This is an optimization exercise on Yosys and OpenROAD, whose aim is small area, a short achievable clock period and few clock cycles per item, not a production implementation.
Function was checked by simulation only, so behaviour that the tests miss may differ from the original.
Some runs may be left out. An edit can pass the tests and still lose a function that they never use.

==> flow/design.v, too long to show whole: its modules and the start of the top module <==
// module PID: 807 lines
module PID(
    input clk,rst_n,
    input adc_complete,
    input [INPUT_BIT_WIDTH-1:0] sample,
    input wire signed[PARAMETER_BIT_WIDTH-1:0] target,
    input wire signed[PARAMETER_BIT_WIDTH-1:0] kp,
    input wire signed[PARAMETER_BIT_WIDTH-1:0] ki,
    input wire signed[PARAMETER_BIT_WIDTH-1:0] maximum_out,
    input wire signed[PARAMETER_BIT_WIDTH-1:0] minimum_out,
    input wire signed[PARAMETER_BIT_WIDTH-1:0] maximum_add,
    input wire signed[PARAMETER_BIT_WIDTH-1:0] minimum_add,
    output reg signed[PARAMETER_BIT_WIDTH-1:0] pi_out,
    output reg pi_valid
);
  // ...
==> flow/flow/run.sh <==
#!/bin/bash
set -euo pipefail
echo 'export BUFFER_PORTS_ARGS = -buffer_cell sky130_fd_sc_hd__buf_2' >> config.mk
bash standard.sh finish > standard_flow.log 2>&1
==> flow/standard.sh <==
#!/bin/bash
# synth_recipe.tcl (not shown) runs the flow's synth.tcl, then flattens the netlist and writes it again
# the make line also repeats each setting of config.mk as NAME=value (left out here)
make -C /OpenROAD-flow-scripts/flow DESIGN_CONFIG=/design/flow/config.mk WORK_HOME=/design/flow/orfs CLKGATE_MAP_FILE= SYNTH_SCRIPT=/design/flow/synth_recipe.tcl "${@:-finish}"
==> flow/config.mk <==
export PLATFORM = sky130hd
export DESIGN_NAME = PID
export DESIGN_NICKNAME = PID
export VERILOG_FILES = /design/flow/design.v
export SDC_FILE = /design/flow/constraint.sdc
export NUM_CORES = 4
export LEC_CHECK = 0
export ABC_AREA = 1
export CAP_MARGIN = 20
export CORE_MARGIN = 2
export CORE_UTILIZATION = 60
export SETUP_SLACK_MARGIN = 4.5
export SLEW_MARGIN = 20
export BUFFER_PORTS_ARGS = -buffer_cell sky130_fd_sc_hd__buf_2
==> flow/constraint.sdc <==
create_clock -name core_clock -period 10.0 [get_ports {clk}]
set_input_delay 2.0000 -clock core_clock [delete_from_list [all_inputs] [get_ports {clk}]]
set_output_delay 2.0000 -clock core_clock [all_outputs]
set_load 0.01 [all_outputs]
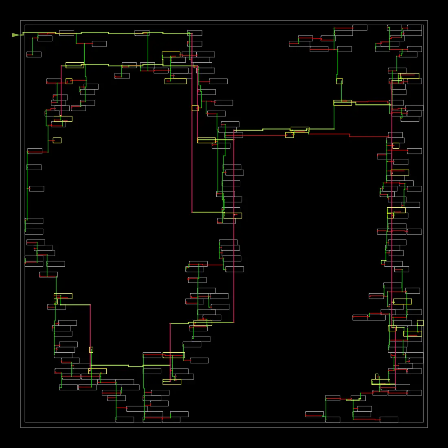
run_1/clock_nets.png
CTS Buf Count: 17
# clock sinks: 186
clock latency (worst-skew pair): 500 ps
Setup Skew: 13.6 ps

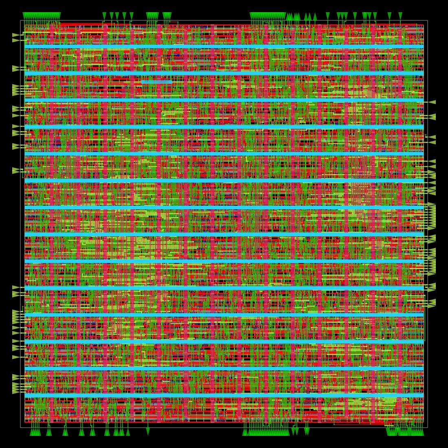
run_1/top_view.png
Non-Filler Instances: 3,983
DIE AREA: 0.0426 mm²
chip height: 206 µm

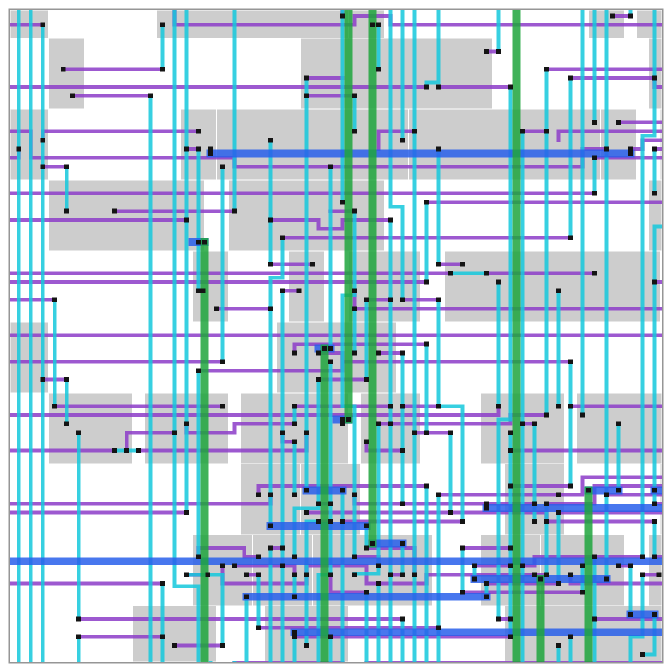
run_1/closeup.png
Region (39, 142) to (64, 167) µm. Cells in gray, sequential cells in the stronger gray; small squares are vias.
- cyan: M2
- green: M4
- blue: M3
- purple: M1
- sequential cells in the window: 0
- cells with their middle in the window: 30
- most frequent: o22ai_1 (6), xor2_1 (5), fa_1 (4)

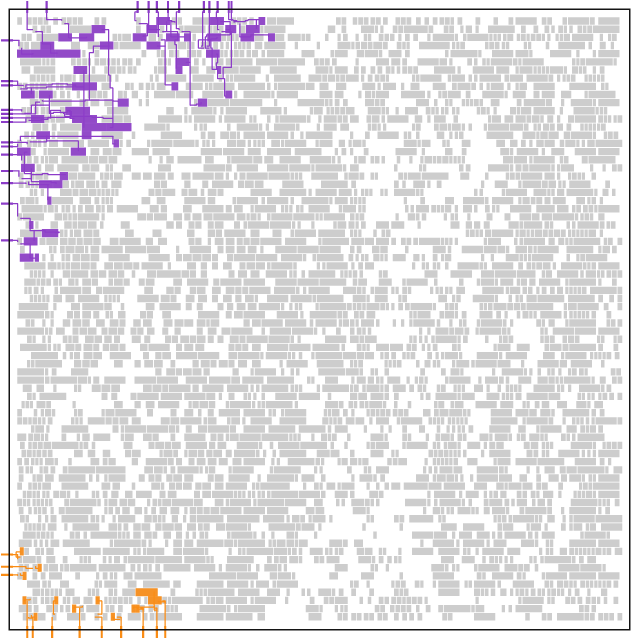
run_1/port_trees.png
Scale: 3 px per µm.
- orange: sample (bits 12; direction input; edge 9 bottom, 3 left; end cells 13; wire 126 µm)
- purple: kp (bits 26; direction input; edge 14 left, 12 top; end cells 53; wire 785 µm)

==> results.py, run 1 <==
metrics = {
    "outcome": {
        "outcome": "no timing/DRC/antenna violations",
    },
    "worst_hold_path": {
        "worstHoldPathCells": 0,
        "min_path_type": "reg -> reg",
    },
    "worst_setup_path": {
        "crit_type": "in -> reg",
        "worstSetupEndpointType": "register",
        "cpPeakStageDelay_ps": 550,
        "r2r_slack_ps": 4650,
        "crit_slowest_cell": "fa_1",
        "crit_path_frequent_cell": "nand2_1",
        "worstPathArrival_ps": 5940,
        "cp.required_ps": 10440,
        "critical_path.top_delay_family": "simple AND/OR/NAND/NOR gates",
        "path_buf_inv": 5,
        "cp-start-kind": "primary input",
        "cp_max_fo": 5,
        "r2r_cells": 25,
    },
    "sta": {
        "fin_crit_ps": 5500,
        "max_clock_freq_mhz": 182,
        "rsz0062_at_grt": "yes",
        "timing.final.max_slew_violations": 0,
        "worstMarginPinSlew_ps": 965,
        "finalHoldViolations": 0,
        "holdWs_ps": 349,
        "slew_headroom": 0.352,
        "fin_crit_sh": 0.550,
        "setup_violations": 0,
    },
    "finish": {
        "largestClassByArea": "multi-input gates",
        "drive_gt1_frac": 0.151,
        "sh_seq_area": 0.152,
        "seqCellArea_mm2": 0.00427,
        "n_all_buffers": 307,
        "clk_share": 0.0210,
        "final_common_cell": "nand2_1",
        "num-fill-cells": 3417,
        "buf_share": 0.0672,
        "multi_input_area_mm2": 0.0184,
        "mostFrequentLayoutCells": "nand2_1 (562), inv_1 (550), fa_1 (241), xor2_1 (229), buf_2 (223)",
        "n_antenna_cell": 0,
        "nMultiInputCombCells": 2354,
        "clock_buffers": 18,
        "design_area_mm2": 0.0280,
        "nFlopsAndLatches": 186,
        "fin_nets": 4072,
        "area_delta_synth_final_pct": 14.1,
        "multi_input_area_share": 0.658,
        "nNonClkInverters": 572,
    },
    "logic_synthesis": {
        "synthSimpleGateAreaFrac": 0.182,
        "syn_avg_cell_area_um2": 7.62,
        "synth_cell_type_count": 47,
        "synthMuxAreaShare": 0.00504,
        "synth_nets": 3855,
        "synth-compound-area-share": 0.122,
        "netlist_area_mm2": 0.0246,
        "synth-xor-area-share": 0.112,
        "synthAdderAreaFrac": 0.299,
        "async_reset_ff_frac": 0.581,
        "ys_seq_area_frac": 0.174,
        "yosysWarnings": 1,
        "synth_seq_cells": 186,
        "ys.flop_type": "dfrtp_1",
        "synth_top_family_by_area": "adder cells",
    },
    "clock_tree": {
        "cts_setup_buffers": 19,
        "cts_hold_buf": 0,
        "cts_tree": "built",
        "clockBufferDepth": 2,
        "clk_pin_slew_ps": 70,
        "htree_levels": 4,
        "root_buffer": "clkbuf_16",
        "ctsResizeCount": 35,
    },
    "floorplan": {
        "start_util": 0.604,
        "num_rows": 74,
        "die_w_um": 206,
        "tap_cells": 532,
        "ioPinCount": 224,
        "coreArea_mm2": 0.0406,
    },
    "route": {
        "via_count": 23058,
        "routed_wl_um": 79400,
        "vias_per_cell": 5.79,
        "drc": 0,
        "wl_per_cell_um": 19.9,
        "ant_nets": 0,
        "initialDrtViolationCount": 2125,
    },
    "global_routing": {
        "grt.overflow.total": 0,
        "grt_max_degree": 60,
        "grt_pass1_vias": 22937,
        "grt_antenna_before_repair": 1,
        "globalRouteTotalUtil": 0.371,
        "grt_pass1_wl_um": 121000,
    },
    "placed_design": {
        "io_buffers": 223,
        "placed_area_mm2": 0.0262,
        "finalWeightedCongestion": 0.995,
    },
    "flow_run": {
        "cap_violations": 0,
    },
}
Testbench counts for the RTL of run 1, summed over its fixed seeds: cycles 4,800, items 1,600.
run 1: synthesized netlist by cell type (10+ instances only):
cell type  number  area (µm²)
fa_1          249        4980
nand3b_1       16         120
buf_1          10        37.5
inv_1         560        2100
nor2_1        212         796
xnor2_1        67         587
dfrtp_1       108        2700
ha_1          188        2350
and2_1         13        81.3
clkbuf_1       88         330
mux2i_1        11         110
nand4_1        22         138
buf_2          14        70.1
nand2_1       585        2200
dfxtp_1        78        1560
o21bai_1       10        75.1
o22ai_1       159         995
or2_2          31         194
nand3_1       149         746
nor3_1         19        95.1
a21oi_1       208        1040
o21ai_0       105         526
xor2_1        232        2030
run 1: metal layers:
layer	wire [µm]	GRT usage	up-vias
met5	13	0	-
met4	5300	0.215	2
met3	6090	0.0538	315
met2	37700	0.624	1111
met1	30300	0.457	10939
li1	-	-	10691
run 1: per-stage QoR:
step | utilization | cells | setup WS [ps]
floorplan | - | 3221 | 4500
global placement | 0.646 | 3896 | 3360
detailed placement | 0.646 | 3896 | 3190
CTS | 0.668 | 3950 | 4520
global route | 0.689 | 3983 | 4340
finish | 0.689 | 3983 | 4500
## Run 2: what changed since run 1
--- a/flow/config.mk
+++ b/flow/config.mk
@@ -10,5 +10,5 @@
 export CORE_MARGIN = 2
 export CORE_UTILIZATION = 60
-export SETUP_SLACK_MARGIN = 4.5
+export SETUP_SLACK_MARGIN = 3.5
 export SLEW_MARGIN = 20
 export BUFFER_PORTS_ARGS = -buffer_cell sky130_fd_sc_hd__buf_2
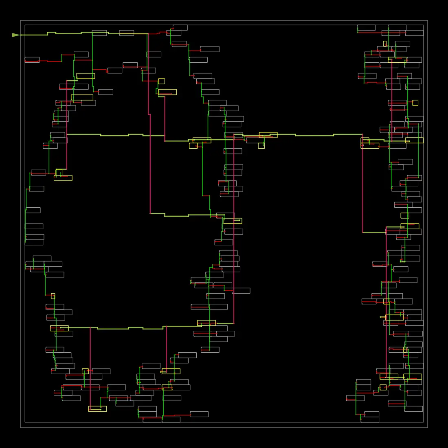
run_2/clock_nets.png
Setup Skew: 12.0 ps
clock latency (worst-skew pair): 510 ps
Seq cells: 186

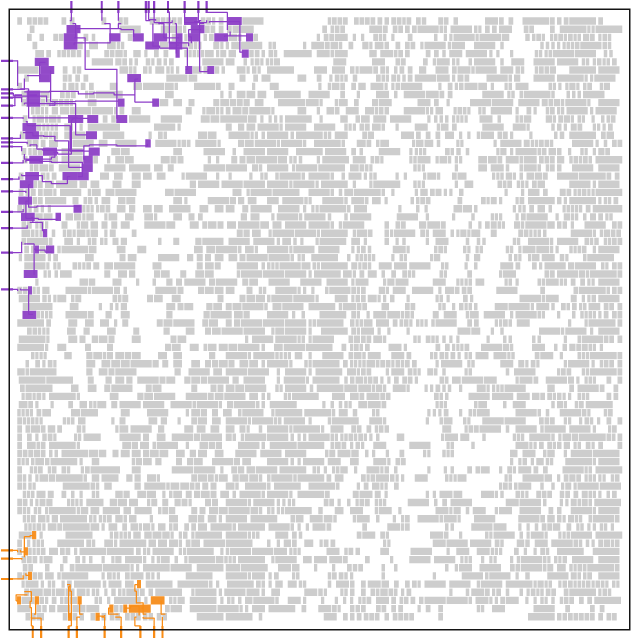
run_2/port_trees.png
Scale: 3 px per µm.
- orange: sample (bits 12; direction input; edge 9 bottom, 3 left; end cells 13; wire 162 µm)
- purple: kp (bits 26; direction input; edge 16 left, 10 top; end cells 53; wire 829 µm)

==> results.py, run 2 <==
metrics = {
    "finish": {
        "num-fill-cells": 3535,
        "mostFrequentLayoutCells": "nand2_1 (585), inv_1 (559), fa_1 (249), xor2_1 (232), buf_2 (222)",
        "fin_nets": 4028,
        "area_delta_synth_final_pct": 9.33,
        "design_area_mm2": 0.0269,
        "fin_cells": 3939,
        "final_common_cell": "nand2_1",
        "n_antenna_cell": 0,
        "drive_gt1_frac": 0.106,
        "final_util": 0.661,
    },
    "logic_synthesis": {
        "ys_top_cells_by_count": "nand2_1 (585), inv_1 (560), fa_1 (249)",
        "synthMuxAreaShare": 0.00504,
        "ys_seq_area_frac": 0.174,
        "synth_cell_type_count": 47,
        "yosysWarnings": 1,
        "synthAdderAreaFrac": 0.299,
        "synthSimpleGateAreaFrac": 0.182,
        "synth-xor-area-share": 0.112,
        "synth_cells": 3221,
        "synth_top_cell_by_area": "fa_1",
        "syn_avg_cell_area_um2": 7.62,
        "yosysTopAreaCellShare": 0.203,
        "synth-compound-area-share": 0.122,
        "synth_nets": 3855,
        "netlist_area_mm2": 0.0246,
        "synth.most_common_cell": "nand2_1",
        "synth-edff-count": 0,
        "netlist_top_cells_area": "fa_1 (20%), dfrtp_1 (11%), ha_1 (9.6%)",
        "synth_seq_cells": 186,
        "ys.flop_type": "dfrtp_1",
        "synth_top_family_by_area": "adder cells",
        "async_reset_ff_frac": 0.581,
    },
    "sta": {
        "setup_violations": 0,
        "rsz0062_at_grt": "no",
        "fin_tns_setup_ps": 0,
        "fin_ws_ps": 3890,
        "fin_crit_ps": 6110,
        "holdWs_ps": 345,
        "max_clock_freq_mhz": 164,
        "worstMarginPinSlew_ps": 989,
        "fin_crit_sh": 0.611,
        "slew_headroom": 0.340,
        "timing.final.max_slew_violations": 0,
        "finalHoldViolations": 0,
    },
    "route": {
        "vias_per_cell": 5.73,
        "drc": 0,
        "initialDrtViolationCount": 1922,
        "wl_per_cell_um": 19.7,
        "via_count": 22555,
        "routed_wl_um": 77600,
        "ant_nets": 0,
        "drtPass1Iterations": 8,
    },
    "clock_tree": {
        "root_buffer": "clkbuf_16",
        "cts_tree": "built",
        "clockBufferDepth": 2,
        "clock_sinks": 186,
        "cts_setup_buffers": 0,
        "ctsResizeCount": 0,
        "numCtsBuffers": 17,
        "cts_hold_buf": 0,
        "clk_pin_slew_ps": 70,
        "htree_levels": 4,
    },
    "worst_setup_path": {
        "worstPathArrival_ps": 6550,
        "crit_type": "in -> reg",
        "cp.required_ps": 10450,
        "cp-start-kind": "primary input",
        "r2r_cells": 18,
        "r2r_slack_ps": 4070,
        "crit_slowest_cell": "fa_1",
        "critical_path.top_delay_family": "simple AND/OR/NAND/NOR gates",
        "worstSetupEndpointType": "register",
        "cp_max_fo": 16,
        "cpPeakStageDelay_ps": 620,
        "path_buf_inv": 4,
        "cp_num_cells": 26,
        "crit_path_frequent_cell": "nand2_1",
    },
    "worst_hold_path": {
        "worstHoldPathCells": 0,
        "min_path_type": "reg -> reg",
    },
    "placed_design": {
        "placed_area_mm2": 0.0263,
        "hpwl_um": 63200,
        "finalWeightedCongestion": 0.957,
        "io_buffers": 223,
        "pre_cts_slack_ps": 3460,
        "dp.cells": 3907,
    },
    "global_routing": {
        "globalRouteTotalUtil": 0.375,
        "grt_antenna_before_repair": 0,
        "grt_pass1_vias": 22801,
        "grt_pass1_wl_um": 121000,
        "grt.overflow.total": 0,
        "grt_max_degree": 91,
    },
    "floorplan": {
        "fp.dieH_um": 206,
        "start_util": 0.604,
        "die_w_um": 206,
        "ioPinCount": 224,
        "num_rows": 74,
        "dieArea_mm2": 0.0426,
        "coreArea_mm2": 0.0406,
    },
    "flow_run": {
        "cap_violations": 0,
    },
    "outcome": {
        "outcome": "no timing/DRC/antenna violations",
    },
}
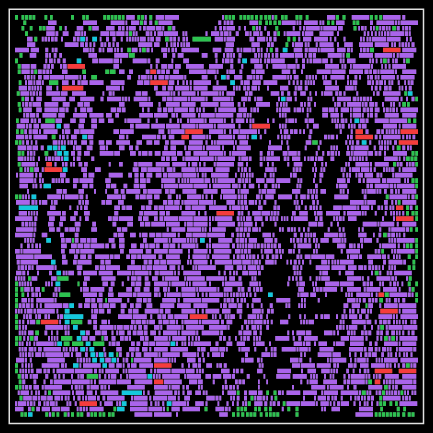
run_2/sizing.png
Scale: 2 px per µm.
- cyan: x3 and x4 (cells 56; share 1.6%)
- green: x2 (cells 277; share 8.1%)
- purple: x1 and smaller (cells 3,047; share 89%)
- red: x6 and larger (cells 27; share 0.79%)

## run 2: cell counts after synthesis
Identical to the previous run, type by type.
## run 2: layout make-up
type / instances / area [µm²] / area share
Timing Repair Buffer: 271 / 1500 / 0.0558
Tap cell: 532 / 666 / 0.0248
Multi-Input combinational cell: 2349 / 17700 / 0.659
Inverter: 569 / 2140 / 0.0795
Clock inverter: 13 / 133 / 0.00494
Clock buffer: 19 / 443 / 0.0165
Sequential cell: 186 / 4270 / 0.159
## run 2: per-layer routing
metal | wire, µm | part of all wire | GRT usage | up-vias
met4 | 3910 | 0.050 | 0.187 | 0
met2 | 37600 | 0.48 | 0.645 | 978
li1 | - | - | - | 10582
met3 | 5540 | 0.071 | 0.0642 | 242
met5 | 0 | 0 | 0 | -
met1 | 30600 | 0.39 | 0.452 | 10753
## Run 3: what changed since run 2
--- a/flow/config.mk
+++ b/flow/config.mk
@@ -9,6 +9,6 @@
 export CAP_MARGIN = 20
 export CORE_MARGIN = 2
-export CORE_UTILIZATION = 60
-export SETUP_SLACK_MARGIN = 3.5
+export CORE_UTILIZATION = 40
+export SETUP_SLACK_MARGIN = 4
 export SLEW_MARGIN = 20
 export BUFFER_PORTS_ARGS = -buffer_cell sky130_fd_sc_hd__buf_2
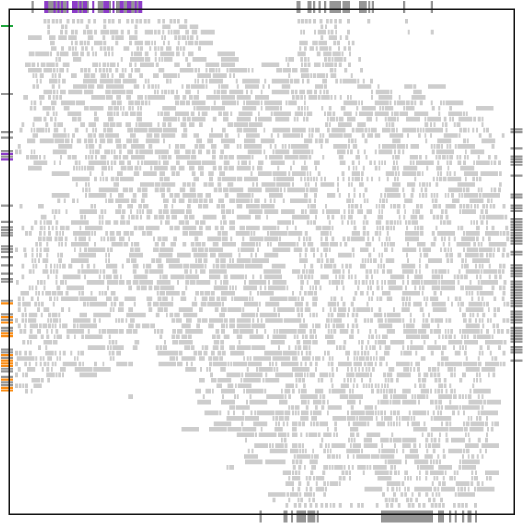
run_3/pinout.png
Scale: 2 px per µm. Pins as bars across the die edge, other pins in gray.
- orange: sample (pins 12; direction input; edge left)
- green: clk (pins 1; direction input; edge left)
- purple: kp (pins 26; direction input; edge 24 top, 2 left)
- all pins by edge: 71 top, 55 right, 51 bottom, 47 left

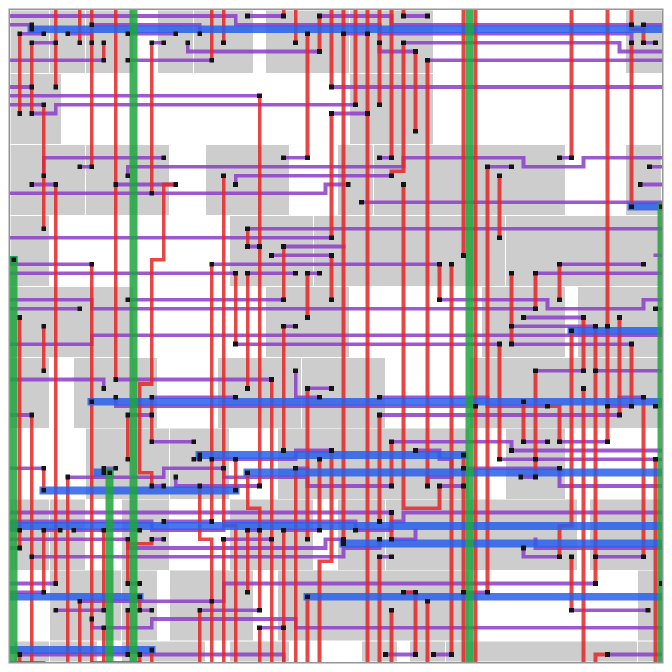
run_3/closeup.png
Region (50, 176) to (75, 201) µm. Cells in gray, sequential cells in the stronger gray; small squares are vias.

==> results.py, run 3 <==
metrics = {
    "finish": {
        "area_delta_synth_final_pct": 11.0,
        "mostFrequentLayoutCells": "nand2_1 (579), inv_1 (558), fa_1 (249), xor2_1 (232), buf_2 (222)",
        "fin_cells": 4190,
        "num-fill-cells": 6236,
        "final_util": 0.450,
        "fin_nets": 4029,
        "drive_gt1_frac": 0.110,
        "n_antenna_cell": 0,
        "final_common_cell": "nand2_1",
    },
    "logic_synthesis": {
        "ys_top_cells_by_count": "nand2_1 (585), inv_1 (560), fa_1 (249)",
        "synth_nets": 3855,
        "synth-compound-area-share": 0.122,
        "yosysWarnings": 1,
        "synth_cells": 3221,
        "async_reset_ff_frac": 0.581,
        "synth_cell_type_count": 47,
        "syn_avg_cell_area_um2": 7.62,
        "netlist_top_cells_area": "fa_1 (20%), dfrtp_1 (11%), ha_1 (9.6%)",
        "synthSimpleGateAreaFrac": 0.182,
        "synth-edff-count": 0,
        "synth_top_family_by_area": "adder cells",
        "ys_seq_area_frac": 0.174,
        "synth_seq_cells": 186,
        "synth-xor-area-share": 0.112,
        "synth.most_common_cell": "nand2_1",
        "netlist_area_mm2": 0.0246,
    },
    "global_routing": {
        "grt.overflow.total": 0,
        "globalRouteTotalUtil": 0.252,
        "grt_max_degree": 62,
        "grt_antenna_before_repair": 0,
        "grt_pass1_vias": 21475,
    },
    "route": {
        "ant_nets": 0,
        "initialDrtViolationCount": 1731,
        "wl_per_cell_um": 18.7,
        "routed_wl_um": 78500,
        "vias_per_cell": 5.21,
        "drc": 0,
    },
    "clock_tree": {
        "htree_levels": 4,
        "cts_tree": "built",
        "cts_setup_buffers": 0,
        "numCtsBuffers": 17,
        "clockBufferDepth": 2,
        "cts_hold_buf": 0,
        "clock_sinks": 186,
    },
    "worst_setup_path": {
        "worstPathArrival_ps": 6150,
        "critical_path.top_delay_family": "adder cells",
        "cp.required_ps": 10410,
        "worstSetupEndpointType": "register",
        "crit_path_frequent_cell": "fa_1",
        "r2r_slack_ps": 4270,
        "cpPeakStageDelay_ps": 490,
        "path_buf_inv": 3,
        "r2r_cells": 18,
        "cp_max_fo": 22,
        "cp-start-kind": "primary input",
        "cp_num_cells": 18,
    },
    "floorplan": {
        "coreArea_mm2": 0.0606,
        "fp.dieH_um": 252,
        "dieArea_mm2": 0.0634,
        "die_w_um": 252,
        "start_util": 0.405,
        "num_rows": 90,
    },
    "sta": {
        "slew_headroom": 0.364,
        "rsz0062_at_grt": "no",
        "fin_ws_ps": 4250,
        "max_clock_freq_mhz": 174,
        "timing.final.max_slew_violations": 0,
        "fin_crit_sh": 0.575,
        "fin_tns_setup_ps": 0,
        "finClkSkew_ps": 24.3,
        "setup_violations": 0,
        "holdWs_ps": 349,
    },
    "placed_design": {
        "finalWeightedCongestion": 0.944,
        "hpwl_um": 63100,
        "dp.cells": 4158,
    },
    "worst_hold_path": {
        "min_path_type": "reg -> reg",
        "worstHoldPathCells": 0,
    },
    "outcome": {
        "outcome": "no timing/DRC/antenna violations",
    },
}
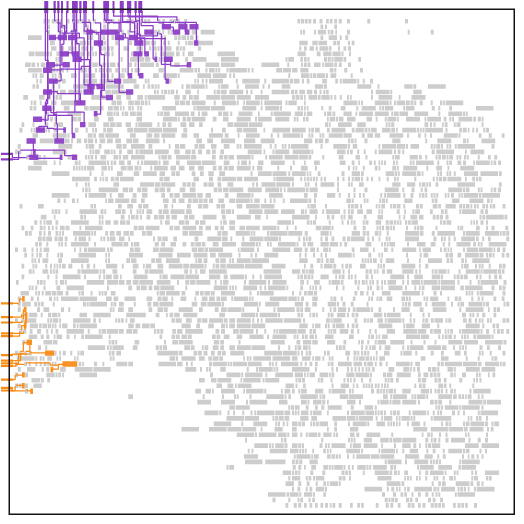
run_3/port_trees.png
Scale: 2 px per µm.
Port Buffers: 223
top-level port count: 224

-- run 3: changes by cell type in the layout (fill, tap and decap cells not counted), moves of 3 or more --
| cell | previous run | this run |
|---|---|---|
| nand2_2 | 0 | 4 |
| clkinv_8 | 0 | 3 |
| inv_8 | 3 | 6 |
| nand2_1 | 585 | 579 |
-- run 3: what timing repair did --
action | in CTS | in global routing
setup endpoints to repair | 11 | 52
cloned | 0 | 0
resized for setup | 1 | 21
-- run 3: layer usage --
layer  vias to the layer above  part of all wire  track usage
li1                      10593                 -            -
met1                     10287              0.44        0.341
met2                       826              0.46        0.413
met3                       144             0.062       0.0314
met4                         0             0.033       0.0935
met5                         -                 0            0
-- run 3: worst reg2reg max path: cells and delay by family (launching register included) --
family                     cells  cell delay [ps]
AOI/OAI and AO/OA              1              120
buffers and inverters          4              710
adders and majority gates      6             2890
xor gates and xnor gates       4             1030
DFF                            1              670
and+or+nand+nor                3              210
-- run 3: cell type report --
class                      instances  area (µm²)  share of cell area
multi-input combinational       2349       17800               0.651
sequential                       186        4270               0.157
inverter                         569        2150              0.0788
timing repair buffer             272        1500              0.0550
tap                              782         978              0.0359
clock buffer                      17         425              0.0156
clock inverter                    15         184             0.00675
## Run 4: what changed since run 3
==> flow/flow/run.sh (replaced) <==
#!/bin/bash
set -euo pipefail
echo 'export BUFFER_PORTS_ARGS = -buffer_cell sky130_fd_sc_hd__buf_2' >> config.mk
echo 'export SYNTH_ARGS = -noabc' >> config.mk
bash standard.sh finish > standard_flow.log 2>&1
--- a/flow/config.mk
+++ b/flow/config.mk
@@ -13,2 +13,3 @@
 export SLEW_MARGIN = 20
 export BUFFER_PORTS_ARGS = -buffer_cell sky130_fd_sc_hd__buf_2
+export SYNTH_ARGS = -noabc
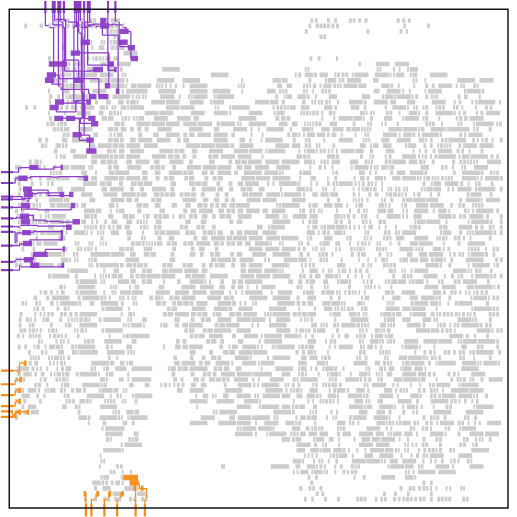
run_4/port_trees.png
Scale: 2 px per µm.

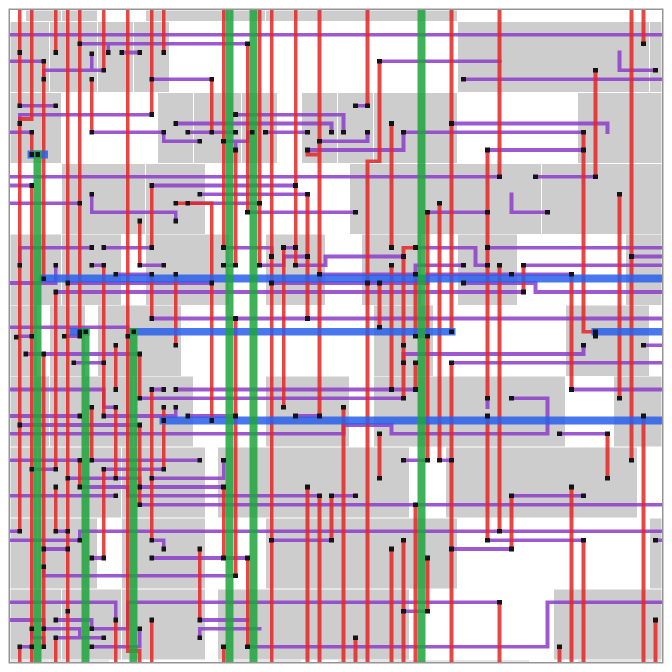
run_4/closeup.png
Region (50, 174) to (75, 199) µm. Cells in gray, sequential cells in the stronger gray; small squares are vias.

==> results.py, run 4 <==
metrics = {
    "outcome": {
        "outcome": "no timing/DRC/antenna violations",
    },
    "global_routing": {
        "grt.overflow.total": 0,
        "met3_usage": 0.0313,
        "use_met1": 0.317,
        "globalRouteTotalUtil": 0.244,
        "met2_usage": 0.415,
        "grt_max_degree": 78,
        "grt_pass1_wl_um": 118000,
        "grt_antenna_before_repair": 0,
        "grt_pass1_vias": 21267,
        "busiest_layer": "met2",
    },
    "worst_setup_path": {
        "r2r_cells": 11,
        "worstSetupEndpointType": "register",
        "cpPeakStageDelay_ps": 640,
        "cp.required_ps": 10400,
        "worstPathArrival_ps": 5990,
        "cp-start-kind": "primary input",
        "crit_slowest_cell": "fa_1",
        "cp_max_fo": 27,
        "r2r_slack_ps": 4440,
        "cp_num_cells": 25,
        "path_buf_inv": 4,
        "crit_type": "in -> reg",
        "crit_path_frequent_cell": "nand2_1",
        "critical_path.top_delay_family": "simple AND/OR/NAND/NOR gates",
    },
    "route": {
        "vias_per_cell": 5.30,
        "wl_per_cell_um": 18.6,
        "via_count": 21042,
        "routed_wl_um": 73900,
        "wl_met2_um": 35700,
        "drtPass1Iterations": 24,
        "drt-met1-wl_um": 32100,
        "drc": 0,
        "ant_nets": 0,
        "highest_layer": "met4",
        "initialDrtViolationCount": 1399,
        "routed-wl-met3_um": 3660,
    },
    "clock_tree": {
        "cts_setup_buffers": 0,
        "root_buffer": "clkbuf_16",
        "ctsResizeCount": 0,
        "htree_levels": 4,
        "worstSkewPairLatency_ps": 510,
        "cts_tree": "built",
        "clockBufferDepth": 2,
        "clk_pin_slew_ps": 80,
        "cts_hold_buf": 0,
        "numCtsBuffers": 17,
        "clock_sinks": 186,
    },
    "sta": {
        "fin_crit_ps": 5590,
        "slew_headroom": 0.251,
        "fin_tns_setup_ps": 0,
        "timing.final.max_slew_violations": 0,
        "holdWs_ps": 348,
        "rsz0062_at_grt": "no",
        "finClkSkew_ps": 18.4,
        "fin_crit_sh": 0.559,
        "setup_violations": 0,
        "worstMarginPinSlew_ps": 1100,
        "finalHoldViolations": 0,
        "max_clock_freq_mhz": 179,
    },
    "logic_synthesis": {
        "netlist_top_cells_area": "fa_1 (21%), dfrtp_1 (11%), ha_1 (10%)",
        "ys_top_cells_by_count": "nand2_1 (504), inv_1 (385), nor2_1 (265)",
        "synth.most_common_cell": "nand2_1",
        "yosysTopAreaCellShare": 0.208,
        "synth_cell_type_count": 54,
        "async_reset_ff_frac": 0.581,
        "synth_cells": 3033,
        "synth_top_cell_by_area": "fa_1",
        "synth-edff-count": 0,
        "ys_seq_area_frac": 0.178,
        "syn_avg_cell_area_um2": 7.90,
        "synth_nets": 3670,
        "synth_seq_cells": 186,
        "yosysWarnings": 1,
        "netlist_area_mm2": 0.0239,
        "ys.flop_type": "dfrtp_1",
    },
    "finish": {
        "drive_gt1_frac": 0.108,
        "clk_share": 0.0237,
        "mostFrequentLayoutCells": "nand2_1 (504), inv_1 (384), nor2_1 (262), fa_1 (249), xor2_1 (238)",
        "clock_buffers": 17,
        "final_common_cell": "nand2_1",
        "multi_input_area_mm2": 0.0178,
        "area_delta_synth_final_pct": 10.5,
        "n_antenna_cell": 0,
        "nNonClkInverters": 387,
        "fin_nets": 3821,
        "seqCellArea_mm2": 0.00427,
        "nMultiInputCombCells": 2339,
        "n_all_buffers": 253,
        "buf_share": 0.0508,
        "largestClassByArea": "multi-input gates",
        "multi_input_area_share": 0.673,
        "num-fill-cells": 6006,
        "nFlopsAndLatches": 186,
        "sh_seq_area": 0.161,
    },
    "floorplan": {
        "tap_cells": 773,
        "ioPinCount": 224,
        "fp.dieH_um": 249,
        "start_util": 0.405,
        "coreArea_mm2": 0.0591,
        "num_rows": 89,
        "dieArea_mm2": 0.0618,
        "die_w_um": 249,
    },
    "worst_hold_path": {
        "min_path_type": "reg -> reg",
        "worstHoldPathCells": 0,
    },
    "flow_run": {
        "cap_violations": 0,
    },
    "placed_design": {
        "finalWeightedCongestion": 0.921,
        "hpwl_um": 58800,
        "io_buffers": 223,
    },
}
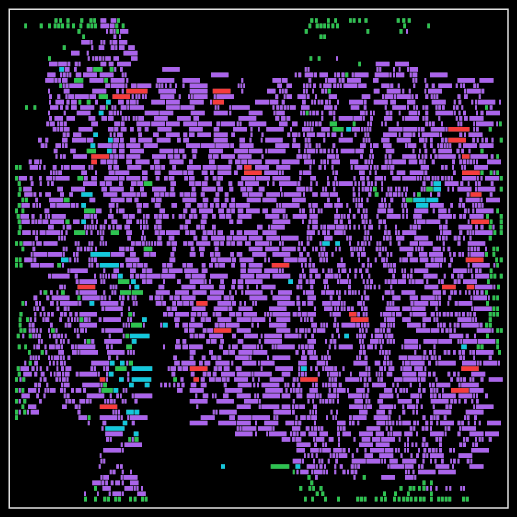
run_4/sizing.png
Scale: 2 px per µm.
- green: x2 (cells 267; share 8.4%)
- cyan: x3 and x4 (cells 49; share 1.5%)
- purple: x1 and smaller (cells 2,851; share 89%)
- red: x6 and larger (cells 30; share 0.94%)

-- run 4: cell types whose count changed after synthesis, sizes merged, moves of 7 or more --
cell and delta:
nor3 -8, nand2 -74, nor2 +53, inv -180, and2 -10, a21oi +20
nand4 +7, or2 -19, nand3b -15, xnor2 -14, nand3 +59, o21ai -25
buf +8, a31oi +8
-- run 4: through the flow --
| stage | setup WS, ps | area (µm²) | util | std cells |
|---|---|---|---|---|
| 2_1_floorplan | 4330 | 23900 | - | 3033 |
| 3_3_place_gp | 3800 | 25800 | 0.436 | 3938 |
| 3_5_place_dp | 3670 | 25800 | 0.436 | 3938 |
| 4_1_cts | 4100 | 26400 | 0.447 | 3970 |
| 5_1_grt | 4010 | 26500 | 0.448 | 3970 |
| 6_report | 4410 | 26500 | 0.448 | 3970 |
-- run 4: cell families after synthesis --
group / after synthesis / share of synthesized area
XOR/XNOR: 292 / 0.111
adder cells (fa/ha/maj): 440 / 0.308
flip-flops: 186 / 0.178
AND/OR/NAND/NOR: 1060 / 0.187
buffers and inverters: 508 / 0.0835
AO/OA/AOI/OAI: 536 / 0.128
multiplexers: 11 / 0.00507
## Run 5: what changed since run 4
--- a/flow/config.mk
+++ b/flow/config.mk
@@ -9,5 +9,5 @@
 export CAP_MARGIN = 20
 export CORE_MARGIN = 2
-export CORE_UTILIZATION = 40
+export CORE_UTILIZATION = 70
 export SETUP_SLACK_MARGIN = 4
 export SLEW_MARGIN = 20
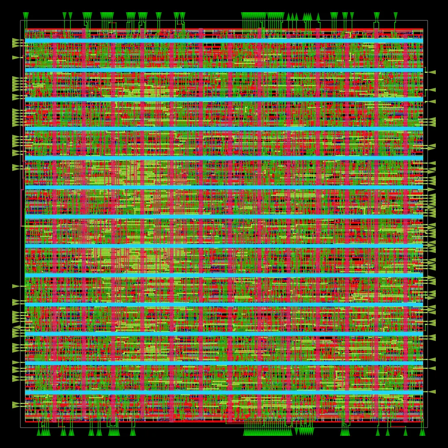
run_5/top_view.png
Die Wd: 189 µm
routed wire length: 71,400 µm
chip height: 189 µm
DIE AREA: 0.0357 mm²

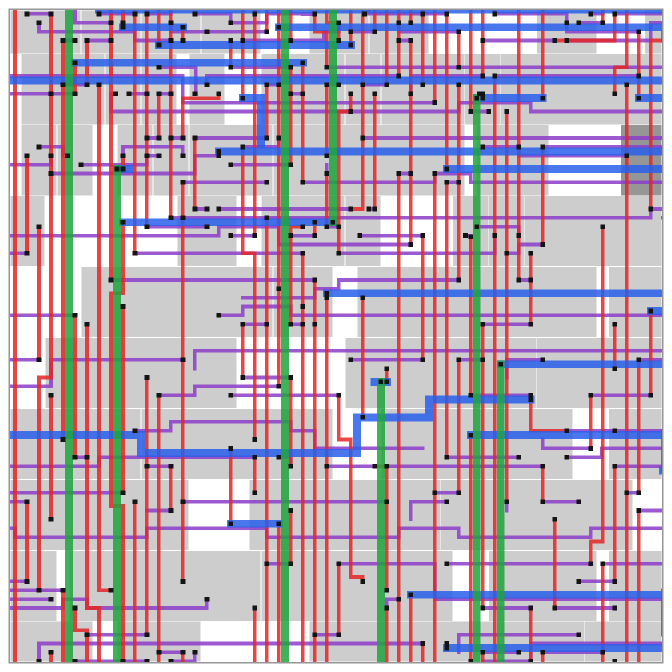
run_5/closeup.png
Region (35, 129) to (60, 154) µm. Cells in gray, sequential cells in the stronger gray; small squares are vias.
- red: M2
- blue: M3
- purple: M1
- green: M4
- most frequent: fa_1 (16), xor2_1 (10), o22ai_1 (8)
- sequential cells in the window: 0
- cells with their middle in the window: 50

==> results.py, run 5 <==
metrics = {
    "outcome": {
        "outcome": "no timing/DRC/antenna violations",
    },
    "logic_synthesis": {
        "yosysTopAreaCellShare": 0.208,
        "synth_top_cell_by_area": "fa_1",
        "synth.most_common_cell": "nand2_1",
        "synthMuxAreaShare": 0.00507,
        "synthAdderAreaFrac": 0.308,
        "synth_seq_cells": 186,
        "synth-xor-area-share": 0.111,
        "netlist_area_mm2": 0.0239,
        "ys_seq_area_frac": 0.178,
        "syn_avg_cell_area_um2": 7.90,
        "synth_nets": 3670,
        "synth_top_family_by_area": "adder cells",
        "synth-edff-count": 0,
        "synth-compound-area-share": 0.128,
        "yosysWarnings": 1,
        "netlist_top_cells_area": "fa_1 (21%), dfrtp_1 (11%), ha_1 (10%)",
        "synth_cell_type_count": 54,
        "ys.flop_type": "dfrtp_1",
        "async_reset_ff_frac": 0.581,
        "synth_cells": 3033,
        "synthSimpleGateAreaFrac": 0.187,
    },
    "worst_setup_path": {
        "crit_type": "in -> reg",
        "r2r_cells": 19,
        "crit_path_frequent_cell": "nand2_1",
        "worstSetupEndpointType": "register",
        "worstPathArrival_ps": 6070,
        "cpPeakStageDelay_ps": 550,
        "crit_slowest_cell": "fa_1",
        "cp.required_ps": 10380,
        "cp-start-kind": "primary input",
    },
    "sta": {
        "timing.final.max_slew_violations": 0,
        "finalHoldViolations": 0,
        "fin_ws_ps": 4310,
        "rsz0062_at_grt": "no",
        "slew_headroom": 0.240,
        "worstMarginPinSlew_ps": 1130,
        "finClkSkew_ps": 16.0,
        "holdWs_ps": 351,
        "fin_tns_setup_ps": 0,
        "max_clock_freq_mhz": 176,
        "fin_crit_ps": 5690,
    },
    "clock_tree": {
        "root_buffer": "clkbuf_16",
        "htree_levels": 4,
        "clock_sinks": 186,
        "ctsResizeCount": 0,
        "numCtsBuffers": 17,
        "cts_tree": "built",
        "cts_setup_buffers": 0,
        "worstSkewPairLatency_ps": 480,
        "clk_pin_slew_ps": 70,
        "clockBufferDepth": 2,
    },
    "route": {
        "wl_per_cell_um": 19.6,
        "routed-wl-met3_um": 6240,
        "ant_nets": 0,
        "initialDrtViolationCount": 1942,
        "wl_met2_um": 34400,
        "drt-met1-wl_um": 26500,
        "highest_layer": "met4",
        "vias_per_cell": 6.13,
        "via_count": 22321,
        "drtPass1Iterations": 6,
        "drc": 0,
    },
    "placed_design": {
        "placed_area_mm2": 0.0254,
        "io_buffers": 223,
        "hpwl_um": 55900,
        "dp.cells": 3609,
        "pre_cts_slack_ps": 3760,
        "finalWeightedCongestion": 0.991,
    },
    "global_routing": {
        "grt_pass1_wl_um": 114000,
        "grt_antenna_before_repair": 0,
        "grt.overflow.total": 0,
        "grt_pass1_vias": 22818,
        "globalRouteTotalUtil": 0.409,
        "grt_max_degree": 68,
    },
    "floorplan": {
        "num_rows": 67,
    },
    "finish": {
        "design_area_mm2": 0.0260,
        "mostFrequentLayoutCells": "nand2_1 (503), inv_1 (385), nor2_1 (262), fa_1 (249), xor2_1 (238)",
        "drive_gt1_frac": 0.108,
        "final_common_cell": "nand2_1",
        "fin_cells": 3642,
        "n_antenna_cell": 0,
        "area_delta_synth_final_pct": 8.68,
        "final_util": 0.774,
    },
    "worst_hold_path": {
        "min_path_type": "reg -> reg",
    },
    "flow_run": {
        "cap_violations": 0,
    },
}
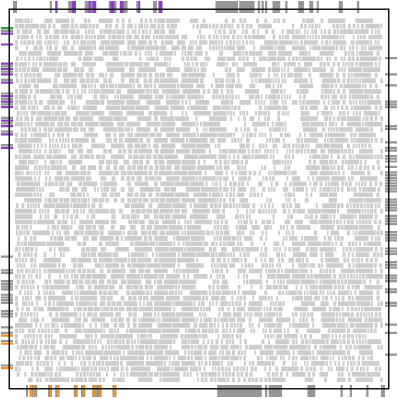
run_5/pinout.png
Scale: 2 px per µm. Pins as bars across the die edge, other pins in gray.
- orange: sample (pins 12; direction input; edge 9 bottom, 3 left)
- green: clk (pins 1; direction input; edge left)
- purple: kp (pins 26; direction input; edge 13 left, 13 top)

## run 5: cell counts after synthesis
No cell type changed its count.
## run 5: area by class of cell
| class | count | area, µm² |
|---|---|---|
| clock buffer | 18 | 439 |
| clock inverter | 14 | 128 |
| multi-input combinational | 2339 | 17800 |
| sequential | 186 | 4270 |
| inverter | 387 | 1450 |
| tap | 448 | 561 |
| timing repair buffer | 250 | 1350 |
| fill | 2487 | 7590 |
## run 5: metal layers
metal / up-vias / GRT usage
met5: - / 0
li1: 10222 / -
met1: 10595 / 0.495
met2: 1216 / 0.693
met4: 0 / 0.220
met3: 288 / 0.0797
## run 5: critical path, delay by kind of cell
family | cells | cell delay, ps
adder cells (fa/ha/maj) | 2 | 970
buffers and inverters | 2 | 330
AO/OA/AOI/OAI | 2 | 510
AND/OR/NAND/NOR | 14 | 2240
## run 5: cell families after synthesis
kind of cell,Yosys count
flops,186
simple gates,1060
compound gates,536
xor+xnor,292
mux,11
buf+inv,508
fa+ha+maj,440
## Run 6: what changed since run 5
--- a/flow/config.mk
+++ b/flow/config.mk
@@ -9,5 +9,5 @@
 export CAP_MARGIN = 20
 export CORE_MARGIN = 2
-export CORE_UTILIZATION = 70
+export CORE_UTILIZATION = 60
 export SETUP_SLACK_MARGIN = 4
 export SLEW_MARGIN = 20
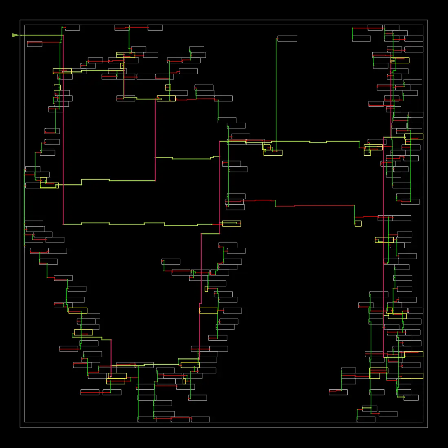
run_6/clock_nets.png
Setup Skew: 14.8 ps
clock buffers: 22

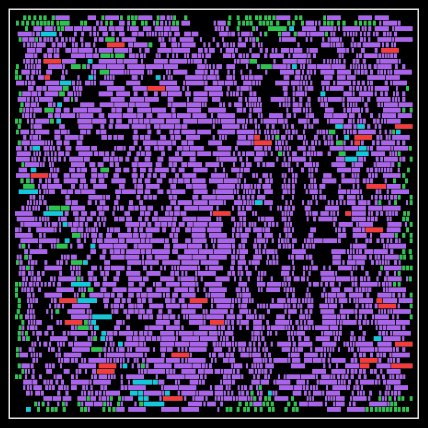
run_6/sizing.png
Scale: 2 px per µm.
- red: x6 and larger (cells 29; share 0.91%)
- cyan: x3 and x4 (cells 46; share 1.4%)
- purple: x1 and smaller (cells 2,851; share 89%)
- green: x2 (cells 267; share 8.4%)

==> results.py, run 6 <==
metrics = {
    "route": {
        "drt-met1-wl_um": 28700,
        "vias_per_cell": 5.89,
        "routed_wl_um": 73200,
        "drc": 0,
        "routed-wl-met3_um": 5180,
        "ant_nets": 0,
        "wl_met2_um": 35300,
        "drtPass1Iterations": 5,
        "initialDrtViolationCount": 1630,
        "highest_layer": "met4",
        "wl_per_cell_um": 19.7,
        "via_count": 21904,
    },
    "logic_synthesis": {
        "synth_cell_type_count": 54,
        "ys.flop_type": "dfrtp_1",
        "ys_top_cells_by_count": "nand2_1 (504), inv_1 (385), nor2_1 (265)",
        "async_reset_ff_frac": 0.581,
        "netlist_area_mm2": 0.0239,
        "syn_avg_cell_area_um2": 7.90,
        "synth_nets": 3670,
        "yosysTopAreaCellShare": 0.208,
        "netlist_top_cells_area": "fa_1 (21%), dfrtp_1 (11%), ha_1 (10%)",
        "ys_seq_area_frac": 0.178,
        "synth-edff-count": 0,
        "synth.most_common_cell": "nand2_1",
        "synth_seq_cells": 186,
        "synth_top_cell_by_area": "fa_1",
        "yosysWarnings": 1,
        "synth_cells": 3033,
    },
    "sta": {
        "rsz0062_at_grt": "no",
        "timing.final.max_slew_violations": 0,
        "fin_crit_ps": 5640,
        "finalHoldViolations": 0,
        "worstMarginPinSlew_ps": 1190,
        "fin_tns_setup_ps": 0,
        "holdWs_ps": 350,
        "fin_crit_sh": 0.564,
        "max_clock_freq_mhz": 177,
        "slew_headroom": 0.207,
        "fin_ws_ps": 4360,
        "setup_violations": 0,
    },
    "placed_design": {
        "dp.cells": 3684,
        "finalWeightedCongestion": 0.966,
        "pre_cts_slack_ps": 3740,
        "hpwl_um": 57500,
        "io_buffers": 223,
        "placed_area_mm2": 0.0255,
    },
    "worst_setup_path": {
        "r2r_slack_ps": 4540,
        "critical_path.top_delay_family": "simple AND/OR/NAND/NOR gates",
        "worstPathArrival_ps": 6050,
        "cp-start-kind": "primary input",
        "r2r_cells": 26,
        "path_buf_inv": 4,
        "cpPeakStageDelay_ps": 610,
        "crit_path_frequent_cell": "nand2_1",
        "crit_type": "in -> reg",
        "cp_max_fo": 25,
        "cp.required_ps": 10410,
        "worstSetupEndpointType": "register",
        "crit_slowest_cell": "fa_1",
        "cp_num_cells": 26,
    },
    "finish": {
        "design_area_mm2": 0.0262,
        "fin_nets": 3817,
        "area_delta_synth_final_pct": 9.30,
        "num-fill-cells": 3472,
        "multi_input_area_mm2": 0.0178,
        "fin_cells": 3718,
        "n_antenna_cell": 0,
        "final_common_cell": "nand2_1",
        "final_util": 0.662,
        "seqCellArea_mm2": 0.00427,
        "drive_gt1_frac": 0.107,
        "mostFrequentLayoutCells": "nand2_1 (504), inv_1 (385), nor2_1 (262), fa_1 (249), xor2_1 (238)",
    },
    "floorplan": {
        "num_rows": 73,
        "coreArea_mm2": 0.0395,
        "dieArea_mm2": 0.0415,
        "start_util": 0.605,
        "die_w_um": 204,
        "fp.dieH_um": 204,
        "ioPinCount": 224,
    },
    "global_routing": {
        "grt_pass1_vias": 22526,
        "grt_antenna_before_repair": 0,
        "grt.overflow.total": 0,
        "met2_usage": 0.623,
        "grt_pass1_wl_um": 117000,
        "globalRouteTotalUtil": 0.363,
        "grt_max_degree": 69,
        "busiest_layer": "met2",
        "met3_usage": 0.0516,
        "use_met1": 0.443,
    },
    "worst_hold_path": {
        "worstHoldPathCells": 0,
        "min_path_type": "reg -> reg",
    },
    "clock_tree": {
        "cts_setup_buffers": 0,
        "clock_sinks": 186,
        "clk_pin_slew_ps": 70,
        "clockBufferDepth": 2,
        "cts_tree": "built",
        "worstSkewPairLatency_ps": 510,
        "htree_levels": 4,
        "root_buffer": "clkbuf_16",
        "numCtsBuffers": 17,
        "cts_hold_buf": 0,
        "ctsResizeCount": 0,
    },
    "outcome": {
        "outcome": "no timing/DRC/antenna violations",
    },
    "flow_run": {
        "cap_violations": 0,
    },
}
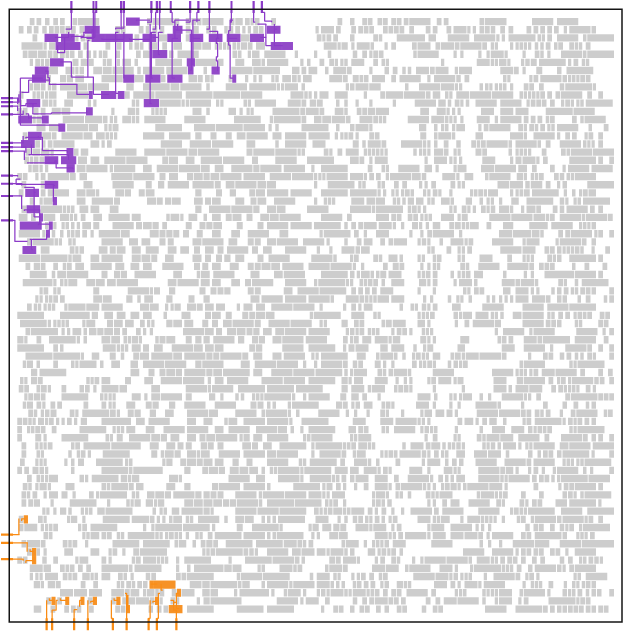
run_6/port_trees.png
Scale: 3 px per µm.

==> run 6: worst register-to-register path, stage by stage, from the launching register on <==
cell and delay, ps:
dfrtp_2 390, buf_4 300, inv_4 670, o21ai_0 200, a21oi_1 150, a21oi_1 70, fa_1 610, inv_1 70
fa_1 470, inv_1 40, ha_1 290, nand2_1 80, nor2_1 180, nand4_1 140, nor2_1 140, nand2_1 90
nand3_1 80, nand2_1 100, nand2_1 100, nand2_1 160, nand2_1 220, nand2_4 220, nand3_1 140, nand3_1 120
nand3_1 100, nand2_1 60, a21oi_1 170
==> run 6: cells by family after synthesis <==
| family | count (synthesis) | share of synthesized area |
|---|---|---|
| compound gates | 536 | 0.128 |
| xor+xnor | 292 | 0.111 |
| fa+ha+maj | 440 | 0.308 |
| buf+inv | 508 | 0.0835 |
| flops | 186 | 0.178 |
| mux | 11 | 0.00507 |
| simple gates | 1060 | 0.187 |
==> run 6: cell type report <==
type	count	share of cell area
inverter	387	0.0556
tap	525	0.0251
timing repair buffer	249	0.0522
multi-input combinational	2339	0.681
clock inverter	10	0.00392
sequential	186	0.163
clock buffer	22	0.0190
## Run 7: what changed since run 6
--- a/flow/config.mk
+++ b/flow/config.mk
@@ -10,5 +10,5 @@
 export CORE_MARGIN = 2
 export CORE_UTILIZATION = 60
-export SETUP_SLACK_MARGIN = 4
+export SETUP_SLACK_MARGIN = 4.25
 export SLEW_MARGIN = 20
 export BUFFER_PORTS_ARGS = -buffer_cell sky130_fd_sc_hd__buf_2
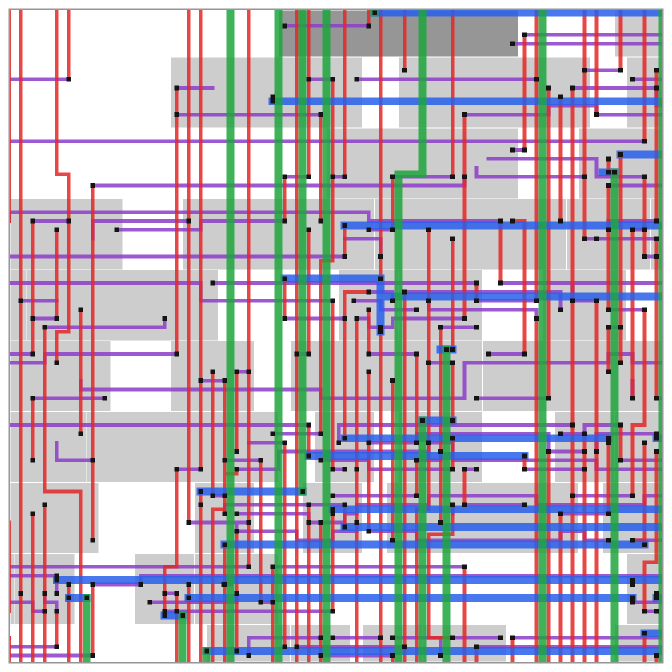
run_7/closeup.png
Region (38, 140) to (63, 165) µm. Cells in gray, sequential cells in the stronger gray; small squares are vias.

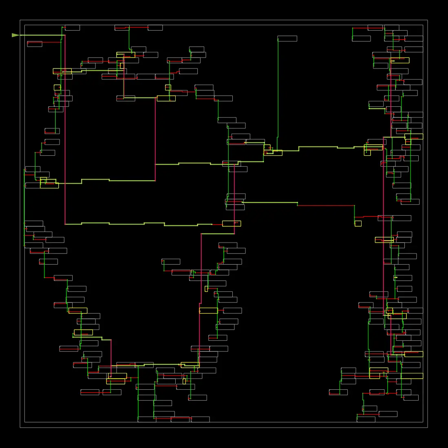
run_7/clock_nets.png
Setup Skew: 14.1 ps

==> results.py, run 7 <==
metrics = {
    "sta": {
        "fin_tns_setup_ps": 0,
        "fin_crit_sh": 0.559,
        "holdWs_ps": 350,
        "slew_headroom": 0.200,
        "max_clock_freq_mhz": 179,
        "setup_violations": 0,
        "finalHoldViolations": 0,
        "fin_crit_ps": 5590,
    },
    "logic_synthesis": {
        "synth-edff-count": 0,
        "ys_seq_area_frac": 0.178,
        "synth_seq_cells": 186,
        "synth.most_common_cell": "nand2_1",
        "yosysWarnings": 1,
        "synthMuxAreaShare": 0.00507,
        "synth_top_family_by_area": "adder cells",
        "ys.flop_type": "dfrtp_1",
        "synth_cell_type_count": 54,
        "synth_cells": 3033,
    },
    "finish": {
        "final_common_cell": "nand2_1",
        "num-fill-cells": 3461,
        "mostFrequentLayoutCells": "nand2_1 (502), inv_1 (382), nor2_1 (261), fa_1 (248), xor2_1 (238)",
        "final_util": 0.665,
        "drive_gt1_frac": 0.111,
    },
    "global_routing": {
        "globalRouteTotalUtil": 0.363,
        "grt_pass1_vias": 22526,
        "grt_max_degree": 69,
        "met2_usage": 0.623,
        "met3_usage": 0.0516,
    },
    "worst_setup_path": {
        "crit_path_frequent_cell": "fa_1",
        "worstSetupEndpointType": "register",
        "crit_slowest_cell": "mux2i_2",
        "critical_path.top_delay_family": "adder cells",
        "r2r_cells": 14,
        "cpPeakStageDelay_ps": 850,
        "cp.required_ps": 10430,
        "r2r_slack_ps": 4580,
    },
    "floorplan": {
        "coreArea_mm2": 0.0395,
        "num_rows": 73,
        "die_w_um": 204,
        "dieArea_mm2": 0.0415,
    },
    "route": {
        "drc": 0,
        "initialDrtViolationCount": 1787,
        "ant_nets": 0,
        "routed_wl_um": 74100,
    },
    "clock_tree": {
        "root_buffer": "clkbuf_16",
        "clockBufferDepth": 2,
        "clk_pin_slew_ps": 70,
        "clock_sinks": 186,
        "numCtsBuffers": 17,
    },
    "worst_hold_path": {
        "worstHoldPathCells": 0,
    },
    "placed_design": {
        "placed_area_mm2": 0.0255,
    },
    "outcome": {
        "outcome": "no timing/DRC/antenna violations",
    },
    "flow_run": {
        "cap_violations": 0,
    },
}
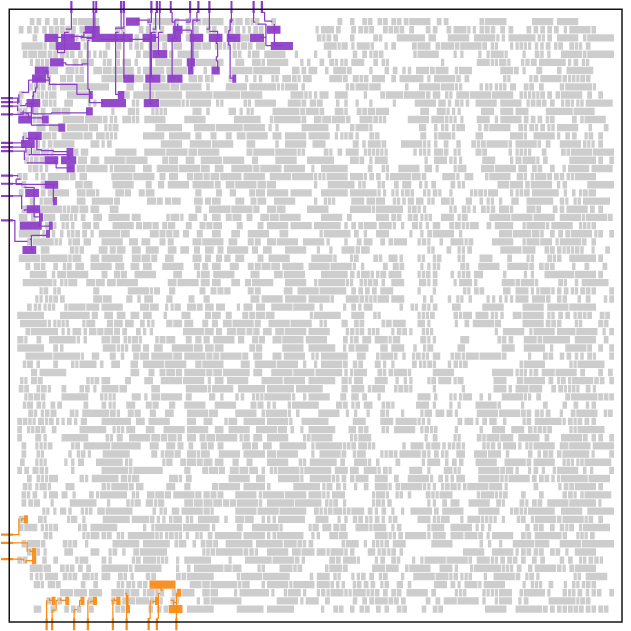
run_7/port_trees.png
Scale: 3 px per µm.
- orange: sample (bits 12; direction input; edge 9 bottom, 3 left; end cells 14; wire 125 µm)
- purple: kp (bits 26; direction input; edge 15 top, 11 left; end cells 53; wire 706 µm)

==> run 7: layer usage <==
| metal | routed length [µm] | vias to the layer above | part of all wire |
|---|---|---|---|
| met5 | 0 | - | 0 |
| met4 | 4180 | 0 | 0.056 |
| met3 | 5240 | 264 | 0.071 |
| met2 | 35600 | 1026 | 0.48 |
| met1 | 29000 | 10466 | 0.39 |
| li1 | - | 10248 | - |
==> run 7: what timing repair did <==
| item | in CTS | in global routing |
|---|---|---|
| setup buffers | 0 | 3 |
| pin swaps | 0 | 3 |
| gates cloned | 0 | 4 |
| hold buffers | 0 | 0 |
| hold endpoints to repair | 0 | 0 |
| setup endpoints to repair | 27 | 69 |
| resized for setup | 1 | 21 |
==> run 7: area by class of cell <==
cell class                      instances  area [µm²]  area share
Timing Repair inverter                  2        10.0    0.000381
Sequential cell                       186        4270       0.162
Inverter                              387        1470      0.0558
Clock inverter                         10         103     0.00390
Timing Repair Buffer                  251        1380      0.0525
Clock buffer                           22         497      0.0189
Multi-Input combinational cell       2341       17900       0.681
Tap cell                              525         657      0.0250
==> run 7: through the flow <==
stage,cells,worst slack (ps)
CTS,3716,4300
floorplan,3033,4330
global placement,3683,3820
global route,3724,4220
detailed placement,3684,3740
finish,3724,4410
## Run 8: what changed since run 7
--- a/flow/config.mk
+++ b/flow/config.mk
@@ -10,4 +10,5 @@
 export CORE_MARGIN = 2
 export CORE_UTILIZATION = 60
+export CTS_BUF_LIST = sky130_fd_sc_hd__clkbuf_4 sky130_fd_sc_hd__clkbuf_8
 export SETUP_SLACK_MARGIN = 4.25
 export SLEW_MARGIN = 20
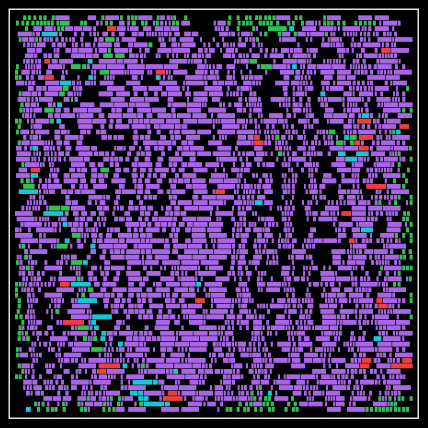
run_8/sizing.png
Scale: 2 px per µm.
area grow syn2layout: 8.67%
Repair and plain buffers: 248
worst setup margin: 4500 ps

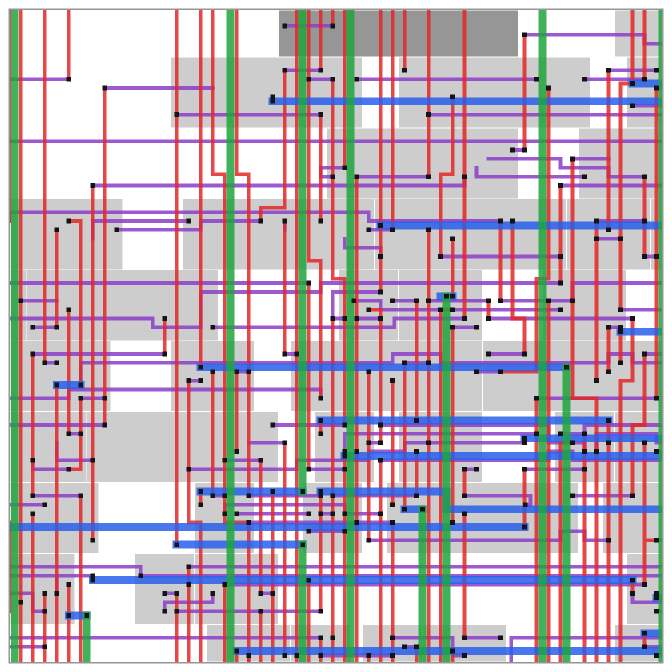
run_8/closeup.png
Region (38, 140) to (63, 165) µm. Cells in gray, sequential cells in the stronger gray; small squares are vias.
- blue: M3
- red: M2
- purple: M1
- green: M4
- most frequent: fa_1 (12), o22ai_1 (11), xor2_1 (10)
- cells with their middle in the window: 34
- sequential cells in the window: 1

==> results.py, run 8 <==
metrics = {
    "worst_hold_path": {
        "worstHoldPathCells": 0,
        "min_path_type": "reg -> reg",
    },
    "clock_tree": {
        "clock_sinks": 186,
        "worstSkewPairLatency_ps": 590,
        "clockBufferDepth": 2,
        "numCtsBuffers": 17,
        "root_buffer": "clkbuf_8",
        "clk_pin_slew_ps": 100,
        "cts_tree": "built",
        "cts_hold_buf": 0,
        "htree_levels": 4,
    },
    "sta": {
        "fin_tns_setup_ps": 0,
        "fin_crit_ps": 5500,
        "worstMarginPinSlew_ps": 1140,
        "timing.final.max_slew_violations": 0,
        "finClkSkew_ps": 18.1,
        "rsz0062_at_grt": "no",
        "finalHoldViolations": 0,
        "holdWs_ps": 353,
        "max_clock_freq_mhz": 182,
        "fin_crit_sh": 0.550,
        "setup_violations": 0,
        "slew_headroom": 0.225,
    },
    "finish": {
        "final_common_cell": "nand2_1",
        "drive_gt1_frac": 0.108,
        "fin_cells": 3718,
        "design_area_mm2": 0.0260,
        "num-fill-cells": 3508,
        "seqCellArea_mm2": 0.00427,
        "mostFrequentLayoutCells": "nand2_1 (502), inv_1 (385), nor2_1 (262), fa_1 (249), xor2_1 (238)",
        "final_util": 0.658,
        "fin_nets": 3817,
        "multi_input_area_mm2": 0.0179,
        "n_antenna_cell": 0,
    },
    "worst_setup_path": {
        "r2r_cells": 14,
        "crit_type": "in -> reg",
        "worstPathArrival_ps": 6020,
        "worstSetupEndpointType": "register",
        "cp.required_ps": 10520,
        "r2r_slack_ps": 4590,
        "cp-start-kind": "primary input",
        "cp_max_fo": 13,
    },
    "logic_synthesis": {
        "ys_seq_area_frac": 0.178,
        "synth_cells": 3033,
        "synth-edff-count": 0,
        "synth_seq_cells": 186,
        "yosysTopAreaCellShare": 0.208,
        "synth_nets": 3670,
        "ys_top_cells_by_count": "nand2_1 (504), inv_1 (385), nor2_1 (265)",
        "synth.most_common_cell": "nand2_1",
        "yosysWarnings": 1,
        "netlist_top_cells_area": "fa_1 (21%), dfrtp_1 (11%), ha_1 (10%)",
        "ys.flop_type": "dfrtp_1",
        "synth_cell_type_count": 54,
        "async_reset_ff_frac": 0.581,
        "netlist_area_mm2": 0.0239,
        "synth_top_cell_by_area": "fa_1",
        "syn_avg_cell_area_um2": 7.90,
    },
    "route": {
        "ant_nets": 0,
        "drt-met1-wl_um": 28900,
        "vias_per_cell": 5.86,
        "routed-wl-met3_um": 5010,
        "routed_wl_um": 73200,
        "wl_per_cell_um": 19.7,
        "wl_met2_um": 35400,
        "via_count": 21805,
        "drtPass1Iterations": 5,
        "highest_layer": "met4",
        "initialDrtViolationCount": 1722,
        "drc": 0,
    },
    "placed_design": {
        "io_buffers": 223,
        "hpwl_um": 57500,
        "pre_cts_slack_ps": 3740,
        "placed_area_mm2": 0.0255,
        "finalWeightedCongestion": 0.966,
        "dp.cells": 3684,
    },
    "global_routing": {
        "grt_max_degree": 69,
        "globalRouteTotalUtil": 0.362,
        "grt_antenna_before_repair": 0,
        "grt_pass1_vias": 22466,
        "grt.overflow.total": 0,
        "use_met1": 0.442,
        "met3_usage": 0.0526,
        "met2_usage": 0.622,
        "busiest_layer": "met2",
        "grt_pass1_wl_um": 116000,
    },
    "floorplan": {
        "start_util": 0.605,
        "die_w_um": 204,
        "dieArea_mm2": 0.0415,
        "coreArea_mm2": 0.0395,
        "num_rows": 73,
        "ioPinCount": 224,
        "fp.dieH_um": 204,
    },
    "outcome": {
        "outcome": "no timing/DRC/antenna violations",
    },
    "flow_run": {
        "cap_violations": 0,
    },
}
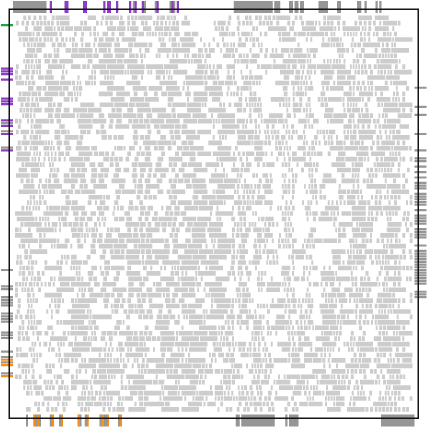
run_8/pinout.png
Scale: 2 px per µm. Pins as bars across the die edge, other pins in gray.
- orange: sample (pins 12; direction input; edge 9 bottom, 3 left)
- purple: kp (pins 26; direction input; edge 15 top, 11 left)
- green: clk (pins 1; direction input; edge left)

## run 8: cell count changes in the layout (fill, tap and decap cells not counted), sizes merged
cell	previous run	this run
clkinvlp	7	2
buf	251	248
inv	389	392
bufinv	1	3
clkbuf	22	20
nand3	210	209
## run 8: layout make-up
cell class,instances,share of cell area
Tap cell,525,0.0252
Sequential cell,186,0.164
Clock buffer,20,0.0101
Clock inverter,12,0.00625
Multi-Input combinational cell,2340,0.687
Inverter,387,0.0559
Timing Repair Buffer,248,0.0517
## run 8: logic make-up (layout without fill, tap and decap cells)
kind of cell	after synthesis	in the layout	share of synthesized area
compound gates	536	536	0.128
xor+xnor	292	292	0.111
flops	186	186	0.178
simple gates	1060	1061	0.187
mux	11	11	0.00507
buf+inv	508	667	0.0835
fa+ha+maj	440	440	0.308
## run 8: worst max-delay path, cell delays in order
cell and delay, ps:
buf_2 110, mux2i_2 860, o22ai_1 200, xor2_1 220, fa_1 470, fa_1 490, fa_1 490, fa_1 480
fa_1 540, inv_1 40, nor2_1 100
## run 8: repair_timing
item,4_1_cts,5_1_grt
endpoints found under the setup margin,28,69
gates resized for setup,1,11
setup buffers,0,1
hold endpoints to repair,0,0
pin swaps,0,2
cloned,0,1
## Run 9: what changed since run 8
--- a/flow/config.mk
+++ b/flow/config.mk
@@ -11,5 +11,5 @@
 export CORE_UTILIZATION = 60
 export CTS_BUF_LIST = sky130_fd_sc_hd__clkbuf_4 sky130_fd_sc_hd__clkbuf_8
-export SETUP_SLACK_MARGIN = 4.25
+export SETUP_SLACK_MARGIN = 4.5
 export SLEW_MARGIN = 20
 export BUFFER_PORTS_ARGS = -buffer_cell sky130_fd_sc_hd__buf_2
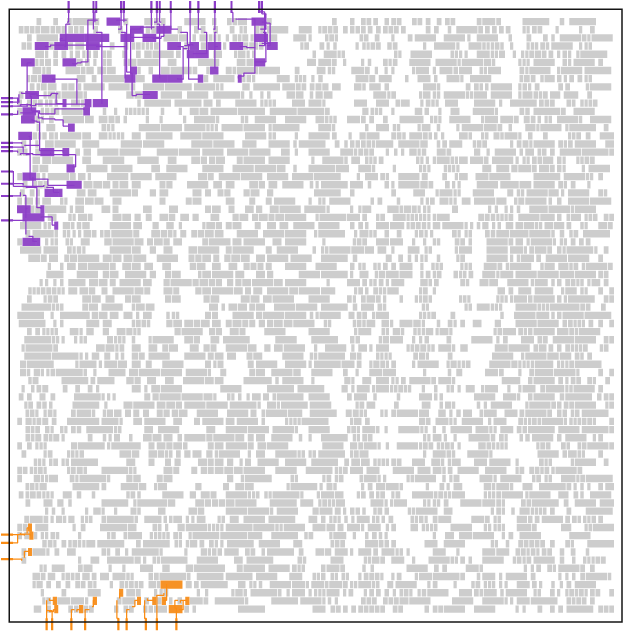
run_9/port_trees.png
Scale: 3 px per µm.
- purple: kp (bits 26; direction input; edge 15 top, 11 left; end cells 53; wire 752 µm)
- orange: sample (bits 12; direction input; edge 9 bottom, 3 left; end cells 14; wire 114 µm)

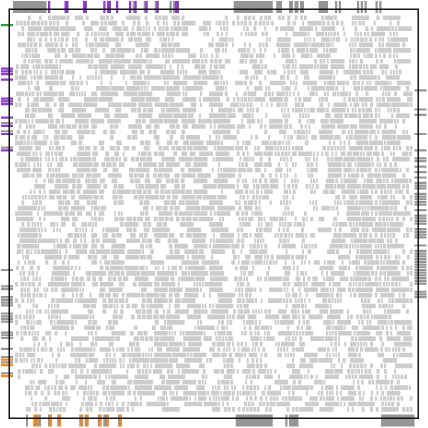
run_9/pinout.png
Scale: 2 px per µm. Pins as bars across the die edge, other pins in gray.
- purple: kp (pins 26; direction input; edge 15 top, 11 left)
- orange: sample (pins 12; direction input; edge 9 bottom, 3 left)
- green: clk (pins 1; direction input; edge left)

==> results.py, run 9 <==
metrics = {
    "sta": {
        "fin_crit_ps": 5530,
        "holdWs_ps": 341,
        "finalHoldViolations": 0,
        "finClkSkew_ps": 25.4,
        "rsz0062_at_grt": "yes",
        "timing.final.max_slew_violations": 0,
        "slew_headroom": 0.224,
        "worstMarginPinSlew_ps": 1160,
        "fin_crit_sh": 0.553,
        "fin_tns_setup_ps": 0,
        "max_clock_freq_mhz": 181,
        "setup_violations": 0,
        "fin_ws_ps": 4470,
    },
    "logic_synthesis": {
        "async_reset_ff_frac": 0.581,
        "ys_seq_area_frac": 0.178,
        "netlist_area_mm2": 0.0239,
        "synth.most_common_cell": "nand2_1",
        "yosysTopAreaCellShare": 0.208,
        "syn_avg_cell_area_um2": 7.90,
        "synth_cell_type_count": 54,
        "synth_cells": 3033,
        "synth_seq_cells": 186,
        "synth_nets": 3670,
        "ys.flop_type": "dfrtp_1",
        "netlist_top_cells_area": "fa_1 (21%), dfrtp_1 (11%), ha_1 (10%)",
        "synth_top_cell_by_area": "fa_1",
        "yosysWarnings": 1,
        "synth-edff-count": 0,
        "ys_top_cells_by_count": "nand2_1 (504), inv_1 (385), nor2_1 (265)",
    },
    "finish": {
        "nMultiInputCombCells": 2352,
        "nNonClkInverters": 390,
        "sh_seq_area": 0.161,
        "drive_gt1_frac": 0.125,
        "design_area_mm2": 0.0265,
        "n_all_buffers": 260,
        "fin_cells": 3744,
        "buf_share": 0.0553,
        "multi_input_area_mm2": 0.0183,
        "fin_nets": 3844,
        "n_antenna_cell": 0,
        "clock_buffers": 17,
        "mostFrequentLayoutCells": "nand2_1 (498), inv_1 (382), nor2_1 (260), fa_1 (248), xor2_1 (238)",
        "final_common_cell": "nand2_1",
        "final_util": 0.671,
        "num-fill-cells": 3359,
        "largestClassByArea": "multi-input gates",
        "multi_input_area_share": 0.689,
        "seqCellArea_mm2": 0.00427,
        "nFlopsAndLatches": 186,
        "clk_share": 0.0140,
        "area_delta_synth_final_pct": 10.7,
    },
    "global_routing": {
        "grt.overflow.total": 0,
        "grt_pass1_vias": 22397,
        "grt_antenna_before_repair": 0,
        "grt_pass1_wl_um": 116000,
        "globalRouteTotalUtil": 0.360,
        "grt_max_degree": 55,
    },
    "clock_tree": {
        "clk_pin_slew_ps": 120,
        "htree_levels": 4,
        "cts_setup_buffers": 0,
        "root_buffer": "clkbuf_8",
        "clockBufferDepth": 2,
        "cts_hold_buf": 0,
        "cts_tree": "built",
        "ctsResizeCount": 9,
        "worstSkewPairLatency_ps": 600,
        "numCtsBuffers": 17,
        "clock_sinks": 186,
    },
    "route": {
        "initialDrtViolationCount": 1905,
        "wl_per_cell_um": 20.5,
        "ant_nets": 0,
        "vias_per_cell": 6.00,
        "drtPass1Iterations": 6,
        "drc": 0,
        "via_count": 22455,
        "routed_wl_um": 76600,
    },
    "placed_design": {
        "io_buffers": 223,
        "hpwl_um": 57600,
        "finalWeightedCongestion": 0.982,
        "pre_cts_slack_ps": 3730,
        "dp.cells": 3686,
        "placed_area_mm2": 0.0255,
    },
    "worst_setup_path": {
        "cp_max_fo": 8,
        "cp-start-kind": "primary input",
        "worstSetupEndpointType": "register",
        "cp.required_ps": 10470,
        "r2r_cells": 21,
        "r2r_slack_ps": 4500,
        "worstPathArrival_ps": 6000,
        "crit_type": "in -> reg",
    },
    "floorplan": {
        "dieArea_mm2": 0.0415,
        "tap_cells": 525,
        "coreArea_mm2": 0.0395,
        "ioPinCount": 224,
        "fp.dieH_um": 204,
        "die_w_um": 204,
        "num_rows": 73,
        "start_util": 0.605,
    },
    "outcome": {
        "outcome": "no timing/DRC/antenna violations",
    },
    "flow_run": {
        "cap_violations": 0,
    },
    "worst_hold_path": {
        "worstHoldPathCells": 0,
        "min_path_type": "reg -> reg",
    },
}
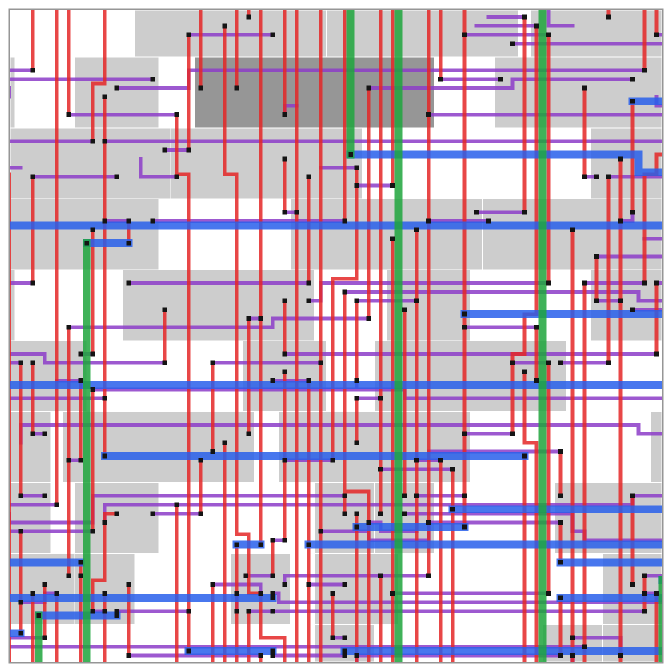
run_9/closeup.png
Region (38, 140) to (63, 165) µm. Cells in gray, sequential cells in the stronger gray; small squares are vias.
- blue: M3
- red: M2
- purple: M1
- green: M4
- cells with their middle in the window: 29
- sequential cells in the window: 1
- most frequent: fa_1 (14), xor2_1 (8), o22ai_1 (6)

==> run 9: per-layer routing <==
metal / track usage / vias up / part of all wire / wire length (µm)
met5: 0 / - / 0 / 0
met1: 0.451 / 10635 / 0.38 / 29000
met3: 0.0569 / 292 / 0.084 / 6400
met2: 0.604 / 1214 / 0.48 / 36600
li1: - / 10314 / - / -
met4: 0.180 / 0 / 0.060 / 4620
==> run 9: critical path, cell delays in order <==
cell and delay (ps):
buf_2 120, nand2_1 70, a21oi_1 350, fa_1 580, fa_1 520, ha_1 300
nand2_1 70, nor2_1 190, nand4_1 200, nor2_1 130, nand2_1 90, nand4_1 200
nand2_4 100, nand2_8 170, nand2_8 200, nand2_8 190, nand3_1 120, nand3_1 130
nand3_1 80, nand2_1 100, a21oi_2 50
==> run 9: cells by family after synthesis <==
family	count (synthesis)	share of synthesized area
simple gates	1060	0.187
xor+xnor	292	0.111
fa+ha+maj	440	0.308
compound gates	536	0.128
mux	11	0.00507
flops	186	0.178
buf+inv	508	0.0835
## Run 10: what changed since run 9
==> flow/flow/run.sh (replaced) <==
#!/bin/bash
set -euo pipefail
echo 'export BUFFER_PORTS_ARGS = -buffer_cell sky130_fd_sc_hd__buf_1' >> config.mk
echo 'export SYNTH_ARGS = -noabc' >> config.mk
bash standard.sh finish > standard_flow.log 2>&1
--- a/flow/config.mk
+++ b/flow/config.mk
@@ -10,7 +10,6 @@
 export CORE_MARGIN = 2
 export CORE_UTILIZATION = 60
-export CTS_BUF_LIST = sky130_fd_sc_hd__clkbuf_4 sky130_fd_sc_hd__clkbuf_8
-export SETUP_SLACK_MARGIN = 4.5
+export SETUP_SLACK_MARGIN = 4
 export SLEW_MARGIN = 20
-export BUFFER_PORTS_ARGS = -buffer_cell sky130_fd_sc_hd__buf_2
+export BUFFER_PORTS_ARGS = -buffer_cell sky130_fd_sc_hd__buf_1
 export SYNTH_ARGS = -noabc
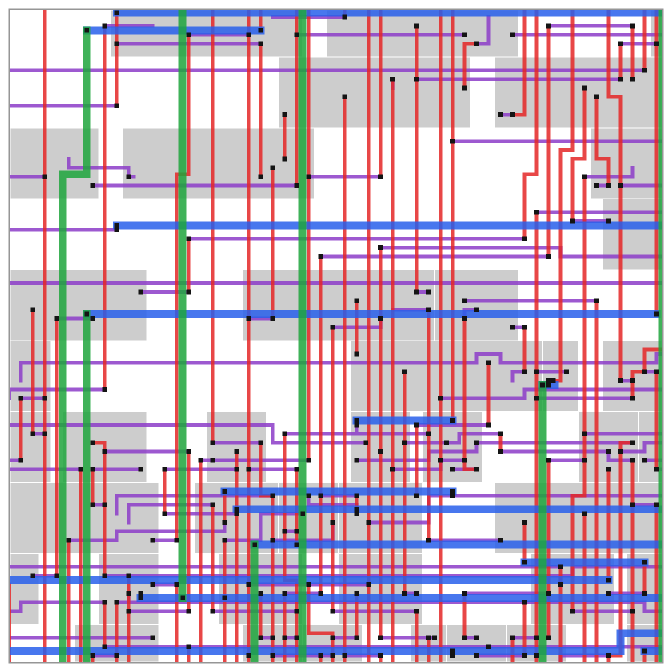
run_10/closeup.png
Region (38, 140) to (63, 165) µm. Cells in gray, sequential cells in the stronger gray; small squares are vias.
- blue: M3
- purple: M1
- green: M4
- red: M2
- most frequent: o22ai_1 (10), fa_1 (10), xor2_1 (9)
- sequential cells in the window: 0
- cells with their middle in the window: 31

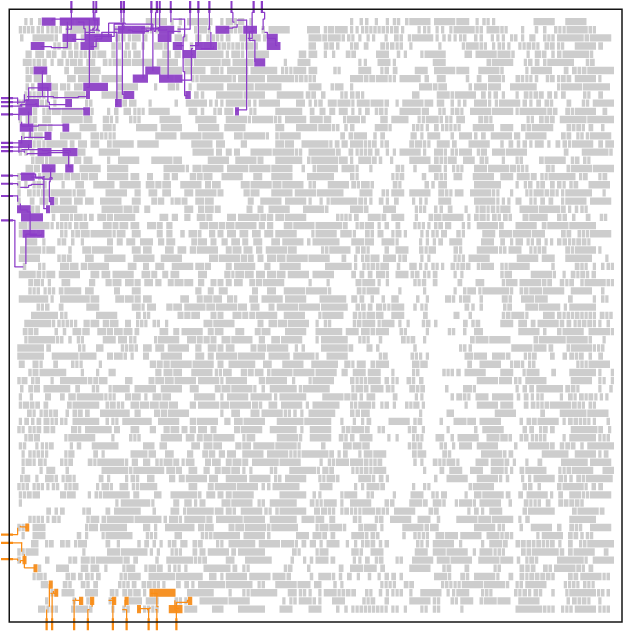
run_10/port_trees.png
Scale: 3 px per µm.
- orange: sample (bits 12; direction input; edge 9 bottom, 3 left; end cells 14; wire 114 µm)
- purple: kp (bits 26; direction input; edge 15 top, 11 left; end cells 53; wire 776 µm)

==> results.py, run 10 <==
metrics = {
    "sta": {
        "finalHoldViolations": 0,
        "worstMarginPinSlew_ps": 1070,
        "fin_ws_ps": 4290,
        "timing.final.max_slew_violations": 0,
        "fin_crit_ps": 5710,
        "holdWs_ps": 351,
        "setup_violations": 0,
        "fin_crit_sh": 0.571,
        "fin_tns_setup_ps": 0,
        "max_clock_freq_mhz": 175,
        "slew_headroom": 0.284,
        "rsz0062_at_grt": "no",
    },
    "placed_design": {
        "hpwl_um": 57600,
        "placed_area_mm2": 0.0252,
        "pre_cts_slack_ps": 3660,
        "finalWeightedCongestion": 0.966,
        "io_buffers": 223,
        "dp.cells": 3685,
    },
    "worst_setup_path": {
        "cp_num_cells": 17,
        "cp.required_ps": 10410,
        "path_buf_inv": 2,
        "r2r_cells": 17,
        "cp_max_fo": 36,
        "worstSetupEndpointType": "register",
        "cp-start-kind": "register",
        "crit_type": "reg -> reg",
        "crit_path_frequent_cell": "fa_1",
        "worstPathArrival_ps": 6120,
        "cpPeakStageDelay_ps": 820,
        "critical_path.top_delay_family": "adder cells",
        "crit_slowest_cell": "dfrtp_4",
        "crit_path_cell_trace": "buf_4 > xnor2_2 > fa_1 > fa_1 > fa_1 > fa_1 > fa_1 > xnor2_1 > xnor2_1 > xor2_1 > xor2_1 > nand3_1 > nand2_1 > inv_1 > nand2_1 > nand2_1 > nor2_1",
        "r2r_slack_ps": 4290,
    },
    "logic_synthesis": {
        "netlist_area_mm2": 0.0239,
        "synth.most_common_cell": "nand2_1",
        "synth-edff-count": 0,
        "yosysWarnings": 1,
        "synth_nets": 3670,
        "syn_avg_cell_area_um2": 7.90,
        "netlist_top_cells_area": "fa_1 (21%), dfrtp_1 (11%), ha_1 (10%)",
        "synth_cell_type_count": 54,
        "synth_cells": 3033,
        "yosysTopAreaCellShare": 0.208,
        "ys_seq_area_frac": 0.178,
        "synth_top_cell_by_area": "fa_1",
        "async_reset_ff_frac": 0.581,
        "ys.flop_type": "dfrtp_1",
        "synth_seq_cells": 186,
        "ys_top_cells_by_count": "nand2_1 (504), inv_1 (385), nor2_1 (265)",
    },
    "clock_tree": {
        "cts_tree": "built",
        "numCtsBuffers": 17,
        "clk_pin_slew_ps": 80,
        "htree_levels": 4,
        "root_buffer": "clkbuf_16",
        "clockBufferDepth": 2,
        "worstSkewPairLatency_ps": 510,
        "cts_hold_buf": 0,
        "clock_sinks": 186,
    },
    "finish": {
        "num-fill-cells": 3480,
        "final_util": 0.655,
        "area_delta_synth_final_pct": 8.15,
        "design_area_mm2": 0.0259,
        "fin_nets": 3818,
        "final_common_cell": "nand2_1",
        "drive_gt1_frac": 0.0385,
        "fin_cells": 3719,
        "n_antenna_cell": 0,
        "mostFrequentLayoutCells": "nand2_1 (503), inv_1 (384), nor2_1 (262), fa_1 (249), xor2_1 (238)",
    },
    "route": {
        "routed_wl_um": 72600,
        "drt-met1-wl_um": 28700,
        "drtPass1Iterations": 7,
        "routed-wl-met3_um": 5240,
        "initialDrtViolationCount": 1740,
        "wl_per_cell_um": 19.5,
        "via_count": 21897,
        "vias_per_cell": 5.89,
        "wl_met2_um": 35500,
        "drc": 0,
        "ant_nets": 0,
        "highest_layer": "met4",
    },
    "flow_run": {
        "cap_violations": 0,
    },
    "global_routing": {
        "met2_usage": 0.616,
        "globalRouteTotalUtil": 0.362,
        "met3_usage": 0.0567,
        "grt.overflow.total": 0,
        "use_met1": 0.452,
        "grt_pass1_wl_um": 116000,
        "grt_max_degree": 77,
        "busiest_layer": "met2",
        "grt_pass1_vias": 22454,
        "grt_antenna_before_repair": 0,
    },
    "floorplan": {
        "ioPinCount": 224,
        "dieArea_mm2": 0.0415,
        "coreArea_mm2": 0.0395,
        "num_rows": 73,
        "start_util": 0.605,
        "die_w_um": 204,
        "fp.dieH_um": 204,
    },
    "outcome": {
        "outcome": "no timing/DRC/antenna violations",
    },
    "worst_hold_path": {
        "min_path_type": "reg -> reg",
        "worstHoldPathCells": 0,
    },
}
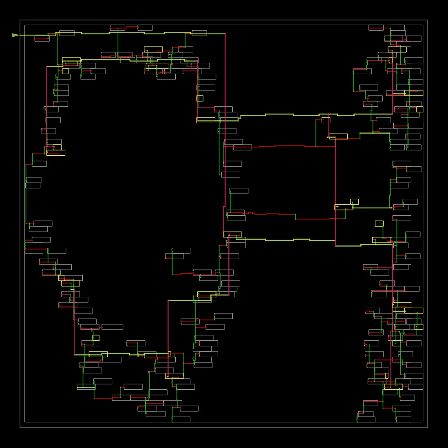
run_10/clock_nets.png
Setup Skew: 13.4 ps
clock buffers: 18

## run 10: cell counts after synthesis
No cell type changed its count.
## run 10: timing repair
item,CTS,global route
setup endpoints to repair,14,28
pin swaps,0,0
setup buffers,1,0
resized for setup,1,10
## run 10: layout make-up
class | count | area (µm²) | share of cell area
clock buffer | 18 | 429 | 0.0166
clock inverter | 14 | 149 | 0.00575
inverter | 387 | 1460 | 0.0562
multi-input combinational | 2339 | 17900 | 0.690
sequential | 186 | 4270 | 0.165
tap | 525 | 657 | 0.0254
timing repair buffer | 250 | 1070 | 0.0414
## run 10: kinds of logic (layout without fill, tap and decap cells)
logic type / Yosys count / in the layout / synth area share
XOR/XNOR: 292 / 292 / 0.111
multiplexers: 11 / 11 / 0.00507
adder cells (fa/ha/maj): 440 / 440 / 0.308
AO/OA/AOI/OAI: 536 / 536 / 0.128
buffers and inverters: 508 / 669 / 0.0835
flip-flops: 186 / 186 / 0.178
AND/OR/NAND/NOR: 1060 / 1060 / 0.187
## Run 11: what changed since run 10
--- a/flow/design.v
+++ b/flow/design.v
@@ -762,4 +762,114 @@
 wire rc735 = (us624 & uc623) | (1'b0 & (us624 ^ uc623));
 wire rs736 = us626 ^ uc625 ^ 1'b0;
+wire gs737 = p1a_r[0] ^ p1b_r[0] ^ ~maximum_add[0];
+wire gc738 = (p1a_r[0] & p1b_r[0]) | (~maximum_add[0] & (p1a_r[0] ^ p1b_r[0]));
+wire gs739 = p1a_r[1] ^ p1b_r[1] ^ ~maximum_add[1];
+wire gc740 = (p1a_r[1] & p1b_r[1]) | (~maximum_add[1] & (p1a_r[1] ^ p1b_r[1]));
+wire gs741 = p1a_r[2] ^ p1b_r[2] ^ ~maximum_add[2];
+wire gc742 = (p1a_r[2] & p1b_r[2]) | (~maximum_add[2] & (p1a_r[2] ^ p1b_r[2]));
+wire gs743 = p1a_r[3] ^ p1b_r[3] ^ ~maximum_add[3];
+wire gc744 = (p1a_r[3] & p1b_r[3]) | (~maximum_add[3] & (p1a_r[3] ^ p1b_r[3]));
+wire gs745 = p1a_r[4] ^ p1b_r[4] ^ ~maximum_add[4];
+wire gc746 = (p1a_r[4] & p1b_r[4]) | (~maximum_add[4] & (p1a_r[4] ^ p1b_r[4]));
+wire gs747 = p1a_r[5] ^ p1b_r[5] ^ ~maximum_add[5];
+wire gc748 = (p1a_r[5] & p1b_r[5]) | (~maximum_add[5] & (p1a_r[5] ^ p1b_r[5]));
+wire gs749 = p1a_r[6] ^ p1b_r[6] ^ ~maximum_add[6];
+wire gc750 = (p1a_r[6] & p1b_r[6]) | (~maximum_add[6] & (p1a_r[6] ^ p1b_r[6]));
+wire gs751 = p1a_r[7] ^ p1b_r[7] ^ ~maximum_add[7];
+wire gc752 = (p1a_r[7] & p1b_r[7]) | (~maximum_add[7] & (p1a_r[7] ^ p1b_r[7]));
+wire gs753 = p1a_r[8] ^ p1b_r[8] ^ ~maximum_add[8];
+wire gc754 = (p1a_r[8] & p1b_r[8]) | (~maximum_add[8] & (p1a_r[8] ^ p1b_r[8]));
+wire gs755 = p1a_r[9] ^ p1b_r[9] ^ ~maximum_add[9];
+wire gc756 = (p1a_r[9] & p1b_r[9]) | (~maximum_add[9] & (p1a_r[9] ^ p1b_r[9]));
+wire gs757 = p1a_r[10] ^ p1b_r[10] ^ ~maximum_add[10];
+wire gc758 = (p1a_r[10] & p1b_r[10]) | (~maximum_add[10] & (p1a_r[10] ^ p1b_r[10]));
+wire gs759 = p1a_r[11] ^ p1b_r[11] ^ ~maximum_add[11];
+wire gc760 = (p1a_r[11] & p1b_r[11]) | (~maximum_add[11] & (p1a_r[11] ^ p1b_r[11]));
+wire gs761 = p1a_r[12] ^ p1b_r[12] ^ ~maximum_add[12];
+wire gc762 = (p1a_r[12] & p1b_r[12]) | (~maximum_add[12] & (p1a_r[12] ^ p1b_r[12]));
+wire gs763 = p1a_r[13] ^ p1b_r[13] ^ ~maximum_add[13];
+wire gc764 = (p1a_r[13] & p1b_r[13]) | (~maximum_add[13] & (p1a_r[13] ^ p1b_r[13]));
+wire gs765 = p1a_r[14] ^ p1b_r[14] ^ ~maximum_add[14];
+wire gc766 = (p1a_r[14] & p1b_r[14]) | (~maximum_add[14] & (p1a_r[14] ^ p1b_r[14]));
+wire gs767 = p1a_r[15] ^ p1b_r[15] ^ ~maximum_add[15];
+wire gc768 = (p1a_r[15] & p1b_r[15]) | (~maximum_add[15] & (p1a_r[15] ^ p1b_r[15]));
+wire gs769 = p1a_r[16] ^ p1b_r[16] ^ ~maximum_add[16];
+wire gc770 = (p1a_r[16] & p1b_r[16]) | (~maximum_add[16] & (p1a_r[16] ^ p1b_r[16]));
+wire gs771 = p1a_r[17] ^ p1b_r[17] ^ ~maximum_add[17];
+wire gc772 = (p1a_r[17] & p1b_r[17]) | (~maximum_add[17] & (p1a_r[17] ^ p1b_r[17]));
+wire gs773 = p1a_r[18] ^ p1b_r[18] ^ ~maximum_add[18];
+wire gc774 = (p1a_r[18] & p1b_r[18]) | (~maximum_add[18] & (p1a_r[18] ^ p1b_r[18]));
+wire gs775 = p1a_r[19] ^ p1b_r[19] ^ ~maximum_add[19];
+wire gc776 = (p1a_r[19] & p1b_r[19]) | (~maximum_add[19] & (p1a_r[19] ^ p1b_r[19]));
+wire gs777 = p1a_r[20] ^ p1b_r[20] ^ ~maximum_add[20];
+wire gc778 = (p1a_r[20] & p1b_r[20]) | (~maximum_add[20] & (p1a_r[20] ^ p1b_r[20]));
+wire gs779 = p1a_r[21] ^ p1b_r[21] ^ ~maximum_add[21];
+wire gc780 = (p1a_r[21] & p1b_r[21]) | (~maximum_add[21] & (p1a_r[21] ^ p1b_r[21]));
+wire gs781 = p1a_r[22] ^ p1b_r[22] ^ ~maximum_add[22];
+wire gc782 = (p1a_r[22] & p1b_r[22]) | (~maximum_add[22] & (p1a_r[22] ^ p1b_r[22]));
+wire gs783 = p1a_r[23] ^ p1b_r[23] ^ ~maximum_add[23];
+wire gc784 = (p1a_r[23] & p1b_r[23]) | (~maximum_add[23] & (p1a_r[23] ^ p1b_r[23]));
+wire gs785 = p1a_r[24] ^ p1b_r[24] ^ ~maximum_add[24];
+wire gc786 = (p1a_r[24] & p1b_r[24]) | (~maximum_add[24] & (p1a_r[24] ^ p1b_r[24]));
+wire gs787 = p1a_r[25] ^ p1b_r[25] ^ ~maximum_add[25];
+wire gc788 = (p1a_r[25] & p1b_r[25]) | (~maximum_add[25] & (p1a_r[25] ^ p1b_r[25]));
+wire gs789 = 1'b0 ^ 1'b0 ^ 1'b0;
+wire gc790 = (1'b0 & 1'b0) | (1'b0 & (1'b0 ^ 1'b0));
+wire gs791 = 1'b0 ^ 1'b0 ^ 1'b0;
+wire hs792 = p1a_r[0] ^ p1b_r[0] ^ ~minimum_add[0];
+wire hc793 = (p1a_r[0] & p1b_r[0]) | (~minimum_add[0] & (p1a_r[0] ^ p1b_r[0]));
+wire hs794 = p1a_r[1] ^ p1b_r[1] ^ ~minimum_add[1];
+wire hc795 = (p1a_r[1] & p1b_r[1]) | (~minimum_add[1] & (p1a_r[1] ^ p1b_r[1]));
+wire hs796 = p1a_r[2] ^ p1b_r[2] ^ ~minimum_add[2];
+wire hc797 = (p1a_r[2] & p1b_r[2]) | (~minimum_add[2] & (p1a_r[2] ^ p1b_r[2]));
+wire hs798 = p1a_r[3] ^ p1b_r[3] ^ ~minimum_add[3];
+wire hc799 = (p1a_r[3] & p1b_r[3]) | (~minimum_add[3] & (p1a_r[3] ^ p1b_r[3]));
+wire hs800 = p1a_r[4] ^ p1b_r[4] ^ ~minimum_add[4];
+wire hc801 = (p1a_r[4] & p1b_r[4]) | (~minimum_add[4] & (p1a_r[4] ^ p1b_r[4]));
+wire hs802 = p1a_r[5] ^ p1b_r[5] ^ ~minimum_add[5];
+wire hc803 = (p1a_r[5] & p1b_r[5]) | (~minimum_add[5] & (p1a_r[5] ^ p1b_r[5]));
+wire hs804 = p1a_r[6] ^ p1b_r[6] ^ ~minimum_add[6];
+wire hc805 = (p1a_r[6] & p1b_r[6]) | (~minimum_add[6] & (p1a_r[6] ^ p1b_r[6]));
+wire hs806 = p1a_r[7] ^ p1b_r[7] ^ ~minimum_add[7];
+wire hc807 = (p1a_r[7] & p1b_r[7]) | (~minimum_add[7] & (p1a_r[7] ^ p1b_r[7]));
+wire hs808 = p1a_r[8] ^ p1b_r[8] ^ ~minimum_add[8];
+wire hc809 = (p1a_r[8] & p1b_r[8]) | (~minimum_add[8] & (p1a_r[8] ^ p1b_r[8]));
+wire hs810 = p1a_r[9] ^ p1b_r[9] ^ ~minimum_add[9];
+wire hc811 = (p1a_r[9] & p1b_r[9]) | (~minimum_add[9] & (p1a_r[9] ^ p1b_r[9]));
+wire hs812 = p1a_r[10] ^ p1b_r[10] ^ ~minimum_add[10];
+wire hc813 = (p1a_r[10] & p1b_r[10]) | (~minimum_add[10] & (p1a_r[10] ^ p1b_r[10]));
+wire hs814 = p1a_r[11] ^ p1b_r[11] ^ ~minimum_add[11];
+wire hc815 = (p1a_r[11] & p1b_r[11]) | (~minimum_add[11] & (p1a_r[11] ^ p1b_r[11]));
+wire hs816 = p1a_r[12] ^ p1b_r[12] ^ ~minimum_add[12];
+wire hc817 = (p1a_r[12] & p1b_r[12]) | (~minimum_add[12] & (p1a_r[12] ^ p1b_r[12]));
+wire hs818 = p1a_r[13] ^ p1b_r[13] ^ ~minimum_add[13];
+wire hc819 = (p1a_r[13] & p1b_r[13]) | (~minimum_add[13] & (p1a_r[13] ^ p1b_r[13]));
+wire hs820 = p1a_r[14] ^ p1b_r[14] ^ ~minimum_add[14];
+wire hc821 = (p1a_r[14] & p1b_r[14]) | (~minimum_add[14] & (p1a_r[14] ^ p1b_r[14]));
+wire hs822 = p1a_r[15] ^ p1b_r[15] ^ ~minimum_add[15];
+wire hc823 = (p1a_r[15] & p1b_r[15]) | (~minimum_add[15] & (p1a_r[15] ^ p1b_r[15]));
+wire hs824 = p1a_r[16] ^ p1b_r[16] ^ ~minimum_add[16];
+wire hc825 = (p1a_r[16] & p1b_r[16]) | (~minimum_add[16] & (p1a_r[16] ^ p1b_r[16]));
+wire hs826 = p1a_r[17] ^ p1b_r[17] ^ ~minimum_add[17];
+wire hc827 = (p1a_r[17] & p1b_r[17]) | (~minimum_add[17] & (p1a_r[17] ^ p1b_r[17]));
+wire hs828 = p1a_r[18] ^ p1b_r[18] ^ ~minimum_add[18];
+wire hc829 = (p1a_r[18] & p1b_r[18]) | (~minimum_add[18] & (p1a_r[18] ^ p1b_r[18]));
+wire hs830 = p1a_r[19] ^ p1b_r[19] ^ ~minimum_add[19];
+wire hc831 = (p1a_r[19] & p1b_r[19]) | (~minimum_add[19] & (p1a_r[19] ^ p1b_r[19]));
+wire hs832 = p1a_r[20] ^ p1b_r[20] ^ ~minimum_add[20];
+wire hc833 = (p1a_r[20] & p1b_r[20]) | (~minimum_add[20] & (p1a_r[20] ^ p1b_r[20]));
+wire hs834 = p1a_r[21] ^ p1b_r[21] ^ ~minimum_add[21];
+wire hc835 = (p1a_r[21] & p1b_r[21]) | (~minimum_add[21] & (p1a_r[21] ^ p1b_r[21]));
+wire hs836 = p1a_r[22] ^ p1b_r[22] ^ ~minimum_add[22];
+wire hc837 = (p1a_r[22] & p1b_r[22]) | (~minimum_add[22] & (p1a_r[22] ^ p1b_r[22]));
+wire hs838 = p1a_r[23] ^ p1b_r[23] ^ ~minimum_add[23];
+wire hc839 = (p1a_r[23] & p1b_r[23]) | (~minimum_add[23] & (p1a_r[23] ^ p1b_r[23]));
+wire hs840 = p1a_r[24] ^ p1b_r[24] ^ ~minimum_add[24];
+wire hc841 = (p1a_r[24] & p1b_r[24]) | (~minimum_add[24] & (p1a_r[24] ^ p1b_r[24]));
+wire hs842 = p1a_r[25] ^ p1b_r[25] ^ ~minimum_add[25];
+wire hc843 = (p1a_r[25] & p1b_r[25]) | (~minimum_add[25] & (p1a_r[25] ^ p1b_r[25]));
+wire hs844 = 1'b0 ^ 1'b0 ^ 1'b0;
+wire hc845 = (1'b0 & 1'b0) | (1'b0 & (1'b0 ^ 1'b0));
+wire hs846 = 1'b0 ^ 1'b0 ^ 1'b0;
 wire [25:0] ta = {fc558, fc532, fc508, fc484, fc462, fc440, fc420, fc400, fc382, fc364, fc348, fc332, fc318, fc304, fc292, fc280, fc270, fc260, fs257, fc244, fc238, fs235, fc228, bd1p32, fs223, fs221};
 wire [25:0] tb = {fs571, fs557, fs531, fs507, fs483, fs461, fs439, fs419, fs399, fs381, fs363, fs347, fs331, fs317, fs303, fs291, fs279, fs269, fs259, fs251, fs243, fs237, fs231, fs227, bd0p4, bd0p3};
@@ -773,7 +883,9 @@
 wire u_lo = ut[25] ^ ~minimum_out[25] ^ ur[26] ^ up[26];
 wire signed [25:0] u = u_hi ? maximum_out : (u_lo ? minimum_out : ut);
-wire signed [25:0] s_r = p1a_r + p1b_r;
-wire a_hi = s_r > maximum_add;
-wire a_lo = s_r < minimum_add;
+wire [27:0] fp = {2'b0, p1a_r} + {2'b0, p1b_r};    
+wire [27:0] fg = {gs791, gs789, gs787, gs785, gs783, gs781, gs779, gs777, gs775, gs773, gs771, gs769, gs767, gs765, gs763, gs761, gs759, gs757, gs755, gs753, gs751, gs749, gs747, gs745, gs743, gs741, gs739, gs737} + {gc790, gc788, gc786, gc784, gc782, gc780, gc778, gc776, gc774, gc772, gc770, gc768, gc766, gc764, gc762, gc760, gc758, gc756, gc754, gc752, gc750, gc748, gc746, gc744, gc742, gc740, gc738, 1'b0};                 
+wire [27:0] fh = {hs846, hs844, hs842, hs840, hs838, hs836, hs834, hs832, hs830, hs828, hs826, hs824, hs822, hs820, hs818, hs816, hs814, hs812, hs810, hs808, hs806, hs804, hs802, hs800, hs798, hs796, hs794, hs792} + {hc845, hc843, hc841, hc839, hc837, hc835, hc833, hc831, hc829, hc827, hc825, hc823, hc821, hc819, hc817, hc815, hc813, hc811, hc809, hc807, hc805, hc803, hc801, hc799, hc797, hc795, hc793, 1'b1};                 
+wire a_hi = fp[25] ^ maximum_add[25] ^ fg[26] ^ fp[26];
+wire a_lo = fp[25] ^ ~minimum_add[25] ^ fh[26] ^ fp[26];
 wire signed [25:0] t_new = a_hi ? c_b : (a_lo ? c_a : u);
 always @(posedge clk or negedge rst_n) begin
==> flow/run.sh (new file) <==
#!/bin/bash
# synth_recipe.tcl (not shown) runs the flow's synth.tcl, then flattens the netlist and writes it again
# the make line also repeats each setting of config.mk as NAME=value (left out here)
make -C /OpenROAD-flow-scripts/flow DESIGN_CONFIG=/design/flow/config.mk WORK_HOME=/design/flow/orfs CLKGATE_MAP_FILE= SYNTH_SCRIPT=/design/flow/synth_recipe.tcl finish
==> flow/config.mk (replaced) <==
export PLATFORM = sky130hd
export DESIGN_NAME = PID
export DESIGN_NICKNAME = PID
export VERILOG_FILES = /design/flow/design.v
export SDC_FILE = /design/flow/constraint.sdc
export NUM_CORES = 4
export LEC_CHECK = 0
export CAP_MARGIN = 20
export CORE_MARGIN = 2
export CORE_UTILIZATION = 40
export SETUP_SLACK_MARGIN = 2
export SLEW_MARGIN = 20
removed: flow/flow/run.sh
removed: flow/standard.sh
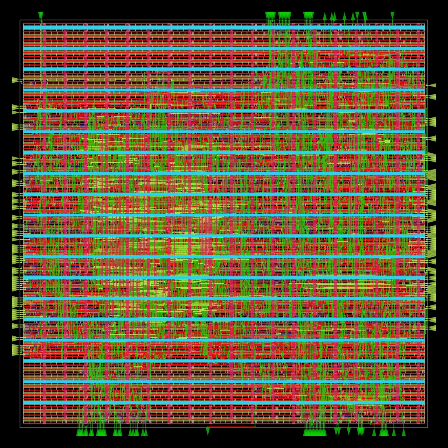
run_11/top_view.png
Post-Layout Inst Area: 0.0311 mm²
DIE AREA: 0.0708 mm²
Non-Filler Instances: 4,196

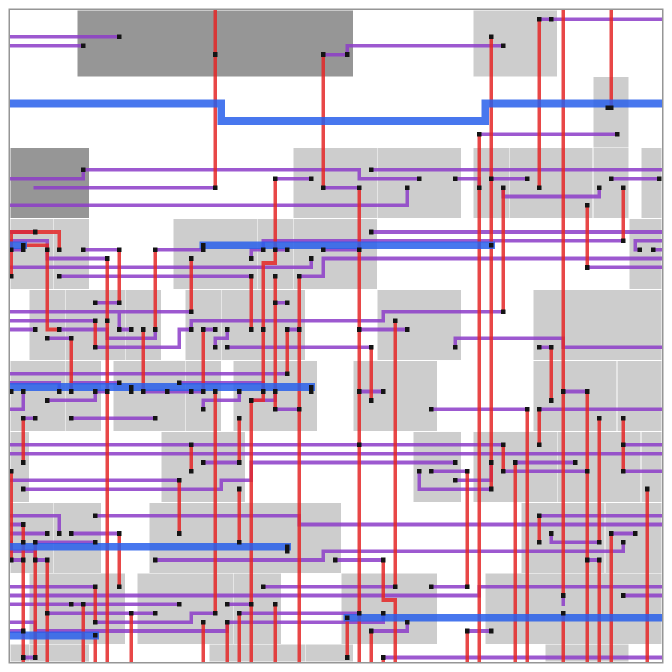
run_11/closeup.png
Region (54, 187) to (79, 212) µm. Cells in gray, sequential cells in the stronger gray; small squares are vias.
- purple: M1
- red: M2
- blue: M3
- most frequent: xnor2_1 (10), nand2_1 (6), xor2_1 (4)
- cells with their middle in the window: 42
- sequential cells in the window: 1

==> results.py, run 11 <==
metrics = {
    "floorplan": {
        "coreArea_mm2": 0.0683,
        "ioPinCount": 224,
        "start_util": 0.402,
        "fp.dieH_um": 266,
        "die_w_um": 266,
        "num_rows": 96,
        "tap_cells": 882,
    },
    "route": {
        "drt-met1-wl_um": 38200,
        "wl_met2_um": 40800,
        "routed_wl_um": 89400,
        "initialDrtViolationCount": 2037,
        "routed-wl-met3_um": 6030,
        "wl_per_cell_um": 21.3,
        "via_count": 23676,
        "vias_per_cell": 5.64,
        "ant_nets": 0,
        "drtPass1Iterations": 6,
        "highest_layer": "met4",
        "drc": 0,
    },
    "global_routing": {
        "met2_usage": 0.416,
        "grt_pass1_wl_um": 140000,
        "use_met1": 0.346,
        "grt.overflow.total": 0,
        "grt_max_degree": 60,
        "busiest_layer": "met2",
        "met3_usage": 0.0388,
        "grt_antenna_before_repair": 0,
        "grt_pass1_vias": 23925,
        "globalRouteTotalUtil": 0.259,
    },
    "logic_synthesis": {
        "netlist_top_cells_area": "fa_1 (22%), dfrtp_1 (9.8%), ha_1 (8.5%)",
        "syn_avg_cell_area_um2": 8.54,
        "ys_seq_area_frac": 0.155,
        "synth_seq_cells": 186,
        "synth.most_common_cell": "inv_1",
        "yosysTopAreaCellShare": 0.218,
        "ys.flop_type": "dfrtp_1",
        "synth-edff-count": 0,
        "ys_top_cells_by_count": "inv_1 (414), fa_1 (299), o21ai_0 (240)",
        "synth_cells": 3215,
        "synth_nets": 3898,
        "yosysWarnings": 1,
        "synth_top_cell_by_area": "fa_1",
        "async_reset_ff_frac": 0.581,
        "synth_cell_type_count": 79,
        "netlist_area_mm2": 0.0275,
    },
    "sta": {
        "fin_crit_ps": 7440,
        "fin_crit_sh": 0.744,
        "worstMarginPinSlew_ps": 1040,
        "setup_violations": 0,
        "max_clock_freq_mhz": 134,
        "holdWs_ps": 354,
        "finalHoldViolations": 0,
        "timing.final.max_slew_violations": 0,
        "slew_headroom": 0.304,
        "finClkSkew_ps": 22.3,
        "rsz0062_at_grt": "no",
        "fin_ws_ps": 2560,
        "fin_tns_setup_ps": 0,
    },
    "placed_design": {
        "dp.cells": 4163,
        "hpwl_um": 69900,
        "placed_area_mm2": 0.0305,
        "finalWeightedCongestion": 0.924,
        "pre_cts_slack_ps": 1950,
        "io_buffers": 223,
    },
    "finish": {
        "seqCellArea_mm2": 0.00427,
        "fin_nets": 3984,
        "final_common_cell": "inv_1",
        "multi_input_area_mm2": 0.0209,
        "num-fill-cells": 6714,
        "final_util": 0.455,
        "sh_seq_area": 0.137,
        "nNonClkInverters": 415,
        "drive_gt1_frac": 0.0573,
        "clk_share": 0.0191,
        "buf_share": 0.0866,
        "area_delta_synth_final_pct": 13.2,
        "clock_buffers": 17,
        "n_antenna_cell": 0,
        "nFlopsAndLatches": 186,
        "n_all_buffers": 283,
        "mostFrequentLayoutCells": "inv_1 (414), fa_1 (299), o21ai_0 (239), nand2_1 (226), clkdlybuf4s50_1 (222)",
        "multi_input_area_share": 0.671,
        "nMultiInputCombCells": 2398,
        "largestClassByArea": "multi-input gates",
    },
    "clock_tree": {
        "cts_setup_buffers": 0,
        "root_buffer": "clkbuf_16",
        "clock_sinks": 186,
        "htree_levels": 4,
        "ctsResizeCount": 0,
        "cts_tree": "built",
        "clockBufferDepth": 2,
        "numCtsBuffers": 17,
        "clk_pin_slew_ps": 90,
        "worstSkewPairLatency_ps": 510,
        "cts_hold_buf": 0,
    },
    "worst_setup_path": {
        "r2r_slack_ps": 3050,
        "worstPathArrival_ps": 7850,
        "crit_type": "in -> reg",
        "cp-start-kind": "primary input",
        "r2r_cells": 18,
        "cpPeakStageDelay_ps": 880,
        "cp_max_fo": 19,
        "worstSetupEndpointType": "register",
        "crit_path_cell_trace": "clkdlybuf4s50_1 > mux2i_1 > o21ai_0 > fa_1 > inv_1 > fa_1 > inv_1 > ha_1 > nand4_1 > nor4_1 > o211ai_1 > o211ai_1 > xnor2_1 > nor4b_2 > or2_1 > buf_4 > a221oi_2 > o221a_2",
        "crit_slowest_cell": "nor4b_2",
        "cp.required_ps": 10410,
    },
    "flow_run": {
        "cap_violations": 0,
    },
    "worst_hold_path": {
        "min_path_type": "reg -> reg",
        "worstHoldPathCells": 0,
    },
    "outcome": {
        "outcome": "no timing/DRC/antenna violations",
    },
}
Testbench counts for the RTL of run 11, summed over its fixed seeds: cycles 4,800, items 1,600.
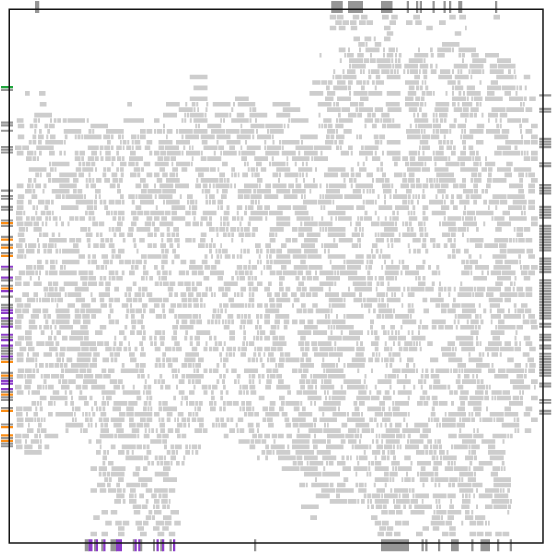
run_11/pinout.png
Scale: 2 px per µm. Pins as bars across the die edge, other pins in gray.
- orange: sample (pins 12; direction input; edge left)
- purple: kp (pins 26; direction input; edge 14 left, 12 bottom)
- green: clk (pins 1; direction input; edge left)

-- run 11: cell types whose count changed after synthesis, moves of 84 or more --
cell and change:
nand3_1 -181, nand2_1 -277, xnor2_1 +115, clkbuf_1 +84, o21ai_0 +159, xor2_1 -88
-- run 11: cell families (layout without fill, tap and decap cells) --
logic type,count (synthesis),count (layout),synth area share
AO/OA/AOI/OAI,882,882,0.214
XOR/XNOR,311,311,0.0997
adder cells (fa/ha/maj),522,522,0.316
buffers and inverters,631,730,0.0878
flip-flops,186,186,0.155
multiplexers,71,71,0.0267
AND/OR/NAND/NOR,612,612,0.101
-- run 11: worst max-delay path: cells and delay by family --
kind                       cells  cell delay, ps
AOI/OAI and AO/OA              5            1140
muxes                          1             150
and+or+nand+nor                4            1860
buffers and inverters          4             990
xor gates and xnor gates       1             280
adders and majority gates      3            1390
## Run 12: what changed since run 11
--- a/flow/config.mk
+++ b/flow/config.mk
@@ -9,4 +9,4 @@
 export CORE_MARGIN = 2
 export CORE_UTILIZATION = 40
-export SETUP_SLACK_MARGIN = 2
+export SETUP_SLACK_MARGIN = 3
 export SLEW_MARGIN = 20
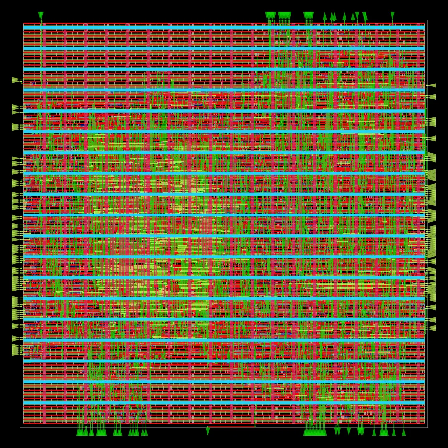
run_12/top_view.png
chip height: 266 µm
post-layout util: 0.456
Post-Layout Inst Area: 0.0312 mm²
Non-Filler Instances: 4,198

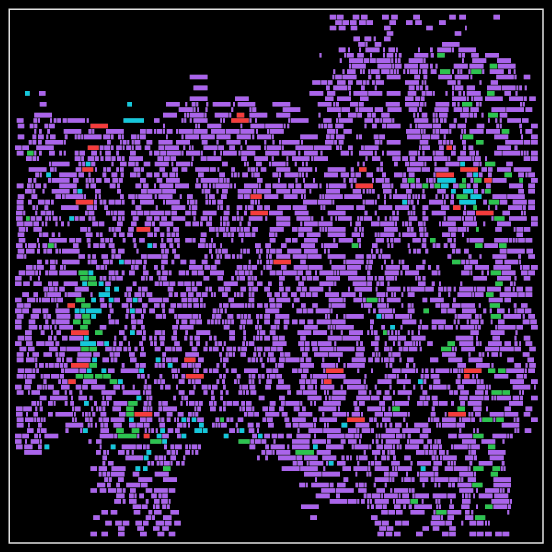
run_12/sizing.png
Scale: 2 px per µm.
- green: x2 (cells 91; share 2.7%)
- purple: x1 and smaller (cells 3,121; share 94%)
- cyan: x3 and x4 (cells 72; share 2.2%)
- red: x6 and larger (cells 32; share 0.97%)

==> results.py, run 12 <==
metrics = {
    "flow_run": {
        "cap_violations": 0,
    },
    "floorplan": {
        "start_util": 0.402,
        "num_rows": 96,
        "die_w_um": 266,
        "dieArea_mm2": 0.0708,
        "coreArea_mm2": 0.0683,
        "ioPinCount": 224,
    },
    "global_routing": {
        "globalRouteTotalUtil": 0.259,
        "grt_pass1_wl_um": 140000,
        "grt.overflow.total": 0,
        "grt_antenna_before_repair": 0,
        "grt_pass1_vias": 23910,
        "grt_max_degree": 60,
        "met2_usage": 0.416,
        "met3_usage": 0.0388,
        "busiest_layer": "met2",
        "use_met1": 0.346,
    },
    "clock_tree": {
        "clock_sinks": 186,
        "root_buffer": "clkbuf_16",
        "cts_tree": "built",
        "clk_pin_slew_ps": 80,
        "worstSkewPairLatency_ps": 510,
        "htree_levels": 4,
        "cts_hold_buf": 0,
        "numCtsBuffers": 17,
        "clockBufferDepth": 2,
    },
    "logic_synthesis": {
        "synth_nets": 3898,
        "ys_top_cells_by_count": "inv_1 (414), fa_1 (299), o21ai_0 (240)",
        "ys_seq_area_frac": 0.155,
        "synth_top_cell_by_area": "fa_1",
        "synth.most_common_cell": "inv_1",
        "synth_cells": 3215,
        "netlist_top_cells_area": "fa_1 (22%), dfrtp_1 (9.8%), ha_1 (8.5%)",
        "yosysWarnings": 1,
        "syn_avg_cell_area_um2": 8.54,
        "synth_cell_type_count": 79,
        "yosysTopAreaCellShare": 0.218,
        "synth_seq_cells": 186,
        "synth-edff-count": 0,
        "async_reset_ff_frac": 0.581,
        "ys.flop_type": "dfrtp_1",
        "netlist_area_mm2": 0.0275,
    },
    "route": {
        "routed-wl-met3_um": 6120,
        "wl_met2_um": 40700,
        "ant_nets": 0,
        "wl_per_cell_um": 21.3,
        "initialDrtViolationCount": 2059,
        "highest_layer": "met4",
        "drc": 0,
        "via_count": 23681,
        "routed_wl_um": 89300,
        "vias_per_cell": 5.64,
        "drtPass1Iterations": 6,
        "drt-met1-wl_um": 38100,
    },
    "placed_design": {
        "dp.cells": 4163,
        "finalWeightedCongestion": 0.924,
        "hpwl_um": 69900,
        "io_buffers": 223,
        "pre_cts_slack_ps": 1950,
        "placed_area_mm2": 0.0305,
    },
    "sta": {
        "fin_crit_ps": 6790,
        "holdWs_ps": 354,
        "max_clock_freq_mhz": 147,
        "worstMarginPinSlew_ps": 1010,
        "finalHoldViolations": 0,
        "fin_crit_sh": 0.679,
        "fin_ws_ps": 3210,
        "setup_violations": 0,
        "timing.final.max_slew_violations": 0,
        "fin_tns_setup_ps": 0,
        "rsz0062_at_grt": "no",
        "slew_headroom": 0.326,
        "finClkSkew_ps": 21.6,
    },
    "worst_hold_path": {
        "min_path_type": "reg -> reg",
        "worstHoldPathCells": 0,
    },
    "finish": {
        "mostFrequentLayoutCells": "inv_1 (414), fa_1 (299), o21ai_0 (239), nand2_1 (226), clkdlybuf4s50_1 (222)",
        "area_delta_synth_final_pct": 13.4,
        "drive_gt1_frac": 0.0588,
        "final_common_cell": "inv_1",
        "fin_nets": 3986,
        "n_antenna_cell": 0,
    },
    "worst_setup_path": {
        "worstSetupEndpointType": "register",
        "crit_type": "in -> reg",
        "cp-start-kind": "primary input",
        "r2r_cells": 19,
        "worstPathArrival_ps": 7180,
        "cp_max_fo": 19,
        "r2r_slack_ps": 3700,
        "cp.required_ps": 10400,
    },
    "outcome": {
        "outcome": "no timing/DRC/antenna violations",
    },
}
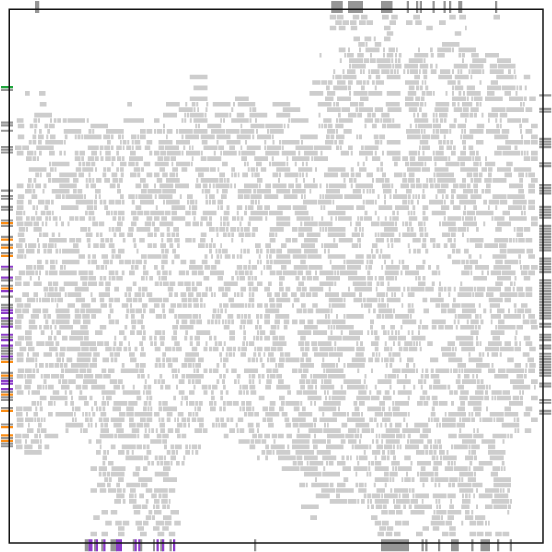
run_12/pinout.png
Scale: 2 px per µm. Pins as bars across the die edge, other pins in gray.
- orange: sample (pins 12; direction input; edge left)
- green: clk (pins 1; direction input; edge left)
- purple: kp (pins 26; direction input; edge 14 left, 12 bottom)

## run 12: cell counts after synthesis
Identical to the previous run, type by type.
## run 12: cell type report
cell class / instances / area [µm²]
sequential: 186 / 4270
inverter: 415 / 1560
timing repair buffer: 285 / 2720
clock inverter: 15 / 169
clock buffer: 17 / 425
fill: 6709 / 37200
multi-input combinational: 2398 / 20900
tap: 882 / 1100
## run 12: cells by family after synthesis
logic type | Yosys count | share of synthesized area
adders and majority gates | 522 | 0.316
xor gates and xnor gates | 311 | 0.0997
and+or+nand+nor | 612 | 0.101
DFF | 186 | 0.155
muxes | 71 | 0.0267
buffers and inverters | 631 | 0.0878
AOI/OAI and AO/OA | 882 | 0.214
## run 12: what timing repair did
item	CTS	global route
pin swaps	1	1
endpoints found under the setup margin	50	30
gates resized for setup	5	4
hold endpoints to repair	0	0
setup buffers	1	1
## run 12: worst max-delay path, stage by stage
cell	delay [ps]
clkdlybuf4s50_1	470
mux2i_1	150
o21ai_0	180
fa_1	590
inv_1	90
fa_1	520
inv_1	50
ha_1	280
nand4_1	240
nor4_2	450
o211ai_1	230
o211ai_1	330
xnor2_2	200
or2_2	350
nor3_1	250
a21o_1	140
buf_6	270
a221oi_2	120
o221a_2	240

==> notes/layouts.md <==
Pictures saved along the way, in no particular order.

Clock nets.
(a)
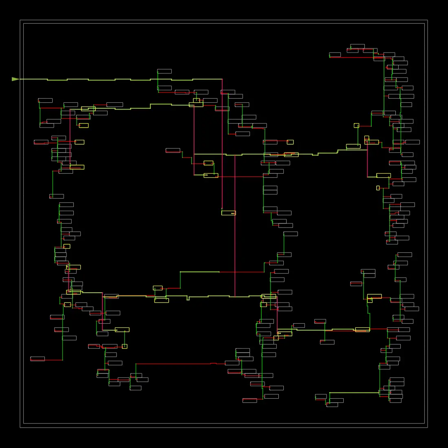
(b)
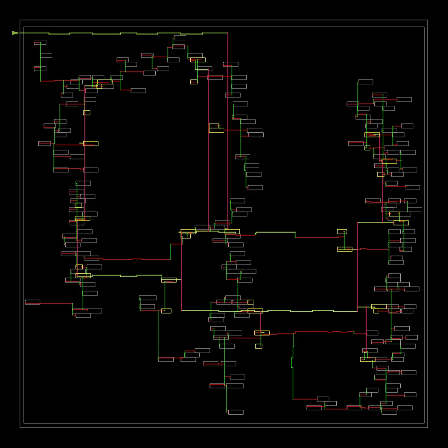
(c)
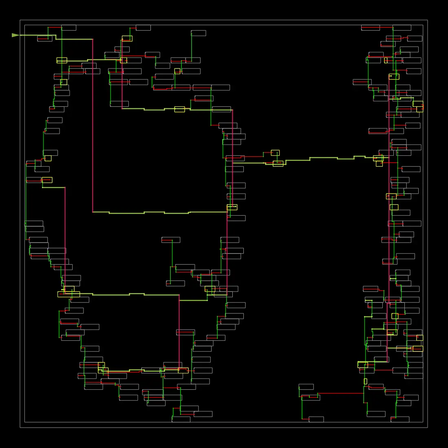
(d)
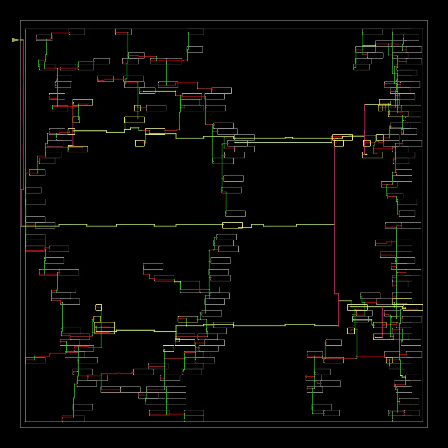
| picture | from |
|---|---|
| (b) | run 3 |
| (d) | run 5 |
| (a) | run 12 |
| (c) | run 9 |


==> gallery <==
Pin map.
Scale: 2 px per µm. Pins as bars across the die edge, other pins in gray.
shot_01.png
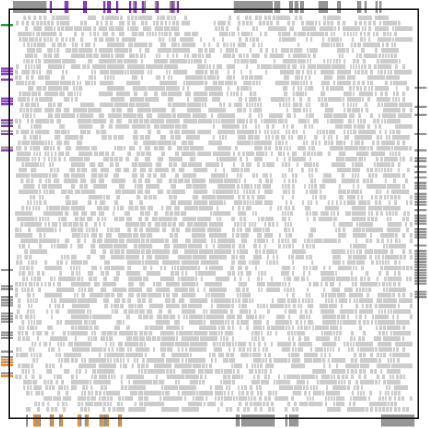
shot_02.png
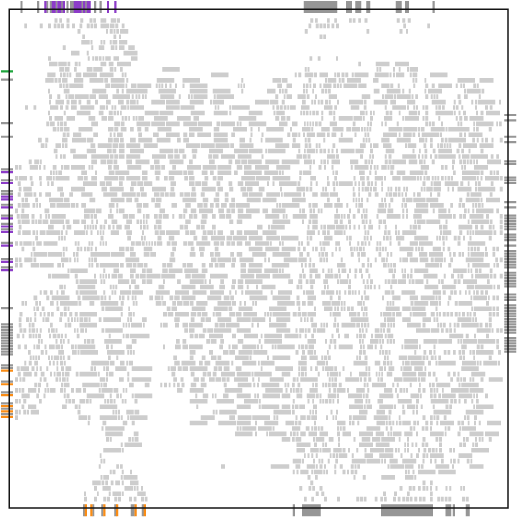
| picture | from |
|---|---|
| shot_01.png | run 6 |
| shot_02.png | run 4 |
The one with the largest die is shot_02.png.

Key to shot_01.png:
- green: clk (pins 1; direction input; edge left)
- orange: sample (pins 12; direction input; edge 9 bottom, 3 left)
- purple: kp (pins 26; direction input; edge 15 top, 11 left)

-- static timing again, ports no longer ideal --
Ports are ideal in the flow. The routed layouts listed here were re-timed in OpenROAD.
Step 1 assumes that a clkbuf_16 drives the clock port and a buf_2 every other input.
Step 2 moves the port delays by t, midway between the first and last clock arrival at a register: inputs arrive t later, outputs are due t later. That takes back most of the time a late clock gives input paths.
Three values: no drivers, after step 1, after step 2; two values: the first two.
run	t (ns)	setup WS [ns]	hold WS [ns]	clock arrival spread, ns	worst data-port slew with drivers (ns)
run 1	0.550	4.498 / 4.536 / 3.986	0.349 / 0.349 / 0.349	0.014 / 0.014	0.06
run 2	0.561	3.894 / 3.932 / 3.371	0.345 / 0.345 / 0.345	0.012 / 0.012	0.06
run 3	0.570	4.255 / 4.251 / 3.681	0.349 / 0.349 / 0.349	0.026 / 0.026	0.07
run 4	0.563	4.413 / 4.437 / 3.889	0.348 / 0.348 / 0.348	0.018 / 0.018	0.05
run 5	0.525	4.306 / 4.339 / 3.814	0.351 / 0.351 / 0.351	0.016 / 0.016	0.04
run 6	0.564	4.361 / 4.403 / 3.839	0.350 / 0.350 / 0.350	0.015 / 0.015	0.04
run 7	0.560	4.415 / 4.449 / 3.889	0.350 / 0.350 / 0.350	0.014 / 0.014	0.04
run 8	0.639	4.502 / 4.529 / 3.891	0.353 / 0.353 / 0.353	0.018 / 0.019	0.04
run 9	0.639	4.470 / 4.497 / 3.864	0.341 / 0.341 / 0.341	0.027 / 0.027	0.04
run 10	0.562	4.291 / 4.291 / 3.779	0.351 / 0.351 / 0.351	0.014 / 0.014	0.05
run 11	0.554	2.561 / 2.590 / 2.036	0.354 / 0.354 / 0.354	0.022 / 0.023	0.05
run 12	0.554	3.211 / 3.240 / 2.686	0.354 / 0.354 / 0.354	0.022 / 0.021	0.05
After both steps setup and hold are still met in every run listed. The setup slack of run 8, which loses most, moves by +0.027 ns with the drivers and by -0.611 ns with both steps.
